Context: an optimization exercise on an open-source flow, tuned for small area and a short achievable clock period. The choices shown serve that exercise and are no tape-out recipe. Where RTL was checked, it was by simulation tests only, not by an equivalence proof against the original. Not every run is shown, and edits may drop behaviour that the tests do not exercise. No functional check of the RTL was part of run 1.

==> flow/run.sh <==
#!/bin/bash
# Standard ORFS layout (standard.sh) with these changes to how the
# layout is made; the SDC, the clock period and the synthesis are unchanged:
# - repair_timing is asked to leave a setup margin, so that it keeps
#   improving paths well below the (loose) clock period;
# - every port still gets a buffer, but a plain buf_2 rather than the delay
#   cell buffer_ports picks by default;
# - clock tree: larger sink clusters and no dummy loads;
# - no gate cloning in repair_timing (clones late in the flow can overload
#   the net that drives them, after the last repair_design).
set -euo pipefail
export SETUP_SLACK_MARGIN=16
export BUFFER_PORTS_ARGS="-buffer_cell sky130_fd_sc_hd__buf_2"
export SKIP_GATE_CLONING=1
export CTS_ARGS="-sink_clustering_enable -repair_clock_nets -dont_use_dummy_load -sink_clustering_size 24 -sink_clustering_max_diameter 80"
bash standard.sh synth > synth.log 2>&1
bash standard.sh finish > layout.log 2>&1
==> constraint.sdc <==
create_clock -name core_clock -period 22.0 [get_ports {clock}]
set_input_delay 4.4000 -clock core_clock [delete_from_list [all_inputs] [get_ports {clock}]]
set_output_delay 4.4000 -clock core_clock [all_outputs]
set_load 0.01 [all_outputs]
==> standard.sh <==
#!/bin/bash
# synth_recipe.tcl (not shown) runs the flow's synth.tcl, then flattens the netlist and writes it again
# the make line also repeats each setting of config.mk as NAME=value (left out here)
make -C /OpenROAD-flow-scripts/flow DESIGN_CONFIG=/design/flow/config.mk WORK_HOME=/design/flow/orfs CLKGATE_MAP_FILE= SYNTH_SCRIPT=/design/flow/synth_recipe.tcl "${@:-finish}"
==> config.mk <==
export PLATFORM = sky130hd
export DESIGN_NAME = KGP_RISC
export DESIGN_NICKNAME = KGP_RISC
export VERILOG_FILES = /design/flow/design.v
export SDC_FILE = /design/flow/constraint.sdc
export NUM_CORES = 4
export LEC_CHECK = 0
export ABC_AREA = 1
export CAP_MARGIN = 20
export CORE_MARGIN = 2
export CORE_UTILIZATION = 40
export SLEW_MARGIN = 20
export TNS_END_PERCENT = 5
==> design.v <==
module add32bk(input [31:0] a, input [31:0] b, input cin, output [31:0] s);
wire [31:0] p = a ^ b;
wire [31:0] g = a & b;
wire gc0 = g[0] | (p[0] & cin);
wire G1 = g[1] | (p[1] & gc0);
wire P1 = p[1] & p[0];
wire G2 = g[3] | (p[3] & g[2]);
wire P2 = p[3] & p[2];
wire G3 = g[5] | (p[5] & g[4]);
wire P3 = p[5] & p[4];
wire G4 = g[7] | (p[7] & g[6]);
wire P4 = p[7] & p[6];
wire G5 = g[9] | (p[9] & g[8]);
wire P5 = p[9] & p[8];
wire G6 = g[11] | (p[11] & g[10]);
wire P6 = p[11] & p[10];
wire G7 = g[13] | (p[13] & g[12]);
wire P7 = p[13] & p[12];
wire G8 = g[15] | (p[15] & g[14]);
wire P8 = p[15] & p[14];
wire G9 = g[17] | (p[17] & g[16]);
wire P9 = p[17] & p[16];
wire G10 = g[19] | (p[19] & g[18]);
wire P10 = p[19] & p[18];
wire G11 = g[21] | (p[21] & g[20]);
wire P11 = p[21] & p[20];
wire G12 = g[23] | (p[23] & g[22]);
wire P12 = p[23] & p[22];
wire G13 = g[25] | (p[25] & g[24]);
wire P13 = p[25] & p[24];
wire G14 = g[27] | (p[27] & g[26]);
wire P14 = p[27] & p[26];
wire G15 = g[29] | (p[29] & g[28]);
wire P15 = p[29] & p[28];
wire G16 = g[31] | (p[31] & g[30]);
wire P16 = p[31] & p[30];
wire G17 = G2 | (P2 & G1);
wire P17 = P2 & P1;
wire G18 = G4 | (P4 & G3);
wire P18 = P4 & P3;
wire G19 = G6 | (P6 & G5);
wire P19 = P6 & P5;
wire G20 = G8 | (P8 & G7);
wire P20 = P8 & P7;
wire G21 = G10 | (P10 & G9);
wire P21 = P10 & P9;
wire G22 = G12 | (P12 & G11);
wire P22 = P12 & P11;
wire G23 = G14 | (P14 & G13);
wire P23 = P14 & P13;
wire G24 = G16 | (P16 & G15);
wire P24 = P16 & P15;
wire G25 = G18 | (P18 & G17);
wire P25 = P18 & P17;
wire G26 = G20 | (P20 & G19);
wire P26 = P20 & P19;
wire G27 = G22 | (P22 & G21);
wire P27 = P22 & P21;
wire G28 = G24 | (P24 & G23);
wire P28 = P24 & P23;
wire G29 = G26 | (P26 & G25);
wire P29 = P26 & P25;
wire G30 = G28 | (P28 & G27);
wire P30 = P28 & P27;
wire G31 = G30 | (P30 & G29);
wire P31 = P30 & P29;
wire G32 = G27 | (P27 & G29);
wire P32 = P27 & P29;
wire G33 = G19 | (P19 & G25);
wire P33 = P19 & P25;
wire G34 = G21 | (P21 & G29);
wire P34 = P21 & P29;
wire G35 = G23 | (P23 & G32);
wire P35 = P23 & P32;
wire G36 = G3 | (P3 & G17);
wire P36 = P3 & P17;
wire G37 = G5 | (P5 & G25);
wire P37 = P5 & P25;
wire G38 = G7 | (P7 & G33);
wire P38 = P7 & P33;
wire G39 = G9 | (P9 & G29);
wire P39 = P9 & P29;
wire G40 = G11 | (P11 & G34);
wire P40 = P11 & P34;
wire G41 = G13 | (P13 & G32);
wire P41 = P13 & P32;
wire G42 = G15 | (P15 & G35);
wire P42 = P15 & P35;
wire G43 = g[2] | (p[2] & G1);
wire P43 = p[2] & P1;
wire G44 = g[4] | (p[4] & G17);
wire P44 = p[4] & P17;
wire G45 = g[6] | (p[6] & G36);
wire P45 = p[6] & P36;
wire G46 = g[8] | (p[8] & G25);
wire P46 = p[8] & P25;
wire G47 = g[10] | (p[10] & G37);
wire P47 = p[10] & P37;
wire G48 = g[12] | (p[12] & G33);
wire P48 = p[12] & P33;
wire G49 = g[14] | (p[14] & G38);
wire P49 = p[14] & P38;
wire G50 = g[16] | (p[16] & G29);
wire P50 = p[16] & P29;
wire G51 = g[18] | (p[18] & G39);
wire P51 = p[18] & P39;
wire G52 = g[20] | (p[20] & G34);
wire P52 = p[20] & P34;
wire G53 = g[22] | (p[22] & G40);
wire P53 = p[22] & P40;
wire G54 = g[24] | (p[24] & G32);
wire P54 = p[24] & P32;
wire G55 = g[26] | (p[26] & G41);
wire P55 = p[26] & P41;
wire G56 = g[28] | (p[28] & G35);
wire P56 = p[28] & P35;
wire G57 = g[30] | (p[30] & G42);
wire P57 = p[30] & P42;
wire [31:0] c;
assign c[0] = cin;
assign c[1] = gc0;
assign c[2] = G1;
assign c[3] = G43;
assign c[4] = G17;
assign c[5] = G44;
assign c[6] = G36;
assign c[7] = G45;
assign c[8] = G25;
assign c[9] = G46;
assign c[10] = G37;
assign c[11] = G47;
assign c[12] = G33;
assign c[13] = G48;
assign c[14] = G38;
assign c[15] = G49;
assign c[16] = G29;
assign c[17] = G50;
assign c[18] = G39;
assign c[19] = G51;
assign c[20] = G34;
assign c[21] = G52;
assign c[22] = G40;
assign c[23] = G53;
assign c[24] = G32;
assign c[25] = G54;
assign c[26] = G41;
assign c[27] = G55;
assign c[28] = G35;
assign c[29] = G56;
assign c[30] = G42;
assign c[31] = G57;
assign s = p ^ c;
endmodule
module mul32lo(input [31:0] a, input [31:0] b, output [31:0] p);
wire neg0 = b[1];
wire one0 = b[0] ^ 1'b0;
wire two0 = (b[1] & ~b[0] & ~1'b0) | (~b[1] & b[0] & 1'b0);
wire [31:0] pp0;
assign pp0[0] = ((one0 & a[0]) | (two0 & 1'b0)) ^ neg0;
assign pp0[1] = ((one0 & a[1]) | (two0 & a[0])) ^ neg0;
assign pp0[2] = ((one0 & a[2]) | (two0 & a[1])) ^ neg0;
assign pp0[3] = ((one0 & a[3]) | (two0 & a[2])) ^ neg0;
assign pp0[4] = ((one0 & a[4]) | (two0 & a[3])) ^ neg0;
assign pp0[5] = ((one0 & a[5]) | (two0 & a[4])) ^ neg0;
assign pp0[6] = ((one0 & a[6]) | (two0 & a[5])) ^ neg0;
assign pp0[7] = ((one0 & a[7]) | (two0 & a[6])) ^ neg0;
assign pp0[8] = ((one0 & a[8]) | (two0 & a[7])) ^ neg0;
assign pp0[9] = ((one0 & a[9]) | (two0 & a[8])) ^ neg0;
assign pp0[10] = ((one0 & a[10]) | (two0 & a[9])) ^ neg0;
assign pp0[11] = ((one0 & a[11]) | (two0 & a[10])) ^ neg0;
assign pp0[12] = ((one0 & a[12]) | (two0 & a[11])) ^ neg0;
assign pp0[13] = ((one0 & a[13]) | (two0 & a[12])) ^ neg0;
assign pp0[14] = ((one0 & a[14]) | (two0 & a[13])) ^ neg0;
assign pp0[15] = ((one0 & a[15]) | (two0 & a[14])) ^ neg0;
assign pp0[16] = ((one0 & a[16]) | (two0 & a[15])) ^ neg0;
assign pp0[17] = ((one0 & a[17]) | (two0 & a[16])) ^ neg0;
assign pp0[18] = ((one0 & a[18]) | (two0 & a[17])) ^ neg0;
assign pp0[19] = ((one0 & a[19]) | (two0 & a[18])) ^ neg0;
assign pp0[20] = ((one0 & a[20]) | (two0 & a[19])) ^ neg0;
assign pp0[21] = ((one0 & a[21]) | (two0 & a[20])) ^ neg0;
assign pp0[22] = ((one0 & a[22]) | (two0 & a[21])) ^ neg0;
assign pp0[23] = ((one0 & a[23]) | (two0 & a[22])) ^ neg0;
assign pp0[24] = ((one0 & a[24]) | (two0 & a[23])) ^ neg0;
assign pp0[25] = ((one0 & a[25]) | (two0 & a[24])) ^ neg0;
assign pp0[26] = ((one0 & a[26]) | (two0 & a[25])) ^ neg0;
assign pp0[27] = ((one0 & a[27]) | (two0 & a[26])) ^ neg0;
assign pp0[28] = ((one0 & a[28]) | (two0 & a[27])) ^ neg0;
assign pp0[29] = ((one0 & a[29]) | (two0 & a[28])) ^ neg0;
assign pp0[30] = ((one0 & a[30]) | (two0 & a[29])) ^ neg0;
assign pp0[31] = ((one0 & a[31]) | (two0 & a[30])) ^ neg0;
wire neg1 = b[3];
wire one1 = b[2] ^ b[1];
wire two1 = (b[3] & ~b[2] & ~b[1]) | (~b[3] & b[2] & b[1]);
wire [29:0] pp1;
assign pp1[0] = ((one1 & a[0]) | (two1 & 1'b0)) ^ neg1;
assign pp1[1] = ((one1 & a[1]) | (two1 & a[0])) ^ neg1;
assign pp1[2] = ((one1 & a[2]) | (two1 & a[1])) ^ neg1;
assign pp1[3] = ((one1 & a[3]) | (two1 & a[2])) ^ neg1;
assign pp1[4] = ((one1 & a[4]) | (two1 & a[3])) ^ neg1;
assign pp1[5] = ((one1 & a[5]) | (two1 & a[4])) ^ neg1;
assign pp1[6] = ((one1 & a[6]) | (two1 & a[5])) ^ neg1;
assign pp1[7] = ((one1 & a[7]) | (two1 & a[6])) ^ neg1;
assign pp1[8] = ((one1 & a[8]) | (two1 & a[7])) ^ neg1;
assign pp1[9] = ((one1 & a[9]) | (two1 & a[8])) ^ neg1;
assign pp1[10] = ((one1 & a[10]) | (two1 & a[9])) ^ neg1;
assign pp1[11] = ((one1 & a[11]) | (two1 & a[10])) ^ neg1;
assign pp1[12] = ((one1 & a[12]) | (two1 & a[11])) ^ neg1;
assign pp1[13] = ((one1 & a[13]) | (two1 & a[12])) ^ neg1;
assign pp1[14] = ((one1 & a[14]) | (two1 & a[13])) ^ neg1;
assign pp1[15] = ((one1 & a[15]) | (two1 & a[14])) ^ neg1;
assign pp1[16] = ((one1 & a[16]) | (two1 & a[15])) ^ neg1;
assign pp1[17] = ((one1 & a[17]) | (two1 & a[16])) ^ neg1;
assign pp1[18] = ((one1 & a[18]) | (two1 & a[17])) ^ neg1;
assign pp1[19] = ((one1 & a[19]) | (two1 & a[18])) ^ neg1;
assign pp1[20] = ((one1 & a[20]) | (two1 & a[19])) ^ neg1;
assign pp1[21] = ((one1 & a[21]) | (two1 & a[20])) ^ neg1;
assign pp1[22] = ((one1 & a[22]) | (two1 & a[21])) ^ neg1;
assign pp1[23] = ((one1 & a[23]) | (two1 & a[22])) ^ neg1;
assign pp1[24] = ((one1 & a[24]) | (two1 & a[23])) ^ neg1;
assign pp1[25] = ((one1 & a[25]) | (two1 & a[24])) ^ neg1;
assign pp1[26] = ((one1 & a[26]) | (two1 & a[25])) ^ neg1;
assign pp1[27] = ((one1 & a[27]) | (two1 & a[26])) ^ neg1;
assign pp1[28] = ((one1 & a[28]) | (two1 & a[27])) ^ neg1;
assign pp1[29] = ((one1 & a[29]) | (two1 & a[28])) ^ neg1;
wire neg2 = b[5];
wire one2 = b[4] ^ b[3];
wire two2 = (b[5] & ~b[4] & ~b[3]) | (~b[5] & b[4] & b[3]);
wire [27:0] pp2;
assign pp2[0] = ((one2 & a[0]) | (two2 & 1'b0)) ^ neg2;
assign pp2[1] = ((one2 & a[1]) | (two2 & a[0])) ^ neg2;
assign pp2[2] = ((one2 & a[2]) | (two2 & a[1])) ^ neg2;
assign pp2[3] = ((one2 & a[3]) | (two2 & a[2])) ^ neg2;
assign pp2[4] = ((one2 & a[4]) | (two2 & a[3])) ^ neg2;
assign pp2[5] = ((one2 & a[5]) | (two2 & a[4])) ^ neg2;
assign pp2[6] = ((one2 & a[6]) | (two2 & a[5])) ^ neg2;
assign pp2[7] = ((one2 & a[7]) | (two2 & a[6])) ^ neg2;
assign pp2[8] = ((one2 & a[8]) | (two2 & a[7])) ^ neg2;
assign pp2[9] = ((one2 & a[9]) | (two2 & a[8])) ^ neg2;
assign pp2[10] = ((one2 & a[10]) | (two2 & a[9])) ^ neg2;
assign pp2[11] = ((one2 & a[11]) | (two2 & a[10])) ^ neg2;
assign pp2[12] = ((one2 & a[12]) | (two2 & a[11])) ^ neg2;
assign pp2[13] = ((one2 & a[13]) | (two2 & a[12])) ^ neg2;
assign pp2[14] = ((one2 & a[14]) | (two2 & a[13])) ^ neg2;
assign pp2[15] = ((one2 & a[15]) | (two2 & a[14])) ^ neg2;
assign pp2[16] = ((one2 & a[16]) | (two2 & a[15])) ^ neg2;
assign pp2[17] = ((one2 & a[17]) | (two2 & a[16])) ^ neg2;
assign pp2[18] = ((one2 & a[18]) | (two2 & a[17])) ^ neg2;
assign pp2[19] = ((one2 & a[19]) | (two2 & a[18])) ^ neg2;
assign pp2[20] = ((one2 & a[20]) | (two2 & a[19])) ^ neg2;
assign pp2[21] = ((one2 & a[21]) | (two2 & a[20])) ^ neg2;
assign pp2[22] = ((one2 & a[22]) | (two2 & a[21])) ^ neg2;
assign pp2[23] = ((one2 & a[23]) | (two2 & a[22])) ^ neg2;
assign pp2[24] = ((one2 & a[24]) | (two2 & a[23])) ^ neg2;
assign pp2[25] = ((one2 & a[25]) | (two2 & a[24])) ^ neg2;
assign pp2[26] = ((one2 & a[26]) | (two2 & a[25])) ^ neg2;
assign pp2[27] = ((one2 & a[27]) | (two2 & a[26])) ^ neg2;
wire neg3 = b[7];
wire one3 = b[6] ^ b[5];
wire two3 = (b[7] & ~b[6] & ~b[5]) | (~b[7] & b[6] & b[5]);
wire [25:0] pp3;
assign pp3[0] = ((one3 & a[0]) | (two3 & 1'b0)) ^ neg3;
assign pp3[1] = ((one3 & a[1]) | (two3 & a[0])) ^ neg3;
assign pp3[2] = ((one3 & a[2]) | (two3 & a[1])) ^ neg3;
assign pp3[3] = ((one3 & a[3]) | (two3 & a[2])) ^ neg3;
assign pp3[4] = ((one3 & a[4]) | (two3 & a[3])) ^ neg3;
assign pp3[5] = ((one3 & a[5]) | (two3 & a[4])) ^ neg3;
assign pp3[6] = ((one3 & a[6]) | (two3 & a[5])) ^ neg3;
assign pp3[7] = ((one3 & a[7]) | (two3 & a[6])) ^ neg3;
assign pp3[8] = ((one3 & a[8]) | (two3 & a[7])) ^ neg3;
assign pp3[9] = ((one3 & a[9]) | (two3 & a[8])) ^ neg3;
assign pp3[10] = ((one3 & a[10]) | (two3 & a[9])) ^ neg3;
assign pp3[11] = ((one3 & a[11]) | (two3 & a[10])) ^ neg3;
assign pp3[12] = ((one3 & a[12]) | (two3 & a[11])) ^ neg3;
assign pp3[13] = ((one3 & a[13]) | (two3 & a[12])) ^ neg3;
assign pp3[14] = ((one3 & a[14]) | (two3 & a[13])) ^ neg3;
assign pp3[15] = ((one3 & a[15]) | (two3 & a[14])) ^ neg3;
assign pp3[16] = ((one3 & a[16]) | (two3 & a[15])) ^ neg3;
assign pp3[17] = ((one3 & a[17]) | (two3 & a[16])) ^ neg3;
assign pp3[18] = ((one3 & a[18]) | (two3 & a[17])) ^ neg3;
assign pp3[19] = ((one3 & a[19]) | (two3 & a[18])) ^ neg3;
assign pp3[20] = ((one3 & a[20]) | (two3 & a[19])) ^ neg3;
assign pp3[21] = ((one3 & a[21]) | (two3 & a[20])) ^ neg3;
assign pp3[22] = ((one3 & a[22]) | (two3 & a[21])) ^ neg3;
assign pp3[23] = ((one3 & a[23]) | (two3 & a[22])) ^ neg3;
assign pp3[24] = ((one3 & a[24]) | (two3 & a[23])) ^ neg3;
assign pp3[25] = ((one3 & a[25]) | (two3 & a[24])) ^ neg3;
wire neg4 = b[9];
wire one4 = b[8] ^ b[7];
wire two4 = (b[9] & ~b[8] & ~b[7]) | (~b[9] & b[8] & b[7]);
wire [23:0] pp4;
assign pp4[0] = ((one4 & a[0]) | (two4 & 1'b0)) ^ neg4;
assign pp4[1] = ((one4 & a[1]) | (two4 & a[0])) ^ neg4;
assign pp4[2] = ((one4 & a[2]) | (two4 & a[1])) ^ neg4;
assign pp4[3] = ((one4 & a[3]) | (two4 & a[2])) ^ neg4;
assign pp4[4] = ((one4 & a[4]) | (two4 & a[3])) ^ neg4;
assign pp4[5] = ((one4 & a[5]) | (two4 & a[4])) ^ neg4;
assign pp4[6] = ((one4 & a[6]) | (two4 & a[5])) ^ neg4;
assign pp4[7] = ((one4 & a[7]) | (two4 & a[6])) ^ neg4;
assign pp4[8] = ((one4 & a[8]) | (two4 & a[7])) ^ neg4;
assign pp4[9] = ((one4 & a[9]) | (two4 & a[8])) ^ neg4;
assign pp4[10] = ((one4 & a[10]) | (two4 & a[9])) ^ neg4;
assign pp4[11] = ((one4 & a[11]) | (two4 & a[10])) ^ neg4;
assign pp4[12] = ((one4 & a[12]) | (two4 & a[11])) ^ neg4;
assign pp4[13] = ((one4 & a[13]) | (two4 & a[12])) ^ neg4;
assign pp4[14] = ((one4 & a[14]) | (two4 & a[13])) ^ neg4;
assign pp4[15] = ((one4 & a[15]) | (two4 & a[14])) ^ neg4;
assign pp4[16] = ((one4 & a[16]) | (two4 & a[15])) ^ neg4;
assign pp4[17] = ((one4 & a[17]) | (two4 & a[16])) ^ neg4;
assign pp4[18] = ((one4 & a[18]) | (two4 & a[17])) ^ neg4;
assign pp4[19] = ((one4 & a[19]) | (two4 & a[18])) ^ neg4;
assign pp4[20] = ((one4 & a[20]) | (two4 & a[19])) ^ neg4;
assign pp4[21] = ((one4 & a[21]) | (two4 & a[20])) ^ neg4;
assign pp4[22] = ((one4 & a[22]) | (two4 & a[21])) ^ neg4;
assign pp4[23] = ((one4 & a[23]) | (two4 & a[22])) ^ neg4;
wire neg5 = b[11];
wire one5 = b[10] ^ b[9];
wire two5 = (b[11] & ~b[10] & ~b[9]) | (~b[11] & b[10] & b[9]);
wire [21:0] pp5;
assign pp5[0] = ((one5 & a[0]) | (two5 & 1'b0)) ^ neg5;
assign pp5[1] = ((one5 & a[1]) | (two5 & a[0])) ^ neg5;
assign pp5[2] = ((one5 & a[2]) | (two5 & a[1])) ^ neg5;
assign pp5[3] = ((one5 & a[3]) | (two5 & a[2])) ^ neg5;
assign pp5[4] = ((one5 & a[4]) | (two5 & a[3])) ^ neg5;
assign pp5[5] = ((one5 & a[5]) | (two5 & a[4])) ^ neg5;
assign pp5[6] = ((one5 & a[6]) | (two5 & a[5])) ^ neg5;
assign pp5[7] = ((one5 & a[7]) | (two5 & a[6])) ^ neg5;
assign pp5[8] = ((one5 & a[8]) | (two5 & a[7])) ^ neg5;
assign pp5[9] = ((one5 & a[9]) | (two5 & a[8])) ^ neg5;
assign pp5[10] = ((one5 & a[10]) | (two5 & a[9])) ^ neg5;
assign pp5[11] = ((one5 & a[11]) | (two5 & a[10])) ^ neg5;
assign pp5[12] = ((one5 & a[12]) | (two5 & a[11])) ^ neg5;
assign pp5[13] = ((one5 & a[13]) | (two5 & a[12])) ^ neg5;
assign pp5[14] = ((one5 & a[14]) | (two5 & a[13])) ^ neg5;
assign pp5[15] = ((one5 & a[15]) | (two5 & a[14])) ^ neg5;
assign pp5[16] = ((one5 & a[16]) | (two5 & a[15])) ^ neg5;
assign pp5[17] = ((one5 & a[17]) | (two5 & a[16])) ^ neg5;
assign pp5[18] = ((one5 & a[18]) | (two5 & a[17])) ^ neg5;
assign pp5[19] = ((one5 & a[19]) | (two5 & a[18])) ^ neg5;
assign pp5[20] = ((one5 & a[20]) | (two5 & a[19])) ^ neg5;
assign pp5[21] = ((one5 & a[21]) | (two5 & a[20])) ^ neg5;
wire neg6 = b[13];
wire one6 = b[12] ^ b[11];
wire two6 = (b[13] & ~b[12] & ~b[11]) | (~b[13] & b[12] & b[11]);
wire [19:0] pp6;
assign pp6[0] = ((one6 & a[0]) | (two6 & 1'b0)) ^ neg6;
assign pp6[1] = ((one6 & a[1]) | (two6 & a[0])) ^ neg6;
assign pp6[2] = ((one6 & a[2]) | (two6 & a[1])) ^ neg6;
assign pp6[3] = ((one6 & a[3]) | (two6 & a[2])) ^ neg6;
assign pp6[4] = ((one6 & a[4]) | (two6 & a[3])) ^ neg6;
assign pp6[5] = ((one6 & a[5]) | (two6 & a[4])) ^ neg6;
assign pp6[6] = ((one6 & a[6]) | (two6 & a[5])) ^ neg6;
assign pp6[7] = ((one6 & a[7]) | (two6 & a[6])) ^ neg6;
assign pp6[8] = ((one6 & a[8]) | (two6 & a[7])) ^ neg6;
assign pp6[9] = ((one6 & a[9]) | (two6 & a[8])) ^ neg6;
assign pp6[10] = ((one6 & a[10]) | (two6 & a[9])) ^ neg6;
assign pp6[11] = ((one6 & a[11]) | (two6 & a[10])) ^ neg6;
assign pp6[12] = ((one6 & a[12]) | (two6 & a[11])) ^ neg6;
assign pp6[13] = ((one6 & a[13]) | (two6 & a[12])) ^ neg6;
assign pp6[14] = ((one6 & a[14]) | (two6 & a[13])) ^ neg6;
assign pp6[15] = ((one6 & a[15]) | (two6 & a[14])) ^ neg6;
assign pp6[16] = ((one6 & a[16]) | (two6 & a[15])) ^ neg6;
assign pp6[17] = ((one6 & a[17]) | (two6 & a[16])) ^ neg6;
assign pp6[18] = ((one6 & a[18]) | (two6 & a[17])) ^ neg6;
assign pp6[19] = ((one6 & a[19]) | (two6 & a[18])) ^ neg6;
wire neg7 = b[15];
wire one7 = b[14] ^ b[13];
wire two7 = (b[15] & ~b[14] & ~b[13]) | (~b[15] & b[14] & b[13]);
wire [17:0] pp7;
assign pp7[0] = ((one7 & a[0]) | (two7 & 1'b0)) ^ neg7;
assign pp7[1] = ((one7 & a[1]) | (two7 & a[0])) ^ neg7;
assign pp7[2] = ((one7 & a[2]) | (two7 & a[1])) ^ neg7;
assign pp7[3] = ((one7 & a[3]) | (two7 & a[2])) ^ neg7;
assign pp7[4] = ((one7 & a[4]) | (two7 & a[3])) ^ neg7;
assign pp7[5] = ((one7 & a[5]) | (two7 & a[4])) ^ neg7;
assign pp7[6] = ((one7 & a[6]) | (two7 & a[5])) ^ neg7;
assign pp7[7] = ((one7 & a[7]) | (two7 & a[6])) ^ neg7;
assign pp7[8] = ((one7 & a[8]) | (two7 & a[7])) ^ neg7;
assign pp7[9] = ((one7 & a[9]) | (two7 & a[8])) ^ neg7;
assign pp7[10] = ((one7 & a[10]) | (two7 & a[9])) ^ neg7;
assign pp7[11] = ((one7 & a[11]) | (two7 & a[10])) ^ neg7;
assign pp7[12] = ((one7 & a[12]) | (two7 & a[11])) ^ neg7;
assign pp7[13] = ((one7 & a[13]) | (two7 & a[12])) ^ neg7;
assign pp7[14] = ((one7 & a[14]) | (two7 & a[13])) ^ neg7;
assign pp7[15] = ((one7 & a[15]) | (two7 & a[14])) ^ neg7;
assign pp7[16] = ((one7 & a[16]) | (two7 & a[15])) ^ neg7;
assign pp7[17] = ((one7 & a[17]) | (two7 & a[16])) ^ neg7;
wire neg8 = b[17];
wire one8 = b[16] ^ b[15];
wire two8 = (b[17] & ~b[16] & ~b[15]) | (~b[17] & b[16] & b[15]);
wire [15:0] pp8;
assign pp8[0] = ((one8 & a[0]) | (two8 & 1'b0)) ^ neg8;
assign pp8[1] = ((one8 & a[1]) | (two8 & a[0])) ^ neg8;
assign pp8[2] = ((one8 & a[2]) | (two8 & a[1])) ^ neg8;
assign pp8[3] = ((one8 & a[3]) | (two8 & a[2])) ^ neg8;
assign pp8[4] = ((one8 & a[4]) | (two8 & a[3])) ^ neg8;
assign pp8[5] = ((one8 & a[5]) | (two8 & a[4])) ^ neg8;
assign pp8[6] = ((one8 & a[6]) | (two8 & a[5])) ^ neg8;
assign pp8[7] = ((one8 & a[7]) | (two8 & a[6])) ^ neg8;
assign pp8[8] = ((one8 & a[8]) | (two8 & a[7])) ^ neg8;
assign pp8[9] = ((one8 & a[9]) | (two8 & a[8])) ^ neg8;
assign pp8[10] = ((one8 & a[10]) | (two8 & a[9])) ^ neg8;
assign pp8[11] = ((one8 & a[11]) | (two8 & a[10])) ^ neg8;
assign pp8[12] = ((one8 & a[12]) | (two8 & a[11])) ^ neg8;
assign pp8[13] = ((one8 & a[13]) | (two8 & a[12])) ^ neg8;
assign pp8[14] = ((one8 & a[14]) | (two8 & a[13])) ^ neg8;
assign pp8[15] = ((one8 & a[15]) | (two8 & a[14])) ^ neg8;
wire neg9 = b[19];
wire one9 = b[18] ^ b[17];
wire two9 = (b[19] & ~b[18] & ~b[17]) | (~b[19] & b[18] & b[17]);
wire [13:0] pp9;
assign pp9[0] = ((one9 & a[0]) | (two9 & 1'b0)) ^ neg9;
assign pp9[1] = ((one9 & a[1]) | (two9 & a[0])) ^ neg9;
assign pp9[2] = ((one9 & a[2]) | (two9 & a[1])) ^ neg9;
assign pp9[3] = ((one9 & a[3]) | (two9 & a[2])) ^ neg9;
assign pp9[4] = ((one9 & a[4]) | (two9 & a[3])) ^ neg9;
assign pp9[5] = ((one9 & a[5]) | (two9 & a[4])) ^ neg9;
assign pp9[6] = ((one9 & a[6]) | (two9 & a[5])) ^ neg9;
assign pp9[7] = ((one9 & a[7]) | (two9 & a[6])) ^ neg9;
assign pp9[8] = ((one9 & a[8]) | (two9 & a[7])) ^ neg9;
assign pp9[9] = ((one9 & a[9]) | (two9 & a[8])) ^ neg9;
assign pp9[10] = ((one9 & a[10]) | (two9 & a[9])) ^ neg9;
assign pp9[11] = ((one9 & a[11]) | (two9 & a[10])) ^ neg9;
assign pp9[12] = ((one9 & a[12]) | (two9 & a[11])) ^ neg9;
assign pp9[13] = ((one9 & a[13]) | (two9 & a[12])) ^ neg9;
wire neg10 = b[21];
wire one10 = b[20] ^ b[19];
wire two10 = (b[21] & ~b[20] & ~b[19]) | (~b[21] & b[20] & b[19]);
wire [11:0] pp10;
assign pp10[0] = ((one10 & a[0]) | (two10 & 1'b0)) ^ neg10;
assign pp10[1] = ((one10 & a[1]) | (two10 & a[0])) ^ neg10;
assign pp10[2] = ((one10 & a[2]) | (two10 & a[1])) ^ neg10;
assign pp10[3] = ((one10 & a[3]) | (two10 & a[2])) ^ neg10;
assign pp10[4] = ((one10 & a[4]) | (two10 & a[3])) ^ neg10;
assign pp10[5] = ((one10 & a[5]) | (two10 & a[4])) ^ neg10;
assign pp10[6] = ((one10 & a[6]) | (two10 & a[5])) ^ neg10;
assign pp10[7] = ((one10 & a[7]) | (two10 & a[6])) ^ neg10;
assign pp10[8] = ((one10 & a[8]) | (two10 & a[7])) ^ neg10;
assign pp10[9] = ((one10 & a[9]) | (two10 & a[8])) ^ neg10;
assign pp10[10] = ((one10 & a[10]) | (two10 & a[9])) ^ neg10;
assign pp10[11] = ((one10 & a[11]) | (two10 & a[10])) ^ neg10;
wire neg11 = b[23];
wire one11 = b[22] ^ b[21];
wire two11 = (b[23] & ~b[22] & ~b[21]) | (~b[23] & b[22] & b[21]);
wire [9:0] pp11;
assign pp11[0] = ((one11 & a[0]) | (two11 & 1'b0)) ^ neg11;
assign pp11[1] = ((one11 & a[1]) | (two11 & a[0])) ^ neg11;
assign pp11[2] = ((one11 & a[2]) | (two11 & a[1])) ^ neg11;
assign pp11[3] = ((one11 & a[3]) | (two11 & a[2])) ^ neg11;
assign pp11[4] = ((one11 & a[4]) | (two11 & a[3])) ^ neg11;
assign pp11[5] = ((one11 & a[5]) | (two11 & a[4])) ^ neg11;
assign pp11[6] = ((one11 & a[6]) | (two11 & a[5])) ^ neg11;
assign pp11[7] = ((one11 & a[7]) | (two11 & a[6])) ^ neg11;
assign pp11[8] = ((one11 & a[8]) | (two11 & a[7])) ^ neg11;
assign pp11[9] = ((one11 & a[9]) | (two11 & a[8])) ^ neg11;
wire neg12 = b[25];
wire one12 = b[24] ^ b[23];
wire two12 = (b[25] & ~b[24] & ~b[23]) | (~b[25] & b[24] & b[23]);
wire [7:0] pp12;
assign pp12[0] = ((one12 & a[0]) | (two12 & 1'b0)) ^ neg12;
assign pp12[1] = ((one12 & a[1]) | (two12 & a[0])) ^ neg12;
assign pp12[2] = ((one12 & a[2]) | (two12 & a[1])) ^ neg12;
assign pp12[3] = ((one12 & a[3]) | (two12 & a[2])) ^ neg12;
assign pp12[4] = ((one12 & a[4]) | (two12 & a[3])) ^ neg12;
assign pp12[5] = ((one12 & a[5]) | (two12 & a[4])) ^ neg12;
assign pp12[6] = ((one12 & a[6]) | (two12 & a[5])) ^ neg12;
assign pp12[7] = ((one12 & a[7]) | (two12 & a[6])) ^ neg12;
wire neg13 = b[27];
wire one13 = b[26] ^ b[25];
wire two13 = (b[27] & ~b[26] & ~b[25]) | (~b[27] & b[26] & b[25]);
wire [5:0] pp13;
assign pp13[0] = ((one13 & a[0]) | (two13 & 1'b0)) ^ neg13;
assign pp13[1] = ((one13 & a[1]) | (two13 & a[0])) ^ neg13;
assign pp13[2] = ((one13 & a[2]) | (two13 & a[1])) ^ neg13;
assign pp13[3] = ((one13 & a[3]) | (two13 & a[2])) ^ neg13;
assign pp13[4] = ((one13 & a[4]) | (two13 & a[3])) ^ neg13;
assign pp13[5] = ((one13 & a[5]) | (two13 & a[4])) ^ neg13;
wire neg14 = b[29];
wire one14 = b[28] ^ b[27];
wire two14 = (b[29] & ~b[28] & ~b[27]) | (~b[29] & b[28] & b[27]);
wire [3:0] pp14;
assign pp14[0] = ((one14 & a[0]) | (two14 & 1'b0)) ^ neg14;
assign pp14[1] = ((one14 & a[1]) | (two14 & a[0])) ^ neg14;
assign pp14[2] = ((one14 & a[2]) | (two14 & a[1])) ^ neg14;
assign pp14[3] = ((one14 & a[3]) | (two14 & a[2])) ^ neg14;
wire neg15 = b[31];
wire one15 = b[30] ^ b[29];
wire two15 = (b[31] & ~b[30] & ~b[29]) | (~b[31] & b[30] & b[29]);
wire [1:0] pp15;
assign pp15[0] = ((one15 & a[0]) | (two15 & 1'b0)) ^ neg15;
assign pp15[1] = ((one15 & a[1]) | (two15 & a[0])) ^ neg15;
wire s1 = pp0[24] ^ pp1[22];
wire c2 = pp0[24] & pp1[22];
wire s3 = pp0[25] ^ pp1[23];
wire c4 = pp0[25] & pp1[23];
wire s5 = pp0[26] ^ pp1[24] ^ pp2[22];
wire c6 = (pp0[26] & pp1[24]) | (pp0[26] & pp2[22]) | (pp1[24] & pp2[22]);
wire s7 = pp3[20] ^ pp4[18];
wire c8 = pp3[20] & pp4[18];
wire s9 = pp0[27] ^ pp1[25] ^ pp2[23];
wire c10 = (pp0[27] & pp1[25]) | (pp0[27] & pp2[23]) | (pp1[25] & pp2[23]);
wire s11 = pp3[21] ^ pp4[19];
wire c12 = pp3[21] & pp4[19];
wire s13 = pp0[28] ^ pp1[26] ^ pp2[24];
wire c14 = (pp0[28] & pp1[26]) | (pp0[28] & pp2[24]) | (pp1[26] & pp2[24]);
wire s15 = pp3[22] ^ pp4[20] ^ pp5[18];
wire c16 = (pp3[22] & pp4[20]) | (pp3[22] & pp5[18]) | (pp4[20] & pp5[18]);
wire s17 = pp6[16] ^ pp7[14];
wire c18 = pp6[16] & pp7[14];
wire s19 = pp0[29] ^ pp1[27] ^ pp2[25];
wire c20 = (pp0[29] & pp1[27]) | (pp0[29] & pp2[25]) | (pp1[27] & pp2[25]);
wire s21 = pp3[23] ^ pp4[21] ^ pp5[19];
wire c22 = (pp3[23] & pp4[21]) | (pp3[23] & pp5[19]) | (pp4[21] & pp5[19]);
wire s23 = pp6[17] ^ pp7[15];
wire c24 = pp6[17] & pp7[15];
wire s25 = pp0[30] ^ pp1[28] ^ pp2[26];
wire c26 = (pp0[30] & pp1[28]) | (pp0[30] & pp2[26]) | (pp1[28] & pp2[26]);
wire s27 = pp3[24] ^ pp4[22] ^ pp5[20];
wire c28 = (pp3[24] & pp4[22]) | (pp3[24] & pp5[20]) | (pp4[22] & pp5[20]);
wire s29 = pp6[18] ^ pp7[16] ^ pp8[14];
wire c30 = (pp6[18] & pp7[16]) | (pp6[18] & pp8[14]) | (pp7[16] & pp8[14]);
wire s31 = pp9[12] ^ pp10[10];
wire c32 = pp9[12] & pp10[10];
wire s33 = pp0[31] ^ pp1[29] ^ pp2[27];
wire s35 = pp3[25] ^ pp4[23] ^ pp5[21];
wire s37 = pp6[19] ^ pp7[17] ^ pp8[15];
wire s39 = pp9[13] ^ pp10[11];
wire s41 = pp0[16] ^ pp1[14];
wire c42 = pp0[16] & pp1[14];
wire s43 = pp0[17] ^ pp1[15];
wire c44 = pp0[17] & pp1[15];
wire s45 = pp0[18] ^ pp1[16] ^ pp2[14];
wire c46 = (pp0[18] & pp1[16]) | (pp0[18] & pp2[14]) | (pp1[16] & pp2[14]);
wire s47 = pp3[12] ^ pp4[10];
wire c48 = pp3[12] & pp4[10];
wire s49 = pp0[19] ^ pp1[17] ^ pp2[15];
wire c50 = (pp0[19] & pp1[17]) | (pp0[19] & pp2[15]) | (pp1[17] & pp2[15]);
wire s51 = pp3[13] ^ pp4[11];
wire c52 = pp3[13] & pp4[11];
wire s53 = pp0[20] ^ pp1[18] ^ pp2[16];
wire c54 = (pp0[20] & pp1[18]) | (pp0[20] & pp2[16]) | (pp1[18] & pp2[16]);
wire s55 = pp3[14] ^ pp4[12] ^ pp5[10];
wire c56 = (pp3[14] & pp4[12]) | (pp3[14] & pp5[10]) | (pp4[12] & pp5[10]);
wire s57 = pp6[8] ^ pp7[6];
wire c58 = pp6[8] & pp7[6];
wire s59 = pp0[21] ^ pp1[19] ^ pp2[17];
wire c60 = (pp0[21] & pp1[19]) | (pp0[21] & pp2[17]) | (pp1[19] & pp2[17]);
wire s61 = pp3[15] ^ pp4[13] ^ pp5[11];
wire c62 = (pp3[15] & pp4[13]) | (pp3[15] & pp5[11]) | (pp4[13] & pp5[11]);
wire s63 = pp6[9] ^ pp7[7];
wire c64 = pp6[9] & pp7[7];
wire s65 = pp0[22] ^ pp1[20] ^ pp2[18];
wire c66 = (pp0[22] & pp1[20]) | (pp0[22] & pp2[18]) | (pp1[20] & pp2[18]);
wire s67 = pp3[16] ^ pp4[14] ^ pp5[12];
wire c68 = (pp3[16] & pp4[14]) | (pp3[16] & pp5[12]) | (pp4[14] & pp5[12]);
wire s69 = pp6[10] ^ pp7[8] ^ pp8[6];
wire c70 = (pp6[10] & pp7[8]) | (pp6[10] & pp8[6]) | (pp7[8] & pp8[6]);
wire s71 = pp9[4] ^ pp10[2];
wire c72 = pp9[4] & pp10[2];
wire s73 = pp0[23] ^ pp1[21] ^ pp2[19];
wire c74 = (pp0[23] & pp1[21]) | (pp0[23] & pp2[19]) | (pp1[21] & pp2[19]);
wire s75 = pp3[17] ^ pp4[15] ^ pp5[13];
wire c76 = (pp3[17] & pp4[15]) | (pp3[17] & pp5[13]) | (pp4[15] & pp5[13]);
wire s77 = pp6[11] ^ pp7[9] ^ pp8[7];
wire c78 = (pp6[11] & pp7[9]) | (pp6[11] & pp8[7]) | (pp7[9] & pp8[7]);
wire s79 = pp9[5] ^ pp10[3];
wire c80 = pp9[5] & pp10[3];
wire s81 = s1 ^ pp2[20] ^ pp3[18];
wire c82 = (s1 & pp2[20]) | (s1 & pp3[18]) | (pp2[20] & pp3[18]);
wire s83 = pp4[16] ^ pp5[14] ^ pp6[12];
wire c84 = (pp4[16] & pp5[14]) | (pp4[16] & pp6[12]) | (pp5[14] & pp6[12]);
wire s85 = pp7[10] ^ pp8[8] ^ pp9[6];
wire c86 = (pp7[10] & pp8[8]) | (pp7[10] & pp9[6]) | (pp8[8] & pp9[6]);
wire s87 = pp10[4] ^ pp11[2] ^ pp12[0];
wire c88 = (pp10[4] & pp11[2]) | (pp10[4] & pp12[0]) | (pp11[2] & pp12[0]);
wire s89 = s3 ^ pp2[21] ^ pp3[19];
wire c90 = (s3 & pp2[21]) | (s3 & pp3[19]) | (pp2[21] & pp3[19]);
wire s91 = pp4[17] ^ pp5[15] ^ pp6[13];
wire c92 = (pp4[17] & pp5[15]) | (pp4[17] & pp6[13]) | (pp5[15] & pp6[13]);
wire s93 = pp7[11] ^ pp8[9] ^ pp9[7];
wire c94 = (pp7[11] & pp8[9]) | (pp7[11] & pp9[7]) | (pp8[9] & pp9[7]);
wire s95 = pp10[5] ^ pp11[3] ^ pp12[1];
wire c96 = (pp10[5] & pp11[3]) | (pp10[5] & pp12[1]) | (pp11[3] & pp12[1]);
wire s97 = s5 ^ s7 ^ pp5[16];
wire c98 = (s5 & s7) | (s5 & pp5[16]) | (s7 & pp5[16]);
wire s99 = pp6[14] ^ pp7[12] ^ pp8[10];
wire c100 = (pp6[14] & pp7[12]) | (pp6[14] & pp8[10]) | (pp7[12] & pp8[10]);
wire s101 = pp9[8] ^ pp10[6] ^ pp11[4];
wire c102 = (pp9[8] & pp10[6]) | (pp9[8] & pp11[4]) | (pp10[6] & pp11[4]);
wire s103 = pp12[2] ^ pp13[0] ^ neg13;
wire c104 = (pp12[2] & pp13[0]) | (pp12[2] & neg13) | (pp13[0] & neg13);
wire s105 = s9 ^ s11 ^ pp5[17];
wire c106 = (s9 & s11) | (s9 & pp5[17]) | (s11 & pp5[17]);
wire s107 = pp6[15] ^ pp7[13] ^ pp8[11];
wire c108 = (pp6[15] & pp7[13]) | (pp6[15] & pp8[11]) | (pp7[13] & pp8[11]);
wire s109 = pp9[9] ^ pp10[7] ^ pp11[5];
wire c110 = (pp9[9] & pp10[7]) | (pp9[9] & pp11[5]) | (pp10[7] & pp11[5]);
wire s111 = pp12[3] ^ pp13[1] ^ c6;
wire c112 = (pp12[3] & pp13[1]) | (pp12[3] & c6) | (pp13[1] & c6);
wire s113 = s13 ^ s15 ^ s17;
wire c114 = (s13 & s15) | (s13 & s17) | (s15 & s17);
wire s115 = pp8[12] ^ pp9[10] ^ pp10[8];
wire c116 = (pp8[12] & pp9[10]) | (pp8[12] & pp10[8]) | (pp9[10] & pp10[8]);
wire s117 = pp11[6] ^ pp12[4] ^ pp13[2];
wire c118 = (pp11[6] & pp12[4]) | (pp11[6] & pp13[2]) | (pp12[4] & pp13[2]);
wire s119 = pp14[0] ^ neg14 ^ c10;
wire c120 = (pp14[0] & neg14) | (pp14[0] & c10) | (neg14 & c10);
wire s121 = s19 ^ s21 ^ s23;
wire c122 = (s19 & s21) | (s19 & s23) | (s21 & s23);
wire s123 = pp8[13] ^ pp9[11] ^ pp10[9];
wire c124 = (pp8[13] & pp9[11]) | (pp8[13] & pp10[9]) | (pp9[11] & pp10[9]);
wire s125 = pp11[7] ^ pp12[5] ^ pp13[3];
wire c126 = (pp11[7] & pp12[5]) | (pp11[7] & pp13[3]) | (pp12[5] & pp13[3]);
wire s127 = pp14[1] ^ c14 ^ c16;
wire c128 = (pp14[1] & c14) | (pp14[1] & c16) | (c14 & c16);
wire s129 = s25 ^ s27 ^ s29;
wire c130 = (s25 & s27) | (s25 & s29) | (s27 & s29);
wire s131 = s31 ^ pp11[8] ^ pp12[6];
wire c132 = (s31 & pp11[8]) | (s31 & pp12[6]) | (pp11[8] & pp12[6]);
wire s133 = pp13[4] ^ pp14[2] ^ pp15[0];
wire c134 = (pp13[4] & pp14[2]) | (pp13[4] & pp15[0]) | (pp14[2] & pp15[0]);
wire s135 = neg15 ^ c20 ^ c22;
wire c136 = (neg15 & c20) | (neg15 & c22) | (c20 & c22);
wire s137 = s33 ^ s35 ^ s37;
wire s139 = s39 ^ pp11[9] ^ pp12[7];
wire s141 = pp13[5] ^ pp14[3] ^ pp15[1];
wire s143 = c26 ^ c28 ^ c30;
wire s145 = pp0[10] ^ pp1[8];
wire c146 = pp0[10] & pp1[8];
wire s147 = pp0[11] ^ pp1[9];
wire c148 = pp0[11] & pp1[9];
wire s149 = pp0[12] ^ pp1[10] ^ pp2[8];
wire c150 = (pp0[12] & pp1[10]) | (pp0[12] & pp2[8]) | (pp1[10] & pp2[8]);
wire s151 = pp3[6] ^ pp4[4];
wire c152 = pp3[6] & pp4[4];
wire s153 = pp0[13] ^ pp1[11] ^ pp2[9];
wire c154 = (pp0[13] & pp1[11]) | (pp0[13] & pp2[9]) | (pp1[11] & pp2[9]);
wire s155 = pp3[7] ^ pp4[5];
wire c156 = pp3[7] & pp4[5];
wire s157 = pp0[14] ^ pp1[12] ^ pp2[10];
wire c158 = (pp0[14] & pp1[12]) | (pp0[14] & pp2[10]) | (pp1[12] & pp2[10]);
wire s159 = pp3[8] ^ pp4[6] ^ pp5[4];
wire c160 = (pp3[8] & pp4[6]) | (pp3[8] & pp5[4]) | (pp4[6] & pp5[4]);
wire s161 = pp6[2] ^ pp7[0];
wire c162 = pp6[2] & pp7[0];
wire s163 = pp0[15] ^ pp1[13] ^ pp2[11];
wire c164 = (pp0[15] & pp1[13]) | (pp0[15] & pp2[11]) | (pp1[13] & pp2[11]);
wire s165 = pp3[9] ^ pp4[7] ^ pp5[5];
wire c166 = (pp3[9] & pp4[7]) | (pp3[9] & pp5[5]) | (pp4[7] & pp5[5]);
wire s167 = pp6[3] ^ pp7[1];
wire c168 = pp6[3] & pp7[1];
wire s169 = s41 ^ pp2[12] ^ pp3[10];
wire c170 = (s41 & pp2[12]) | (s41 & pp3[10]) | (pp2[12] & pp3[10]);
wire s171 = pp4[8] ^ pp5[6] ^ pp6[4];
wire c172 = (pp4[8] & pp5[6]) | (pp4[8] & pp6[4]) | (pp5[6] & pp6[4]);
wire s173 = pp7[2] ^ pp8[0] ^ neg8;
wire c174 = (pp7[2] & pp8[0]) | (pp7[2] & neg8) | (pp8[0] & neg8);
wire s175 = s43 ^ pp2[13] ^ pp3[11];
wire c176 = (s43 & pp2[13]) | (s43 & pp3[11]) | (pp2[13] & pp3[11]);
wire s177 = pp4[9] ^ pp5[7] ^ pp6[5];
wire c178 = (pp4[9] & pp5[7]) | (pp4[9] & pp6[5]) | (pp5[7] & pp6[5]);
wire s179 = pp7[3] ^ pp8[1] ^ c42;
wire c180 = (pp7[3] & pp8[1]) | (pp7[3] & c42) | (pp8[1] & c42);
wire s181 = s45 ^ s47 ^ pp5[8];
wire c182 = (s45 & s47) | (s45 & pp5[8]) | (s47 & pp5[8]);
wire s183 = pp6[6] ^ pp7[4] ^ pp8[2];
wire c184 = (pp6[6] & pp7[4]) | (pp6[6] & pp8[2]) | (pp7[4] & pp8[2]);
wire s185 = pp9[0] ^ neg9 ^ c44;
wire c186 = (pp9[0] & neg9) | (pp9[0] & c44) | (neg9 & c44);
wire s187 = s49 ^ s51 ^ pp5[9];
wire c188 = (s49 & s51) | (s49 & pp5[9]) | (s51 & pp5[9]);
wire s189 = pp6[7] ^ pp7[5] ^ pp8[3];
wire c190 = (pp6[7] & pp7[5]) | (pp6[7] & pp8[3]) | (pp7[5] & pp8[3]);
wire s191 = pp9[1] ^ c46 ^ c48;
wire c192 = (pp9[1] & c46) | (pp9[1] & c48) | (c46 & c48);
wire s193 = s53 ^ s55 ^ s57;
wire c194 = (s53 & s55) | (s53 & s57) | (s55 & s57);
wire s195 = pp8[4] ^ pp9[2] ^ pp10[0];
wire c196 = (pp8[4] & pp9[2]) | (pp8[4] & pp10[0]) | (pp9[2] & pp10[0]);
wire s197 = neg10 ^ c50 ^ c52;
wire c198 = (neg10 & c50) | (neg10 & c52) | (c50 & c52);
wire s199 = s59 ^ s61 ^ s63;
wire c200 = (s59 & s61) | (s59 & s63) | (s61 & s63);
wire s201 = pp8[5] ^ pp9[3] ^ pp10[1];
wire c202 = (pp8[5] & pp9[3]) | (pp8[5] & pp10[1]) | (pp9[3] & pp10[1]);
wire s203 = c54 ^ c56 ^ c58;
wire c204 = (c54 & c56) | (c54 & c58) | (c56 & c58);
wire s205 = s65 ^ s67 ^ s69;
wire c206 = (s65 & s67) | (s65 & s69) | (s67 & s69);
wire s207 = s71 ^ pp11[0] ^ neg11;
wire c208 = (s71 & pp11[0]) | (s71 & neg11) | (pp11[0] & neg11);
wire s209 = c60 ^ c62 ^ c64;
wire c210 = (c60 & c62) | (c60 & c64) | (c62 & c64);
wire s211 = s73 ^ s75 ^ s77;
wire c212 = (s73 & s75) | (s73 & s77) | (s75 & s77);
wire s213 = s79 ^ pp11[1] ^ c66;
wire c214 = (s79 & pp11[1]) | (s79 & c66) | (pp11[1] & c66);
wire s215 = c68 ^ c70 ^ c72;
wire c216 = (c68 & c70) | (c68 & c72) | (c70 & c72);
wire s217 = s81 ^ s83 ^ s85;
wire c218 = (s81 & s83) | (s81 & s85) | (s83 & s85);
wire s219 = s87 ^ neg12 ^ c74;
wire c220 = (s87 & neg12) | (s87 & c74) | (neg12 & c74);
wire s221 = c76 ^ c78 ^ c80;
wire c222 = (c76 & c78) | (c76 & c80) | (c78 & c80);
wire s223 = s89 ^ s91 ^ s93;
wire c224 = (s89 & s91) | (s89 & s93) | (s91 & s93);
wire s225 = s95 ^ c2 ^ c82;
wire c226 = (s95 & c2) | (s95 & c82) | (c2 & c82);
wire s227 = c84 ^ c86 ^ c88;
wire c228 = (c84 & c86) | (c84 & c88) | (c86 & c88);
wire s229 = s97 ^ s99 ^ s101;
wire c230 = (s97 & s99) | (s97 & s101) | (s99 & s101);
wire s231 = s103 ^ c4 ^ c90;
wire c232 = (s103 & c4) | (s103 & c90) | (c4 & c90);
wire s233 = c92 ^ c94 ^ c96;
wire c234 = (c92 & c94) | (c92 & c96) | (c94 & c96);
wire s235 = s105 ^ s107 ^ s109;
wire c236 = (s105 & s107) | (s105 & s109) | (s107 & s109);
wire s237 = s111 ^ c8 ^ c98;
wire c238 = (s111 & c8) | (s111 & c98) | (c8 & c98);
wire s239 = c100 ^ c102 ^ c104;
wire c240 = (c100 & c102) | (c100 & c104) | (c102 & c104);
wire s241 = s113 ^ s115 ^ s117;
wire c242 = (s113 & s115) | (s113 & s117) | (s115 & s117);
wire s243 = s119 ^ c12 ^ c106;
wire c244 = (s119 & c12) | (s119 & c106) | (c12 & c106);
wire s245 = c108 ^ c110 ^ c112;
wire c246 = (c108 & c110) | (c108 & c112) | (c110 & c112);
wire s247 = s121 ^ s123 ^ s125;
wire c248 = (s121 & s123) | (s121 & s125) | (s123 & s125);
wire s249 = s127 ^ c18 ^ c114;
wire c250 = (s127 & c18) | (s127 & c114) | (c18 & c114);
wire s251 = c116 ^ c118 ^ c120;
wire c252 = (c116 & c118) | (c116 & c120) | (c118 & c120);
wire s253 = s129 ^ s131 ^ s133;
wire c254 = (s129 & s131) | (s129 & s133) | (s131 & s133);
wire s255 = s135 ^ c24 ^ c122;
wire c256 = (s135 & c24) | (s135 & c122) | (c24 & c122);
wire s257 = c124 ^ c126 ^ c128;
wire c258 = (c124 & c126) | (c124 & c128) | (c126 & c128);
wire s259 = s137 ^ s139 ^ s141;
wire s261 = s143 ^ c32 ^ c130;
wire s263 = c132 ^ c134 ^ c136;
wire s265 = pp0[6] ^ pp1[4];
wire c266 = pp0[6] & pp1[4];
wire s267 = pp0[7] ^ pp1[5];
wire c268 = pp0[7] & pp1[5];
wire s269 = pp0[8] ^ pp1[6] ^ pp2[4];
wire c270 = (pp0[8] & pp1[6]) | (pp0[8] & pp2[4]) | (pp1[6] & pp2[4]);
wire s271 = pp3[2] ^ pp4[0];
wire c272 = pp3[2] & pp4[0];
wire s273 = pp0[9] ^ pp1[7] ^ pp2[5];
wire c274 = (pp0[9] & pp1[7]) | (pp0[9] & pp2[5]) | (pp1[7] & pp2[5]);
wire s275 = pp3[3] ^ pp4[1];
wire c276 = pp3[3] & pp4[1];
wire s277 = s145 ^ pp2[6] ^ pp3[4];
wire c278 = (s145 & pp2[6]) | (s145 & pp3[4]) | (pp2[6] & pp3[4]);
wire s279 = pp4[2] ^ pp5[0] ^ neg5;
wire c280 = (pp4[2] & pp5[0]) | (pp4[2] & neg5) | (pp5[0] & neg5);
wire s281 = s147 ^ pp2[7] ^ pp3[5];
wire c282 = (s147 & pp2[7]) | (s147 & pp3[5]) | (pp2[7] & pp3[5]);
wire s283 = pp4[3] ^ pp5[1] ^ c146;
wire c284 = (pp4[3] & pp5[1]) | (pp4[3] & c146) | (pp5[1] & c146);
wire s285 = s149 ^ s151 ^ pp5[2];
wire c286 = (s149 & s151) | (s149 & pp5[2]) | (s151 & pp5[2]);
wire s287 = pp6[0] ^ neg6 ^ c148;
wire c288 = (pp6[0] & neg6) | (pp6[0] & c148) | (neg6 & c148);
wire s289 = s153 ^ s155 ^ pp5[3];
wire c290 = (s153 & s155) | (s153 & pp5[3]) | (s155 & pp5[3]);
wire s291 = pp6[1] ^ c150 ^ c152;
wire c292 = (pp6[1] & c150) | (pp6[1] & c152) | (c150 & c152);
wire s293 = s157 ^ s159 ^ s161;
wire c294 = (s157 & s159) | (s157 & s161) | (s159 & s161);
wire s295 = neg7 ^ c154 ^ c156;
wire c296 = (neg7 & c154) | (neg7 & c156) | (c154 & c156);
wire s297 = s163 ^ s165 ^ s167;
wire c298 = (s163 & s165) | (s163 & s167) | (s165 & s167);
wire s299 = c158 ^ c160 ^ c162;
wire c300 = (c158 & c160) | (c158 & c162) | (c160 & c162);
wire s301 = s169 ^ s171 ^ s173;
wire c302 = (s169 & s171) | (s169 & s173) | (s171 & s173);
wire s303 = c164 ^ c166 ^ c168;
wire c304 = (c164 & c166) | (c164 & c168) | (c166 & c168);
wire s305 = s175 ^ s177 ^ s179;
wire c306 = (s175 & s177) | (s175 & s179) | (s177 & s179);
wire s307 = c170 ^ c172 ^ c174;
wire c308 = (c170 & c172) | (c170 & c174) | (c172 & c174);
wire s309 = s181 ^ s183 ^ s185;
wire c310 = (s181 & s183) | (s181 & s185) | (s183 & s185);
wire s311 = c176 ^ c178 ^ c180;
wire c312 = (c176 & c178) | (c176 & c180) | (c178 & c180);
wire s313 = s187 ^ s189 ^ s191;
wire c314 = (s187 & s189) | (s187 & s191) | (s189 & s191);
wire s315 = c182 ^ c184 ^ c186;
wire c316 = (c182 & c184) | (c182 & c186) | (c184 & c186);
wire s317 = s193 ^ s195 ^ s197;
wire c318 = (s193 & s195) | (s193 & s197) | (s195 & s197);
wire s319 = c188 ^ c190 ^ c192;
wire c320 = (c188 & c190) | (c188 & c192) | (c190 & c192);
wire s321 = s199 ^ s201 ^ s203;
wire c322 = (s199 & s201) | (s199 & s203) | (s201 & s203);
wire s323 = c194 ^ c196 ^ c198;
wire c324 = (c194 & c196) | (c194 & c198) | (c196 & c198);
wire s325 = s205 ^ s207 ^ s209;
wire c326 = (s205 & s207) | (s205 & s209) | (s207 & s209);
wire s327 = c200 ^ c202 ^ c204;
wire c328 = (c200 & c202) | (c200 & c204) | (c202 & c204);
wire s329 = s211 ^ s213 ^ s215;
wire c330 = (s211 & s213) | (s211 & s215) | (s213 & s215);
wire s331 = c206 ^ c208 ^ c210;
wire c332 = (c206 & c208) | (c206 & c210) | (c208 & c210);
wire s333 = s217 ^ s219 ^ s221;
wire c334 = (s217 & s219) | (s217 & s221) | (s219 & s221);
wire s335 = c212 ^ c214 ^ c216;
wire c336 = (c212 & c214) | (c212 & c216) | (c214 & c216);
wire s337 = s223 ^ s225 ^ s227;
wire c338 = (s223 & s225) | (s223 & s227) | (s225 & s227);
wire s339 = c218 ^ c220 ^ c222;
wire c340 = (c218 & c220) | (c218 & c222) | (c220 & c222);
wire s341 = s229 ^ s231 ^ s233;
wire c342 = (s229 & s231) | (s229 & s233) | (s231 & s233);
wire s343 = c224 ^ c226 ^ c228;
wire c344 = (c224 & c226) | (c224 & c228) | (c226 & c228);
wire s345 = s235 ^ s237 ^ s239;
wire c346 = (s235 & s237) | (s235 & s239) | (s237 & s239);
wire s347 = c230 ^ c232 ^ c234;
wire c348 = (c230 & c232) | (c230 & c234) | (c232 & c234);
wire s349 = s241 ^ s243 ^ s245;
wire c350 = (s241 & s243) | (s241 & s245) | (s243 & s245);
wire s351 = c236 ^ c238 ^ c240;
wire c352 = (c236 & c238) | (c236 & c240) | (c238 & c240);
wire s353 = s247 ^ s249 ^ s251;
wire c354 = (s247 & s249) | (s247 & s251) | (s249 & s251);
wire s355 = c242 ^ c244 ^ c246;
wire c356 = (c242 & c244) | (c242 & c246) | (c244 & c246);
wire s357 = s253 ^ s255 ^ s257;
wire c358 = (s253 & s255) | (s253 & s257) | (s255 & s257);
wire s359 = c248 ^ c250 ^ c252;
wire c360 = (c248 & c250) | (c248 & c252) | (c250 & c252);
wire s361 = s259 ^ s261 ^ s263;
wire s363 = c254 ^ c256 ^ c258;
wire s365 = pp0[4] ^ pp1[2];
wire c366 = pp0[4] & pp1[2];
wire s367 = pp0[5] ^ pp1[3];
wire c368 = pp0[5] & pp1[3];
wire s369 = s265 ^ pp2[2] ^ pp3[0];
wire c370 = (s265 & pp2[2]) | (s265 & pp3[0]) | (pp2[2] & pp3[0]);
wire s371 = s267 ^ pp2[3] ^ pp3[1];
wire c372 = (s267 & pp2[3]) | (s267 & pp3[1]) | (pp2[3] & pp3[1]);
wire s373 = s269 ^ s271 ^ neg4;
wire c374 = (s269 & s271) | (s269 & neg4) | (s271 & neg4);
wire s375 = s273 ^ s275 ^ c270;
wire c376 = (s273 & s275) | (s273 & c270) | (s275 & c270);
wire s377 = s277 ^ s279 ^ c274;
wire c378 = (s277 & s279) | (s277 & c274) | (s279 & c274);
wire s379 = s281 ^ s283 ^ c278;
wire c380 = (s281 & s283) | (s281 & c278) | (s283 & c278);
wire s381 = s285 ^ s287 ^ c282;
wire c382 = (s285 & s287) | (s285 & c282) | (s287 & c282);
wire s383 = s289 ^ s291 ^ c286;
wire c384 = (s289 & s291) | (s289 & c286) | (s291 & c286);
wire s385 = s293 ^ s295 ^ c290;
wire c386 = (s293 & s295) | (s293 & c290) | (s295 & c290);
wire s387 = s297 ^ s299 ^ c294;
wire c388 = (s297 & s299) | (s297 & c294) | (s299 & c294);
wire s389 = s301 ^ s303 ^ c298;
wire c390 = (s301 & s303) | (s301 & c298) | (s303 & c298);
wire s391 = s305 ^ s307 ^ c302;
wire c392 = (s305 & s307) | (s305 & c302) | (s307 & c302);
wire s393 = s309 ^ s311 ^ c306;
wire c394 = (s309 & s311) | (s309 & c306) | (s311 & c306);
wire s395 = s313 ^ s315 ^ c310;
wire c396 = (s313 & s315) | (s313 & c310) | (s315 & c310);
wire s397 = s317 ^ s319 ^ c314;
wire c398 = (s317 & s319) | (s317 & c314) | (s319 & c314);
wire s399 = s321 ^ s323 ^ c318;
wire c400 = (s321 & s323) | (s321 & c318) | (s323 & c318);
wire s401 = s325 ^ s327 ^ c322;
wire c402 = (s325 & s327) | (s325 & c322) | (s327 & c322);
wire s403 = s329 ^ s331 ^ c326;
wire c404 = (s329 & s331) | (s329 & c326) | (s331 & c326);
wire s405 = s333 ^ s335 ^ c330;
wire c406 = (s333 & s335) | (s333 & c330) | (s335 & c330);
wire s407 = s337 ^ s339 ^ c334;
wire c408 = (s337 & s339) | (s337 & c334) | (s339 & c334);
wire s409 = s341 ^ s343 ^ c338;
wire c410 = (s341 & s343) | (s341 & c338) | (s343 & c338);
wire s411 = s345 ^ s347 ^ c342;
wire c412 = (s345 & s347) | (s345 & c342) | (s347 & c342);
wire s413 = s349 ^ s351 ^ c346;
wire c414 = (s349 & s351) | (s349 & c346) | (s351 & c346);
wire s415 = s353 ^ s355 ^ c350;
wire c416 = (s353 & s355) | (s353 & c350) | (s355 & c350);
wire s417 = s357 ^ s359 ^ c354;
wire c418 = (s357 & s359) | (s357 & c354) | (s359 & c354);
wire s419 = s361 ^ s363 ^ c358;
wire s421 = pp0[2] ^ pp1[0];
wire c422 = pp0[2] & pp1[0];
wire s423 = pp0[3] ^ pp1[1];
wire c424 = pp0[3] & pp1[1];
wire s425 = s365 ^ pp2[0] ^ neg2;
wire c426 = (s365 & pp2[0]) | (s365 & neg2) | (pp2[0] & neg2);
wire s427 = s367 ^ pp2[1] ^ c366;
wire c428 = (s367 & pp2[1]) | (s367 & c366) | (pp2[1] & c366);
wire s429 = s369 ^ neg3 ^ c368;
wire c430 = (s369 & neg3) | (s369 & c368) | (neg3 & c368);
wire s431 = s371 ^ c266 ^ c370;
wire c432 = (s371 & c266) | (s371 & c370) | (c266 & c370);
wire s433 = s373 ^ c268 ^ c372;
wire c434 = (s373 & c268) | (s373 & c372) | (c268 & c372);
wire s435 = s375 ^ c272 ^ c374;
wire c436 = (s375 & c272) | (s375 & c374) | (c272 & c374);
wire s437 = s377 ^ c276 ^ c376;
wire c438 = (s377 & c276) | (s377 & c376) | (c276 & c376);
wire s439 = s379 ^ c280 ^ c378;
wire c440 = (s379 & c280) | (s379 & c378) | (c280 & c378);
wire s441 = s381 ^ c284 ^ c380;
wire c442 = (s381 & c284) | (s381 & c380) | (c284 & c380);
wire s443 = s383 ^ c288 ^ c382;
wire c444 = (s383 & c288) | (s383 & c382) | (c288 & c382);
wire s445 = s385 ^ c292 ^ c384;
wire c446 = (s385 & c292) | (s385 & c384) | (c292 & c384);
wire s447 = s387 ^ c296 ^ c386;
wire c448 = (s387 & c296) | (s387 & c386) | (c296 & c386);
wire s449 = s389 ^ c300 ^ c388;
wire c450 = (s389 & c300) | (s389 & c388) | (c300 & c388);
wire s451 = s391 ^ c304 ^ c390;
wire c452 = (s391 & c304) | (s391 & c390) | (c304 & c390);
wire s453 = s393 ^ c308 ^ c392;
wire c454 = (s393 & c308) | (s393 & c392) | (c308 & c392);
wire s455 = s395 ^ c312 ^ c394;
wire c456 = (s395 & c312) | (s395 & c394) | (c312 & c394);
wire s457 = s397 ^ c316 ^ c396;
wire c458 = (s397 & c316) | (s397 & c396) | (c316 & c396);
wire s459 = s399 ^ c320 ^ c398;
wire c460 = (s399 & c320) | (s399 & c398) | (c320 & c398);
wire s461 = s401 ^ c324 ^ c400;
wire c462 = (s401 & c324) | (s401 & c400) | (c324 & c400);
wire s463 = s403 ^ c328 ^ c402;
wire c464 = (s403 & c328) | (s403 & c402) | (c328 & c402);
wire s465 = s405 ^ c332 ^ c404;
wire c466 = (s405 & c332) | (s405 & c404) | (c332 & c404);
wire s467 = s407 ^ c336 ^ c406;
wire c468 = (s407 & c336) | (s407 & c406) | (c336 & c406);
wire s469 = s409 ^ c340 ^ c408;
wire c470 = (s409 & c340) | (s409 & c408) | (c340 & c408);
wire s471 = s411 ^ c344 ^ c410;
wire c472 = (s411 & c344) | (s411 & c410) | (c344 & c410);
wire s473 = s413 ^ c348 ^ c412;
wire c474 = (s413 & c348) | (s413 & c412) | (c348 & c412);
wire s475 = s415 ^ c352 ^ c414;
wire c476 = (s415 & c352) | (s415 & c414) | (c352 & c414);
wire s477 = s417 ^ c356 ^ c416;
wire c478 = (s417 & c356) | (s417 & c416) | (c356 & c416);
wire s479 = s419 ^ c360 ^ c418;
wire [31:0] ra = {s479, s477, s475, s473, s471, s469, s467, s465, s463, s461, s459, s457, s455, s453, s451, s449, s447, s445, s443, s441, s439, s437, s435, s433, s431, s429, s427, s425, s423, s421, pp0[1], pp0[0]};
wire [31:0] rb = {c478, c476, c474, c472, c470, c468, c466, c464, c462, c460, c458, c456, c454, c452, c450, c448, c446, c444, c442, c440, c438, c436, c434, c432, c430, c428, c426, c424, c422, neg1, 1'b0, neg0};
assign p = ra + rb;
endmodule
`timescale 1ns / 1ps
module KGP_RISC(
        input clock,
        input rst,
        output [7:0] imem_addr,
        input [31:0] imem_data,
        output [7:0] dmem_addr,
        output [31:0] dmem_wdata,
        output dmem_we,
        input [31:0] dmem_rdata,
        output [15:0] r
    );
reg [7:0]  pc;
reg [1023:0] rf;            
reg [31:0] opa, opb;         
reg [31:0] mpa, mpb;         
reg [31:0] ada, adb;         
reg [22:0] e_imm;            
reg [3:0]  e_alo;            
reg        e_ac4;            
reg [3:0]  e_ahi0, e_ahi1;   
reg        e_xor, e_and, e_neg, e_shl, e_shr, e_sra, e_ld;
reg        e_st, e_we, e_jmp, e_jlbl;
reg [4:0]  e_wa;
wire [31:0] nx = imem_data;                    
wire [2:0]  n_op = nx[31:29];
wire [4:0]  n_rs = nx[28:24];
wire [4:0]  n_rt = nx[23:19];
wire [3:0]  n_f  = nx[13:10];
wire [1:0]  n_fi = nx[1:0];
wire n_r = n_op == 3'd0;
wire n_i = n_op == 3'd1;
wire n_m = n_op == 3'd2;
wire n_j = n_op == 3'd3;
wire n_z = n_op == 3'd4;
wire n_mul = !rst && n_r && (n_f == 4'd10 || n_f == 4'd11);
wire n_add = !rst && ((n_r && n_f == 4'd3) || (n_i && n_fi == 2'd0));    
wire n_neg = !rst && ((n_r && n_f == 4'd2) || (n_i && n_fi == 2'd1));    
wire [31:0] n_imm = {{10{nx[23]}}, nx[23:2]};
wire [31:0] sum;              
add32bk u_add(.a(ada), .b(adb), .cin(e_neg), .s(sum));
wire [4:0]  shamt = opb[4:0];
wire [31:0] opa_rev;
genvar gi;
generate for (gi = 0; gi < 32; gi = gi + 1) begin : g_rev
    assign opa_rev[gi] = opa[31-gi];
end endgenerate
wire [31:0] sh_in = e_shl ? opa_rev : opa;
wire        sh_fill = e_sra & opa[31];
wire [31:0] sh_mask = 32'hffffffff >> shamt;       
wire [31:0] sh_r = (sh_in >> shamt) | ({32{sh_fill}} & ~sh_mask);
wire [31:0] sh_rev;
generate for (gi = 0; gi < 32; gi = gi + 1) begin : g_rev2
    assign sh_rev[gi] = sh_r[31-gi];
end endgenerate
wire [31:0] shv = e_shl ? sh_rev : sh_r;
wire [31:0] prod;             
mul32lo u_mul(.a(mpa), .b(mpb), .p(prod));
wire [31:0] res = ({32{e_xor}} & (opa ^ opb))
                | ({32{e_and}} & (opa & opb))
                | sum
                | ({32{e_shl | e_shr | e_sra}} & shv)
                | prod
                | ({32{e_ld}} & dmem_rdata);
wire fwd_a = e_we && e_wa == n_rs;
wire fwd_b = e_we && e_wa == n_rt;
wire [31:0] dec_a = 32'd1 << n_rs;
wire [31:0] dec_b = 32'd1 << n_rt;
reg  [31:0] rf_a, rf_b;
integer j;
always @(*) begin
    rf_a = 32'd0;
    rf_b = 32'd0;
    for (j = 0; j < 32; j = j + 1) begin
        rf_a = rf_a | ({32{dec_a[j]}} & rf[32*j +: 32]);
        rf_b = rf_b | ({32{dec_b[j]}} & rf[32*j +: 32]);
    end
end
wire [31:0] rd_a = fwd_a ? res : rf_a;
wire [31:0] rd_b = fwd_b ? res : rf_b;
wire [4:0] alo_n  = rd_a[3:0] + nx[4:1];
wire [3:0] ahi0_n = rd_a[7:4] + nx[8:5];
wire [3:0] ohi_p1 = {nx[8] ^ (nx[7] & nx[6] & nx[5]), nx[7] ^ (nx[6] & nx[5]),
                     nx[6] ^ nx[5], ~nx[5]};    
wire [3:0] ahi1_n = rd_a[7:4] + ohi_p1;
integer k;
always @(posedge clock) begin
    for (k = 0; k < 32; k = k + 1)
        if (e_we && e_wa == k) rf[32*k +: 32] <= res;
    opa <= rd_a;
    opb <= rd_b;
    mpa <= rd_a & {32{n_mul}};
    mpb <= rd_b & {32{n_mul}};
    ada <= rd_a & {32{n_add}};
    adb <= n_i ? (n_imm & {32{n_add}}) | (~n_imm & {32{n_neg}})
               : (rd_b & {32{n_add}}) | (~rd_b & {32{n_neg}});
    e_alo <= alo_n[3:0];
    e_ac4 <= alo_n[4];
    e_ahi0 <= ahi0_n;
    e_ahi1 <= ahi1_n;
end
always @(posedge clock) begin
    e_imm    <= nx[23:1];
    e_xor    <= !rst && n_r && n_f == 4'd0;
    e_and    <= !rst && n_r && n_f == 4'd1;
    e_neg    <= n_neg;
    e_shl    <= !rst && n_r && (n_f == 4'd4 || n_f == 4'd6);
    e_shr    <= !rst && n_r && (n_f == 4'd5 || n_f == 4'd7);
    e_sra    <= !rst && n_r && (n_f == 4'd8 || n_f == 4'd9);
    e_ld     <= !rst && n_m && !nx[0];
    e_st     <= !rst && n_m && nx[0];
    e_we     <= rst || n_r || n_i || (n_m && !nx[0]) || (n_j && nx[3:0] == 4'd9);
    e_wa     <= rst ? 5'd0 : n_m ? n_rt : (n_j ? 5'd31 : n_rs);
    e_jmp    <= !rst && (n_j || n_z);
    e_jlbl   <= n_j;
end
always @(posedge clock) begin
    if (rst)
        pc <= 8'd0;
    else if (e_jmp)
        pc <= e_jlbl ? e_imm[10:3] : 8'd0;
    else
        pc <= pc + 8'd1;
end
assign imem_addr  = pc;
assign dmem_addr  = {e_ac4 ? e_ahi1 : e_ahi0, e_alo};
assign dmem_wdata = opb;
assign dmem_we    = e_st;
assign r          = rf[32*7 +: 16];
endmodule
==> summary.txt, run 1 <==
Status: timing/DRC/antenna clean
Startpoint of the most critical register-to-register path: mpb[3]
Unrepaired setup endpoints after global routing: yes
Worst endpoint data arrival time: 7.48 ns
Count of input and output buffers: 130
Most common cell after layout, fill and taps aside: sky130_fd_sc_hd__nand2_1
Minimum period implied by the final worst setup slack: 6.936 ns
Hold crit path type: reg2reg
Xor/xnor cell area share of the yosys netlist: 0.03868
Worst-path fanout max: 13
Clock tree from TritonCTS: yes
M1 GR Usage: 0.4654
Max frequency: 144.2 MHz
Dpl cells: 9345
Flip-flop count of the largest register after layout: 1024
Worst hold margin: 0.4414 ns
Biggest register: rf
Number of distinct library cells after synthesis: 70
Remaining antenna violation count after routing: 0
Routed length on met1: 119100 um
Clock sink count: 1261
Worst-case headroom to the max-slew limit: 0.1603
Routed wl met3: 51230 um
Reported max-cap violation count: 0
Worst-case reg-to-reg path depth: 26
Worst path slowest cell: sky130_fd_sc_hd__nand4_1
Sum of net half-perimeters after detailed placement: 225500 um
Maximum clock skew at final layout: 0.1256 ns
Clk Latency, worst-skew pair: 0.77 ns
Crit start category: primary input
Hold Buf Count CTS: 0
Max-slew violation count: 0
Mean cell area of the mapped netlist: 9.865 um2
Pin slew with the least headroom to its limit: 1.248 ns
Number of synthesis warnings: 1
Data-path buffer share of cell area in the final layout: 0.07461
Die Outline Area: 0.1777 mm2
Worst setup slack for register-to-register paths: 15.28 ns
Termination of the worst setup path: mpa[30]
Layout buffer count excluding clock buffers: 659
Fig. 1: run 1, sequential cells coloured by netlist name
Drawn at 1 px/um.
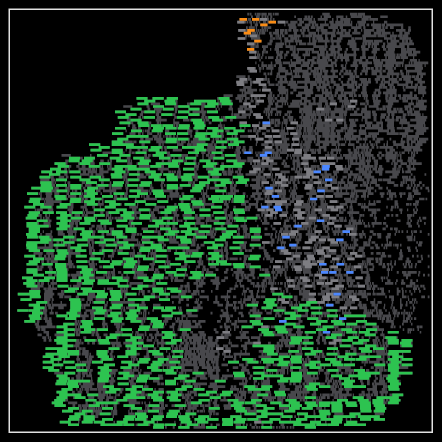
`pc`: in orange, flops 8, where top middle. `rf`: in green, flops 1024. `ada`: in blue, flops 32, where right middle.
Another 197 sequential cells are not coloured.

Fig. 2: run 1, critical path on the layout
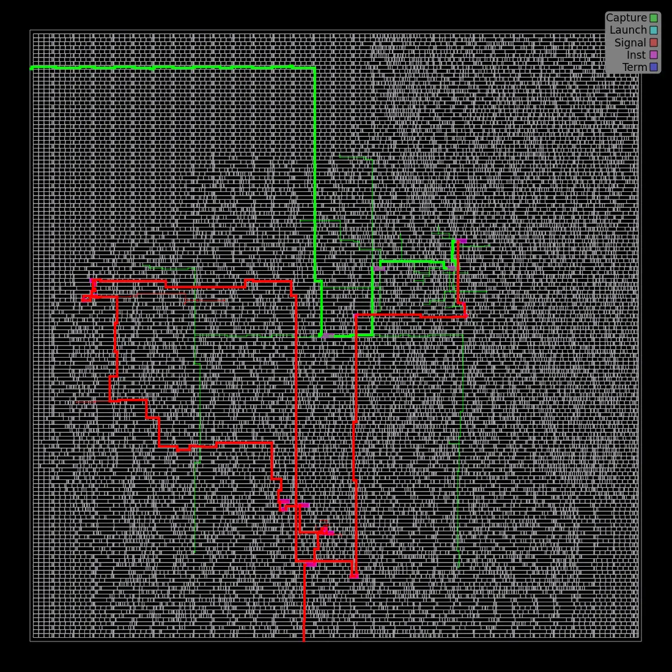
utilization of the core after routing: 0.4787
number of cells in the finished layout apart from fillers: 9758
final worst setup slack: 15.06 ns

Fig. 3: run 1, signal metal coverage by tile
Drawn at 1 px/um. 21 x 21 tiles, from black (low) to pale yellow (high), scaled to the fullest tile. Values are wire area over tile area, all layers added.
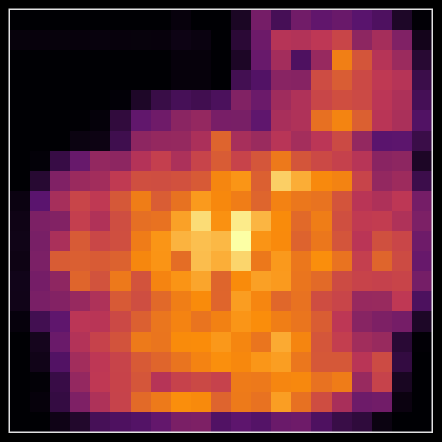
17% of the tiles are nearly empty. The mean over all tiles is 0.35. The emptiest ninth of the die: top left. The densest ninth of the die: middle. 44% of the tiles are over half the peak. The fullest tile reaches 0.86.
count of vias placed by the detailed router: 62400
routed wire length per instance: 34.52 um
Routed WL: 336900 um

Fig. 4: run 1, logic cells by family
Drawn at 1.5 px/um.
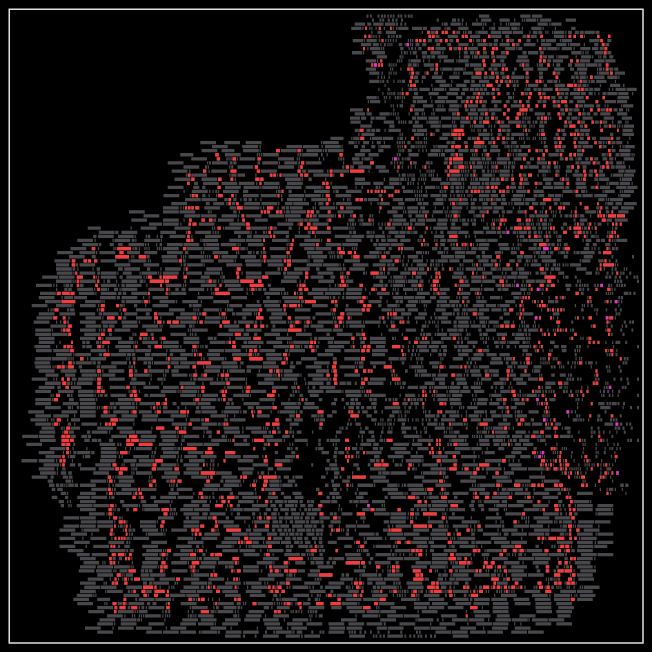

--- run 2 (diff from run 1) ---
--- a/design.v
+++ b/design.v
@@ -972,14 +972,13 @@
 reg [7:0]  pc;
 reg [1023:0] rf;            
 reg [31:0] opa, opb;         
-reg [31:0] mpa, mpb;         
-reg [31:0] ada, adb;         
 reg [22:0] e_imm;            
-reg [3:0]  e_alo;            
-reg        e_ac4;            
-reg [3:0]  e_ahi0, e_ahi1;   
-reg        e_xor, e_and, e_neg, e_shl, e_shr, e_sra, e_ld;
-reg        e_st, e_we, e_jmp, e_jlbl;
+reg [7:0]  e_as0;
+reg [7:2]  e_as1;
+reg [2:0]  e_ac0;
+reg [2:1]  e_ac1;
+reg        e_xor, e_and, e_add, e_neg, e_shl, e_shr, e_sra, e_mul, e_ld;
+reg        e_useimm, e_st, e_we, e_jmp, e_jlbl;
 reg [4:0]  e_wa;
 wire [31:0] nx = imem_data;                    
 wire [2:0]  n_op = nx[31:29];
@@ -992,12 +991,10 @@
 wire n_m = n_op == 3'd2;
 wire n_j = n_op == 3'd3;
 wire n_z = n_op == 3'd4;
-wire n_mul = !rst && n_r && (n_f == 4'd10 || n_f == 4'd11);
-wire n_add = !rst && ((n_r && n_f == 4'd3) || (n_i && n_fi == 2'd0));    
-wire n_neg = !rst && ((n_r && n_f == 4'd2) || (n_i && n_fi == 2'd1));    
-wire [31:0] n_imm = {{10{nx[23]}}, nx[23:2]};
-wire [31:0] sum;              
-add32bk u_add(.a(ada), .b(adb), .cin(e_neg), .s(sum));
+wire [31:0] imm = {{10{e_imm[22]}}, e_imm[22:1]};
+wire [31:0] y   = e_useimm ? imm : opb;
+wire [31:0] sum;
+add32bk u_add(.a(e_neg ? 32'd0 : opa), .b(e_neg ? ~y : y), .cin(e_neg), .s(sum));
 wire [4:0]  shamt = opb[4:0];
 wire [31:0] opa_rev;
 genvar gi;
@@ -1013,13 +1010,13 @@
     assign sh_rev[gi] = sh_r[31-gi];
 end endgenerate
 wire [31:0] shv = e_shl ? sh_rev : sh_r;
-wire [31:0] prod;             
-mul32lo u_mul(.a(mpa), .b(mpb), .p(prod));
+wire [31:0] prod;
+mul32lo u_mul(.a(opa), .b(opb), .p(prod));
 wire [31:0] res = ({32{e_xor}} & (opa ^ opb))
                 | ({32{e_and}} & (opa & opb))
-                | sum
+                | ({32{e_add | e_neg}} & sum)
                 | ({32{e_shl | e_shr | e_sra}} & shv)
-                | prod
+                | ({32{e_mul}} & prod)
                 | ({32{e_ld}} & dmem_rdata);
 wire fwd_a = e_we && e_wa == n_rs;
 wire fwd_b = e_we && e_wa == n_rt;
@@ -1037,37 +1034,42 @@
 end
 wire [31:0] rd_a = fwd_a ? res : rf_a;
 wire [31:0] rd_b = fwd_b ? res : rf_b;
-wire [4:0] alo_n  = rd_a[3:0] + nx[4:1];
-wire [3:0] ahi0_n = rd_a[7:4] + nx[8:5];
-wire [3:0] ohi_p1 = {nx[8] ^ (nx[7] & nx[6] & nx[5]), nx[7] ^ (nx[6] & nx[5]),
-                     nx[6] ^ nx[5], ~nx[5]};    
-wire [3:0] ahi1_n = rd_a[7:4] + ohi_p1;
+wire [7:0] ap = rd_a[7:0] ^ nx[8:1];
+wire [7:0] ag = rd_a[7:0] & nx[8:1];
+wire [7:0] as0_n, as1_n;
+wire [3:0] ac0_n, ac1_n;
+generate for (gi = 0; gi < 4; gi = gi + 1) begin : g_agrp
+    assign as0_n[2*gi]   = ap[2*gi];
+    assign as0_n[2*gi+1] = ap[2*gi+1] ^ ag[2*gi];
+    assign ac0_n[gi]     = ag[2*gi+1] | (ap[2*gi+1] & ag[2*gi]);
+    assign as1_n[2*gi]   = ~ap[2*gi];
+    assign as1_n[2*gi+1] = ap[2*gi+1] ^ (ag[2*gi] | ap[2*gi]);
+    assign ac1_n[gi]     = ag[2*gi+1] | (ap[2*gi+1] & (ag[2*gi] | ap[2*gi]));
+end endgenerate
 integer k;
 always @(posedge clock) begin
     for (k = 0; k < 32; k = k + 1)
         if (e_we && e_wa == k) rf[32*k +: 32] <= res;
     opa <= rd_a;
     opb <= rd_b;
-    mpa <= rd_a & {32{n_mul}};
-    mpb <= rd_b & {32{n_mul}};
-    ada <= rd_a & {32{n_add}};
-    adb <= n_i ? (n_imm & {32{n_add}}) | (~n_imm & {32{n_neg}})
-               : (rd_b & {32{n_add}}) | (~rd_b & {32{n_neg}});
-    e_alo <= alo_n[3:0];
-    e_ac4 <= alo_n[4];
-    e_ahi0 <= ahi0_n;
-    e_ahi1 <= ahi1_n;
+    e_as0 <= as0_n;
+    e_as1 <= as1_n[7:2];
+    e_ac0 <= ac0_n[2:0];
+    e_ac1 <= ac1_n[2:1];
 end
 always @(posedge clock) begin
     e_imm    <= nx[23:1];
     e_xor    <= !rst && n_r && n_f == 4'd0;
     e_and    <= !rst && n_r && n_f == 4'd1;
-    e_neg    <= n_neg;
+    e_neg    <= !rst && ((n_r && n_f == 4'd2) || (n_i && n_fi == 2'd1));
+    e_add    <= !rst && ((n_r && n_f == 4'd3) || (n_i && n_fi == 2'd0));
     e_shl    <= !rst && n_r && (n_f == 4'd4 || n_f == 4'd6);
     e_shr    <= !rst && n_r && (n_f == 4'd5 || n_f == 4'd7);
     e_sra    <= !rst && n_r && (n_f == 4'd8 || n_f == 4'd9);
+    e_mul    <= !rst && n_r && (n_f == 4'd10 || n_f == 4'd11);
     e_ld     <= !rst && n_m && !nx[0];
     e_st     <= !rst && n_m && nx[0];
+    e_useimm <= n_i;
     e_we     <= rst || n_r || n_i || (n_m && !nx[0]) || (n_j && nx[3:0] == 4'd9);
     e_wa     <= rst ? 5'd0 : n_m ? n_rt : (n_j ? 5'd31 : n_rs);
     e_jmp    <= !rst && (n_j || n_z);
@@ -1082,7 +1084,11 @@
         pc <= pc + 8'd1;
 end
 assign imem_addr  = pc;
-assign dmem_addr  = {e_ac4 ? e_ahi1 : e_ahi0, e_alo};
+wire ak2 = e_ac0[0];                           
+wire ak4 = ak2 ? e_ac1[1] : e_ac0[1];          
+wire ak6 = ak4 ? e_ac1[2] : e_ac0[2];          
+assign dmem_addr  = {ak6 ? e_as1[7:6] : e_as0[7:6], ak4 ? e_as1[5:4] : e_as0[5:4],
+                     ak2 ? e_as1[3:2] : e_as0[3:2], e_as0[1:0]};
 assign dmem_wdata = opb;
 assign dmem_we    = e_st;
 assign r          = rf[32*7 +: 16];
==> flow/run.sh (replaced) <==
#!/bin/bash
# Standard ORFS layout (standard.sh) with these changes to how the
# layout is made; the SDC, the clock period and the synthesis are unchanged:
# - repair_timing is asked to leave a setup margin, so that it keeps
#   improving paths well below the (loose) clock period;
# - every port still gets a buffer, but a plain buf_2 rather than the delay
#   cell buffer_ports picks by default;
# - clock tree: larger sink clusters and no dummy loads.
set -euo pipefail
export SETUP_SLACK_MARGIN=16
export BUFFER_PORTS_ARGS="-buffer_cell sky130_fd_sc_hd__buf_2"
export CTS_ARGS="-sink_clustering_enable -repair_clock_nets -dont_use_dummy_load -sink_clustering_size 24 -sink_clustering_max_diameter 80"
bash standard.sh synth > synth.log 2>&1
bash standard.sh finish > layout.log 2>&1
Fig. 5: run 2, logic cells by family
Drawn at 1.5 px/um.
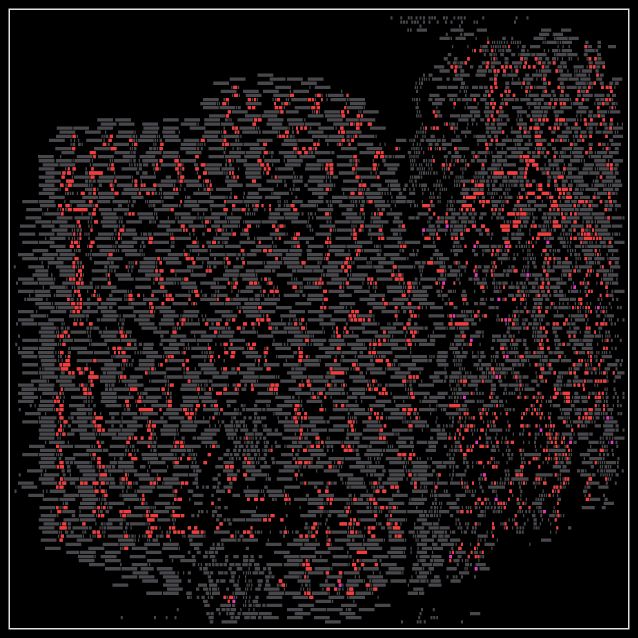
and/or cells: in magenta, cells 29, most used or2_2. aoi and oai cells: in red, cells 1501, most used o22ai_1, where widely spread.
share of cell area taken by multi-input logic gates: 0.3949
number of cells in the finished layout apart from fillers: 9287
most common cell after layout, fill and taps aside: sky130_fd_sc_hd__nand2_1

Fig. 6: run 2, cells by drive strength
Drawn at 1.5 px/um.
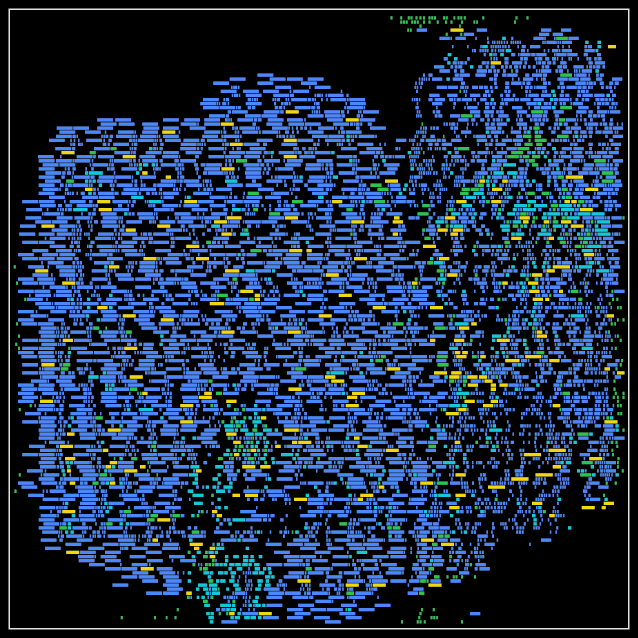
x3 and x4: in cyan, cells 505, share 7.1%. x2: in green, cells 359, share 5.1%. x1 and smaller: in blue, cells 6016, share 85%. x6 and larger: in yellow, cells 213, share 3.0%.
layout overhead on the synthesized area: 15.84%
Final Cell Area: 0.07711 mm2
layout buffer count excluding clock buffers: 562
final worst setup slack: 14.97 ns

Fig. 7: run 2, sequential cells coloured by netlist name
Drawn at 1 px/um.
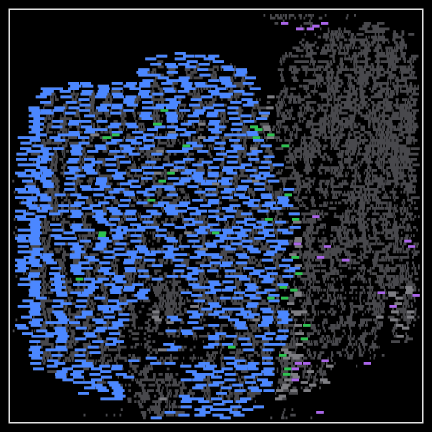
`e_imm`: in purple, flops 22. `rf`: in blue, flops 1024. `opa`: in green, flops 32.
Another 78 sequential cells are not coloured.
utilization of the core after routing: 0.4668
register share of the cell area: 0.4337

Fig. 8: run 2, critical path on the layout
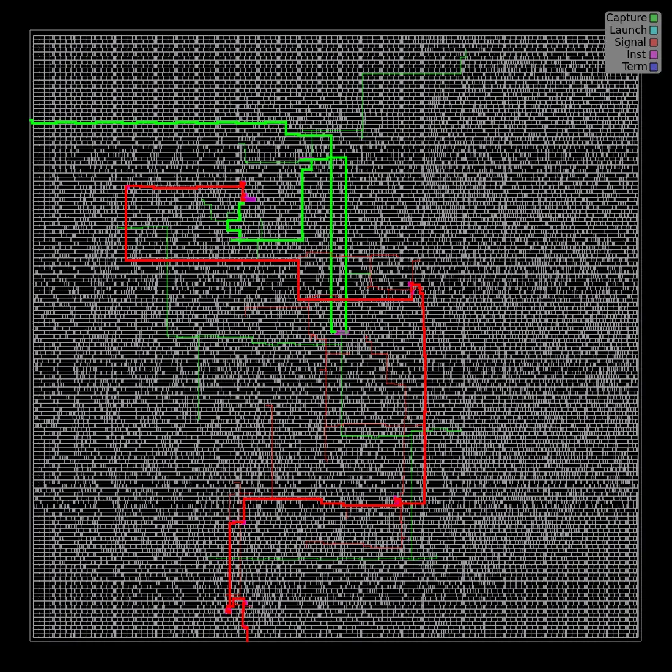
Sum Neg Setup Slack: 0 ns
minimum period implied by the final worst setup slack: 7.029 ns

==> summary.txt, run 2 <==
Worst-case headroom to the max-slew limit: -0.1002
Number of synthesis warnings: 1
Count of vias placed by the detailed router: 61080
Largest registers: rf: 1024 flops, opa: 32 flops, opb: 32 flops
Pin slew with the least headroom to its limit: 1.643 ns
Die Outline Area: 0.1697 mm2
Mean cell area of the mapped netlist: 9.766 um2
Worst path slowest cell: sky130_fd_sc_hd__nor4_1
Maximum clock skew at final layout: 0.1061 ns
Cell type group with the largest total delay on the critical path: simple AND/OR/NAND/NOR gates
Area share of the leading cell type in the synthesized netlist: 0.4619
Status: complete, but fails checks
Worst setup slack for register-to-register paths: 15.08 ns
Routed length on met1: 114800 um
Remaining antenna violation count after routing: 0
Data-path buffer share of cell area in the final layout: 0.06685
Antenna fix cells: 5
Reported max-cap violation count: 1
Xor/xnor cell area share of the yosys netlist: 0.03645
Synth Area in Simple Gates: 0.1430
Sum of net half-perimeters after detailed placement: 214500 um
Vias per cell: 6.577
Routed wire length per instance: 35.73 um
Initial antenna violation count: 28
Commonest cells after routing, fill and taps aside: sky130_fd_sc_hd__nand2_1, sky130_fd_sc_hd__edfxtp_1, sky130_fd_sc_hd__inv_1
Most frequently used cell type in the post-synthesis netlist: sky130_fd_sc_hd__nand2_1
Clock sink count: 1156
Routed WL: 331800 um
Unrepaired setup endpoints after global routing: yes
Clock tree from TritonCTS: yes
Max frequency: 142.3 MHz
Flip-flop count of the largest register after layout: 1024
Global-route wire length before repair: 447200 um
Routed wl met3: 50990 um
Die Width: 411.9 um
Max-slew violation count: 5
Share of the clock period used by the worst path after layout: 0.3195
Number of distinct library cells after synthesis: 65
Count of input and output buffers: 130
Worst endpoint data arrival time: 7.64 ns
Dpl cells: 8982
Hold crit path type: reg2reg
Crit start category: primary input
Cell types with the highest counts after synthesis: sky130_fd_sc_hd__nand2_1, sky130_fd_sc_hd__edfxtp_1, sky130_fd_sc_hd__inv_1
Clock network share of area: 0.02337
Biggest register: rf
Worst hold margin: 0.5481 ns
Clk Latency, worst-skew pair: 0.77 ns
Termination of the worst setup path: opa[17]
M1 GR Usage: 0.4656
Worst-case reg-to-reg path depth: 21
Hold Buf Count CTS: 0
Layout violations: capacitance limit, slew limit
Worst-path fanout max: 25
Fig. 9: run 2, signal metal coverage by tile
Drawn at 1 px/um. 21 x 21 tiles, from black (low) to pale yellow (high), scaled to the fullest tile. Values are wire area over tile area, all layers added.
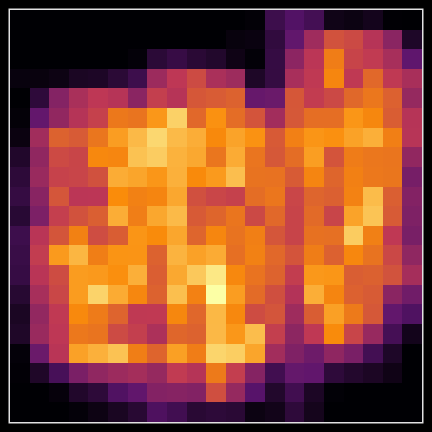

--- run 3 (diff from run 2) ---
--- a/flow/run.sh
+++ b/flow/run.sh
@@ -5,10 +5,13 @@
 #   improving paths well below the (loose) clock period;
 # - every port still gets a buffer, but a plain buf_2 rather than the delay
 #   cell buffer_ports picks by default;
-# - clock tree: larger sink clusters and no dummy loads.
+# - clock tree: larger sink clusters and no dummy loads;
+# - no gate cloning in repair_timing (clones late in the flow can overload
+#   the net that drives them, after the last repair_design).
 set -euo pipefail
 export SETUP_SLACK_MARGIN=16
 export BUFFER_PORTS_ARGS="-buffer_cell sky130_fd_sc_hd__buf_2"
+export SKIP_GATE_CLONING=1
 export CTS_ARGS="-sink_clustering_enable -repair_clock_nets -dont_use_dummy_load -sink_clustering_size 24 -sink_clustering_max_diameter 80"
 bash standard.sh synth > synth.log 2>&1
 bash standard.sh finish > layout.log 2>&1
Fig. 10: run 3, signal metal coverage by tile
Drawn at 1 px/um. 21 x 21 tiles, from black (low) to pale yellow (high), scaled to the fullest tile. Values are wire area over tile area, all layers added.
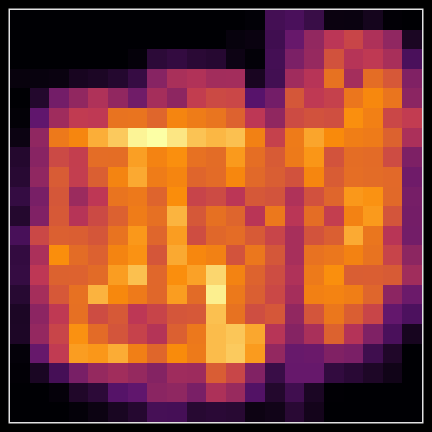
The fullest tile reaches 0.82. The emptiest ninth of the die: top left. 13% of the tiles are nearly empty. 50% of the tiles are over half the peak. The densest ninth of the die: middle.

Fig. 11: run 3, critical path on the layout
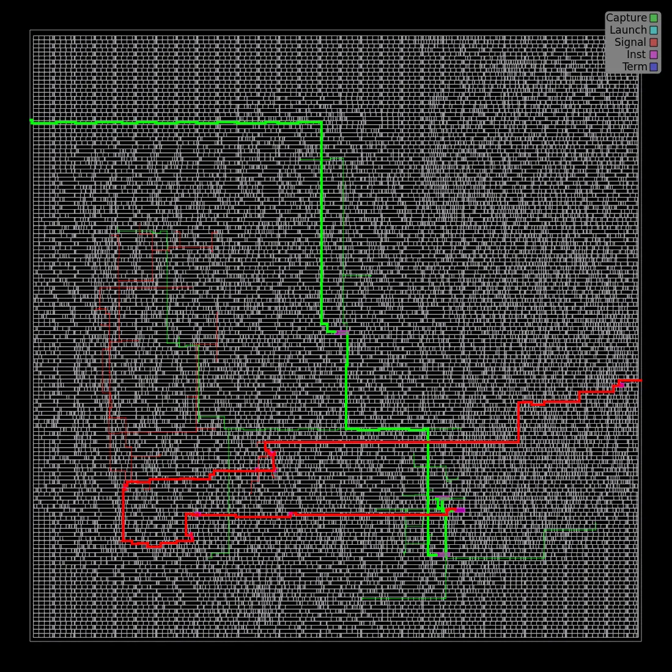
minimum period implied by the final worst setup slack: 6.865 ns
number of cells in the finished layout apart from fillers: 9241
utilization of the core after routing: 0.4623
final worst setup slack: 15.14 ns

Fig. 12: run 3, logic cells by family
Drawn at 1.5 px/um.
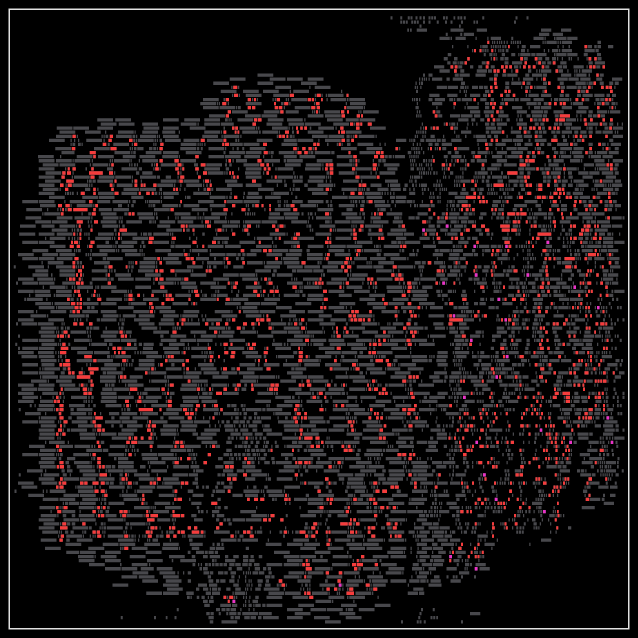
aoi and oai cells: in red, cells 1500, most used o22ai_1, where widely spread. and/or cells: in magenta, cells 29, most used or2_2.

Fig. 13: run 3, cells by drive strength
Drawn at 1.5 px/um.
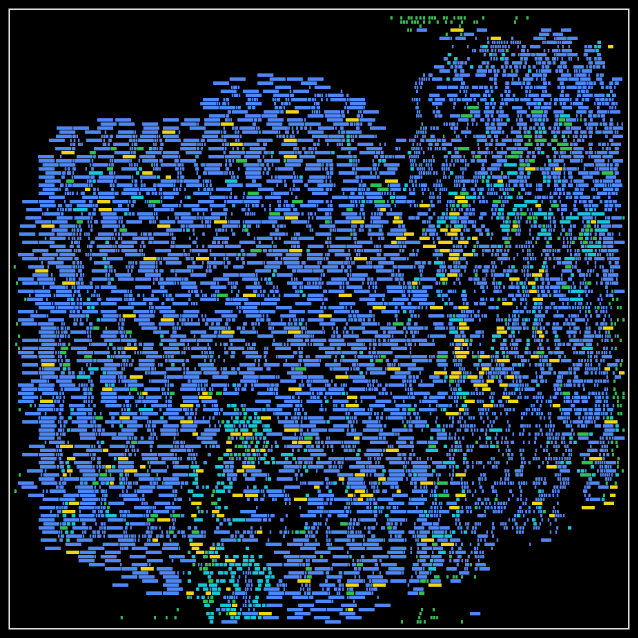
x1 and smaller: in blue, cells 6031, share 86%. x6 and larger: in yellow, cells 210, share 3.0%. x3 and x4: in cyan, cells 456, share 6.5%. x2: in green, cells 346, share 4.9%.
layout buffer count excluding clock buffers: 530
Final Cell Area: 0.07636 mm2
layout overhead on the synthesized area: 14.72%

==> summary.txt, run 3 <==
Status: timing/DRC/antenna clean
Routed WL: 328300 um
Routed length on met1: 114200 um
Max-slew violation count: 0
Worst-case headroom to the max-slew limit: 0.1683
Antenna fix cells: 9
Largest registers: rf: 1024 flops, opa: 32 flops, opb: 32 flops
Dpl cells: 8982
Count of vias placed by the detailed router: 60470
Commonest cells after routing, fill and taps aside: sky130_fd_sc_hd__nand2_1, sky130_fd_sc_hd__edfxtp_1, sky130_fd_sc_hd__inv_1
Die Outline Area: 0.1697 mm2
Most frequently used cell type in the post-synthesis netlist: sky130_fd_sc_hd__nand2_1
Flip-flop count of the largest register after layout: 1024
Hold Buf Count CTS: 0
Remaining antenna violation count after routing: 0
Number of synthesis warnings: 1
Cell type group with the largest total delay on the critical path: simple AND/OR/NAND/NOR gates
Xor/xnor cell area share of the yosys netlist: 0.03645
Max frequency: 145.7 MHz
Worst hold margin: 0.5480 ns
Clock tree from TritonCTS: yes
Vias per cell: 6.544
Routed wire length per instance: 35.53 um
Reported max-cap violation count: 0
Die Width: 411.9 um
Mean cell area of the mapped netlist: 9.766 um2
Worst-path fanout max: 23
Pin slew with the least headroom to its limit: 1.234 ns
Routed wl met3: 48560 um
Data-path buffer share of cell area in the final layout: 0.06221
Startpoint of the most critical register-to-register path: opa[26]
Worst setup slack for register-to-register paths: 15.19 ns
Count of input and output buffers: 130
M1 GR Usage: 0.4643
Worst endpoint data arrival time: 7.46 ns
Unrepaired setup endpoints after global routing: yes
Register share of the cell area: 0.4379
Crit start category: primary input
Maximum clock skew at final layout: 0.1102 ns
Worst path slowest cell: sky130_fd_sc_hd__a2111oi_1
Biggest register: rf
Worst-case reg-to-reg path depth: 24
Number of distinct library cells after synthesis: 65
Fig. 14: run 3, sequential cells coloured by netlist name
Drawn at 1 px/um.
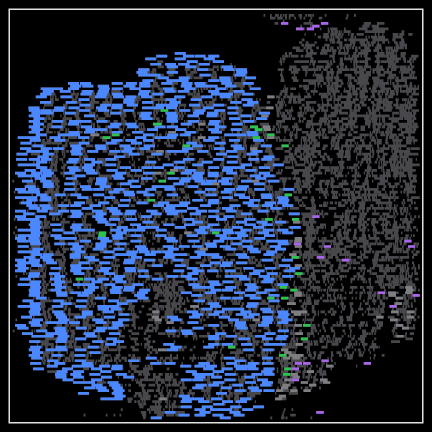

--- run 4 (diff from run 3) ---
--- a/flow/run.sh
+++ b/flow/run.sh
@@ -9,7 +9,7 @@
 # - no gate cloning in repair_timing (clones late in the flow can overload
 #   the net that drives them, after the last repair_design).
 set -euo pipefail
-export SETUP_SLACK_MARGIN=16
+export SETUP_SLACK_MARGIN=15.4
 export BUFFER_PORTS_ARGS="-buffer_cell sky130_fd_sc_hd__buf_2"
 export SKIP_GATE_CLONING=1
 export CTS_ARGS="-sink_clustering_enable -repair_clock_nets -dont_use_dummy_load -sink_clustering_size 24 -sink_clustering_max_diameter 80"
Fig. 15: run 4, sequential cells coloured by netlist name
Drawn at 1 px/um.
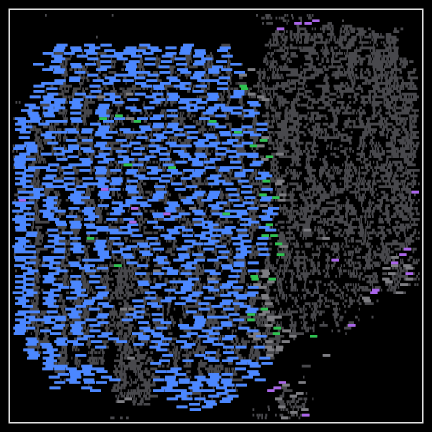
`rf`: in blue, flops 1024. `e_imm`: in purple, flops 22, where widely spread. `opa`: in green, flops 32.

Fig. 16: run 4, signal metal coverage by tile
Drawn at 1 px/um. 21 x 21 tiles, from black (low) to pale yellow (high), scaled to the fullest tile. Values are wire area over tile area, all layers added.
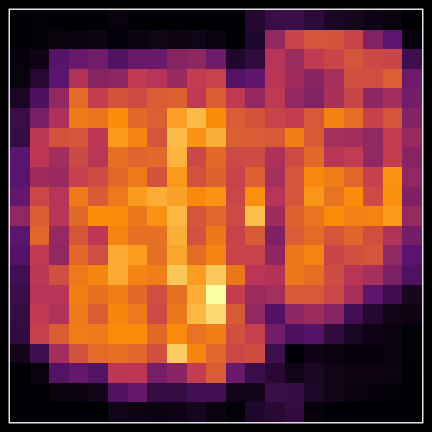
The emptiest ninth of the die: bottom right. 9.3% of the tiles are nearly empty. The mean over all tiles is 0.34. The densest ninth of the die: middle. 48% of the tiles are over half the peak. The fullest tile reaches 0.82.

==> summary.txt, run 4 <==
Status: timing/DRC/antenna clean
Largest registers: rf: 1024 flops, opa: 32 flops, opb: 32 flops
Die Width: 411.9 um
Antenna fix cells: 4
Startpoint of the most critical register-to-register path: opb[3]
Worst setup slack for register-to-register paths: 15.35 ns
Pin slew with the least headroom to its limit: 1.192 ns
Xor/xnor cell area share of the yosys netlist: 0.03645
Area share of the leading cell type in the synthesized netlist: 0.4619
Routed WL: 320300 um
Reported max-cap violation count: 0
M1 GR Usage: 0.4459
Routed length on met1: 111600 um
Clock sink count: 1156
Hold Buf Count CTS: 0
Max-slew violation count: 0
Commonest cells after routing, fill and taps aside: sky130_fd_sc_hd__nand2_1, sky130_fd_sc_hd__edfxtp_1, sky130_fd_sc_hd__inv_1
Unrepaired setup endpoints after global routing: yes
Routed wire length per instance: 34.70 um
Sum Neg Setup Slack: 0 ns
Number of distinct library cells after synthesis: 65
Max frequency: 143.6 MHz
Worst path slowest cell: sky130_fd_sc_hd__nor4_1
Clk Latency, worst-skew pair: 0.76 ns
Initial antenna violation count: 17
Dpl cells: 8989
Minimum period implied by the final worst setup slack: 6.965 ns
Worst-case headroom to the max-slew limit: 0.2002
Number of synthesis warnings: 1
Die Outline Area: 0.1697 mm2
Biggest register: rf
Count of input and output buffers: 130
Vias per cell: 6.471
Synth Area in Simple Gates: 0.1430
Flip-flop count of the largest register after layout: 1024
Worst-case reg-to-reg path depth: 28
Clock tree from TritonCTS: yes
Share of the clock period used by the worst path after layout: 0.3166
Sum of net half-perimeters after detailed placement: 212100 um
Worst endpoint data arrival time: 7.50 ns
Remaining antenna violation count after routing: 0
Worst hold margin: 0.5587 ns
Register share of the cell area: 0.4419
Fig. 17: run 4, logic cells by family
Drawn at 1.5 px/um.
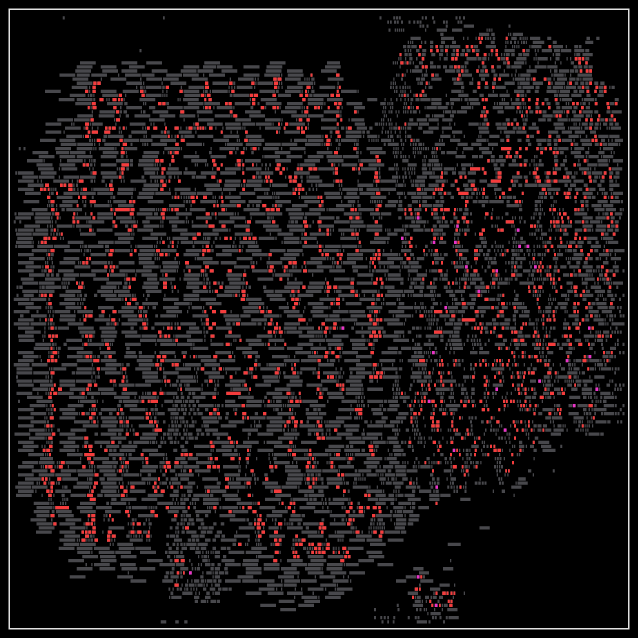
and/or cells: in magenta, cells 29, most used or2_2, where right middle. aoi and oai cells: in red, cells 1500, most used o22ai_1, where widely spread.
share of cell area taken by multi-input logic gates: 0.3924
number of cells in the finished layout apart from fillers: 9230

Fig. 18: run 4, cells by drive strength
Drawn at 1.5 px/um.
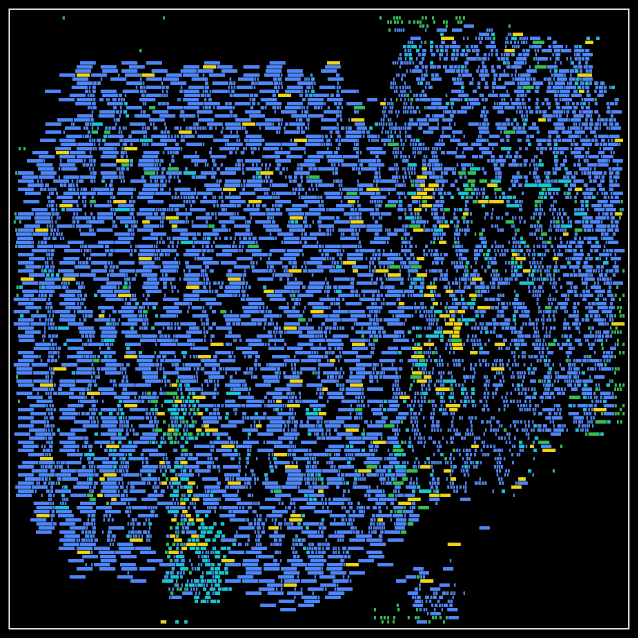
x3 and x4: in cyan, cells 446, share 6.3%. x1 and smaller: in blue, cells 6098, share 87%. x2: in green, cells 299, share 4.2%. x6 and larger: in yellow, cells 194, share 2.8%.
layout buffer count excluding clock buffers: 521
Final Cell Area: 0.07568 mm2
final worst setup slack: 15.03 ns
layout overhead on the synthesized area: 13.69%

Fig. 19: run 4, critical path on the layout
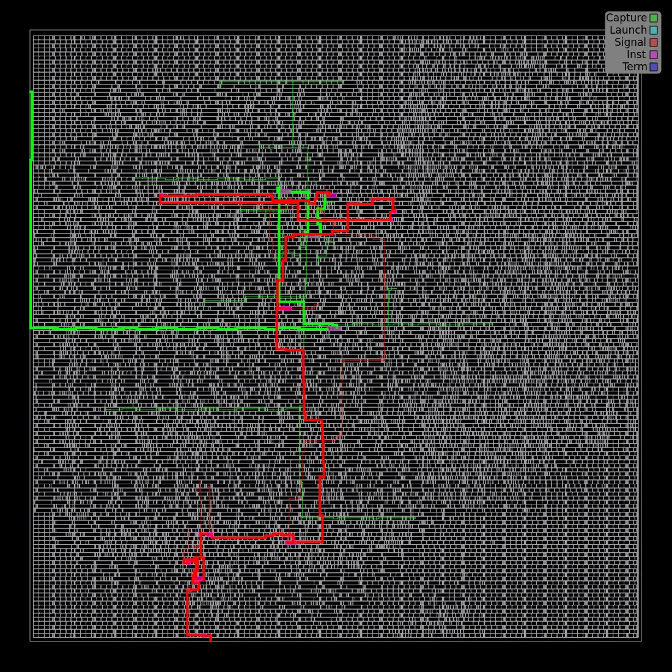

--- run 5 (diff from run 4) ---
--- a/flow/run.sh
+++ b/flow/run.sh
@@ -12,6 +12,6 @@
 export SETUP_SLACK_MARGIN=15.4
 export BUFFER_PORTS_ARGS="-buffer_cell sky130_fd_sc_hd__buf_2"
 export SKIP_GATE_CLONING=1
-export CTS_ARGS="-sink_clustering_enable -repair_clock_nets -dont_use_dummy_load -sink_clustering_size 24 -sink_clustering_max_diameter 80"
+export CTS_ARGS="-sink_clustering_enable -repair_clock_nets -dont_use_dummy_load -sink_clustering_size 30 -sink_clustering_max_diameter 100"
 bash standard.sh synth > synth.log 2>&1
 bash standard.sh finish > layout.log 2>&1
Fig. 20: run 5, critical path on the layout
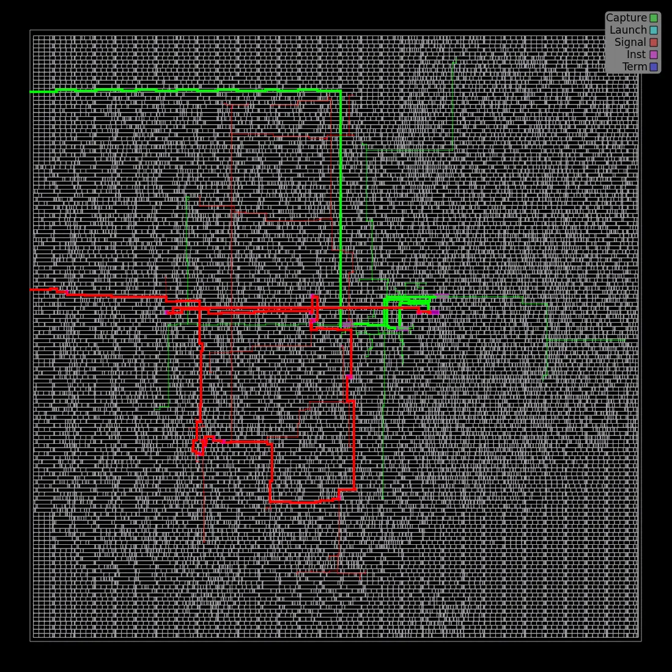
minimum period implied by the final worst setup slack: 6.962 ns
utilization of the core after routing: 0.4522
number of cells in the finished layout apart from fillers: 9190
final worst setup slack: 15.04 ns

Fig. 21: run 5, sequential cells coloured by netlist name
Drawn at 1 px/um.
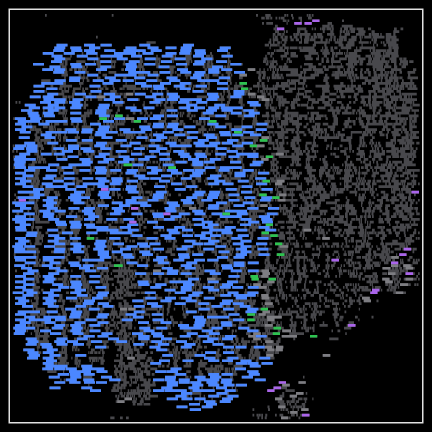
`e_imm`: in purple, flops 22, where widely spread. `opa`: in green, flops 32. `rf`: in blue, flops 1024.
Another 78 sequential cells are not coloured.

==> summary.txt, run 5 <==
Worst path slowest cell: sky130_fd_sc_hd__nand4_1
Remaining antenna violation count after routing: 0
Worst hold margin: 0.5486 ns
Startpoint of the most critical register-to-register path: opb[3]
Flip-flop count of the largest register after layout: 1024
Clock network share of area: 0.01675
Clk Latency, worst-skew pair: 0.77 ns
Register share of the cell area: 0.4478
Largest registers: rf: 1024 flops, opa: 32 flops, opb: 32 flops
Hold Buf Count CTS: 0
Sum Neg Setup Slack: 0 ns
Initial antenna violation count: 20
Share of the clock period used by the worst path after layout: 0.3164
Worst endpoint data arrival time: 7.55 ns
Max frequency: 143.6 MHz
Count of input and output buffers: 130
Vias per cell: 6.468
Routed wl met3: 44400 um
Status: timing/DRC/antenna clean
Maximum clock skew at final layout: 0.1548 ns
Layout buffer count excluding clock buffers: 503
Antenna fix cells: 7
Most common cell after layout, fill and taps aside: sky130_fd_sc_hd__nand2_1
Unrepaired setup endpoints after global routing: yes
Most frequently used cell type in the post-synthesis netlist: sky130_fd_sc_hd__nand2_1
Routed wire length per instance: 34.64 um
Die Width: 411.9 um
Termination of the worst setup path: opb[5]
Dpl cells: 8989
Layout overhead on the synthesized area: 12.21%
Worst-path fanout max: 14
Final Cell Area: 0.07470 mm2
Clock sink count: 1156
Data-path buffer share of cell area in the final layout: 0.05600
Count of vias placed by the detailed router: 59450
Hold crit path type: reg2reg
Biggest register: rf
Number of distinct library cells after synthesis: 65
Number of synthesis warnings: 1
Routed length on met1: 110500 um
Max-slew violation count: 0
Clock tree from TritonCTS: yes
Sum of net half-perimeters after detailed placement: 212100 um
Crit start category: primary input
M1 GR Usage: 0.4445
Cell type group with the largest total delay on the critical path: buffers and inverters
Fig. 22: run 5, logic cells by family
Drawn at 1.5 px/um.
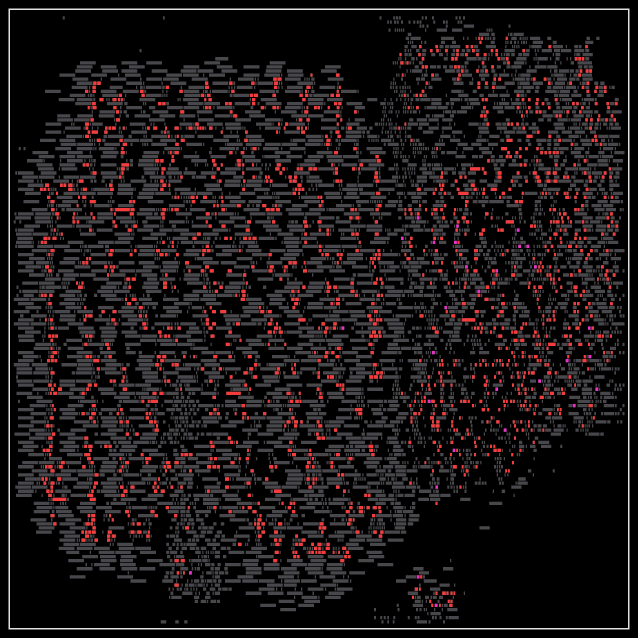
share of cell area taken by multi-input logic gates: 0.3969

Fig. 23: run 5, signal metal coverage by tile
Drawn at 1 px/um. 21 x 21 tiles, from black (low) to pale yellow (high), scaled to the fullest tile. Values are wire area over tile area, all layers added.
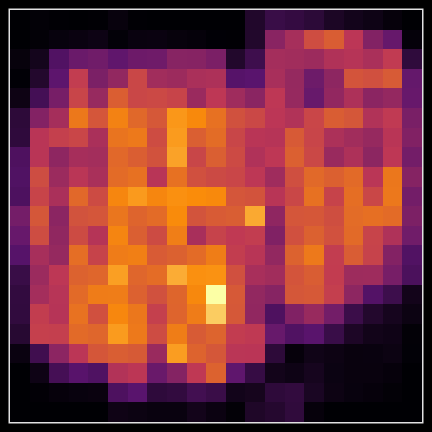
11% of the tiles are nearly empty. The densest ninth of the die: middle. 40% of the tiles are over half the peak. The fullest tile reaches 0.88.

separate check: timing with driven ports:
The results above use ideal ports. As a check the final layouts listed here were re-extracted and re-timed, cells and wires unchanged.
Step 1, drivers: a clkbuf_16 drives clock and a buf_2 each remaining input, both assumed.
Step 2 also shifts input and output timing later by t, the mid clock arrival at the registers, as if the neighbouring blocks saw the same clock.
Three values: ideal, step 1, step 2; two values: the first two.
run	t, ns	slack for setup (ns)	worst hold slack (ns)	latest minus earliest clock arrival (ns)
run 1	0.783	15.064 / 15.026 / 14.243	0.441 / 0.441 / 0.441	0.126 / 0.127
run 2	0.793	14.971 / 14.911 / 14.117	0.548 / 0.548 / 0.548	0.109 / 0.109
run 3	0.785	15.135 / 15.089 / 14.304	0.548 / 0.548 / 0.548	0.111 / 0.112
run 4	0.778	15.035 / 15.094 / 14.316	0.559 / 0.559 / 0.559	0.128 / 0.128
run 5	0.785	15.038 / 15.075 / 14.290	0.549 / 0.549 / 0.549	0.155 / 0.155
For run 2, which loses most, drivers alone change the setup slack by -0.060 ns; drivers and shift together by -0.854 ns.
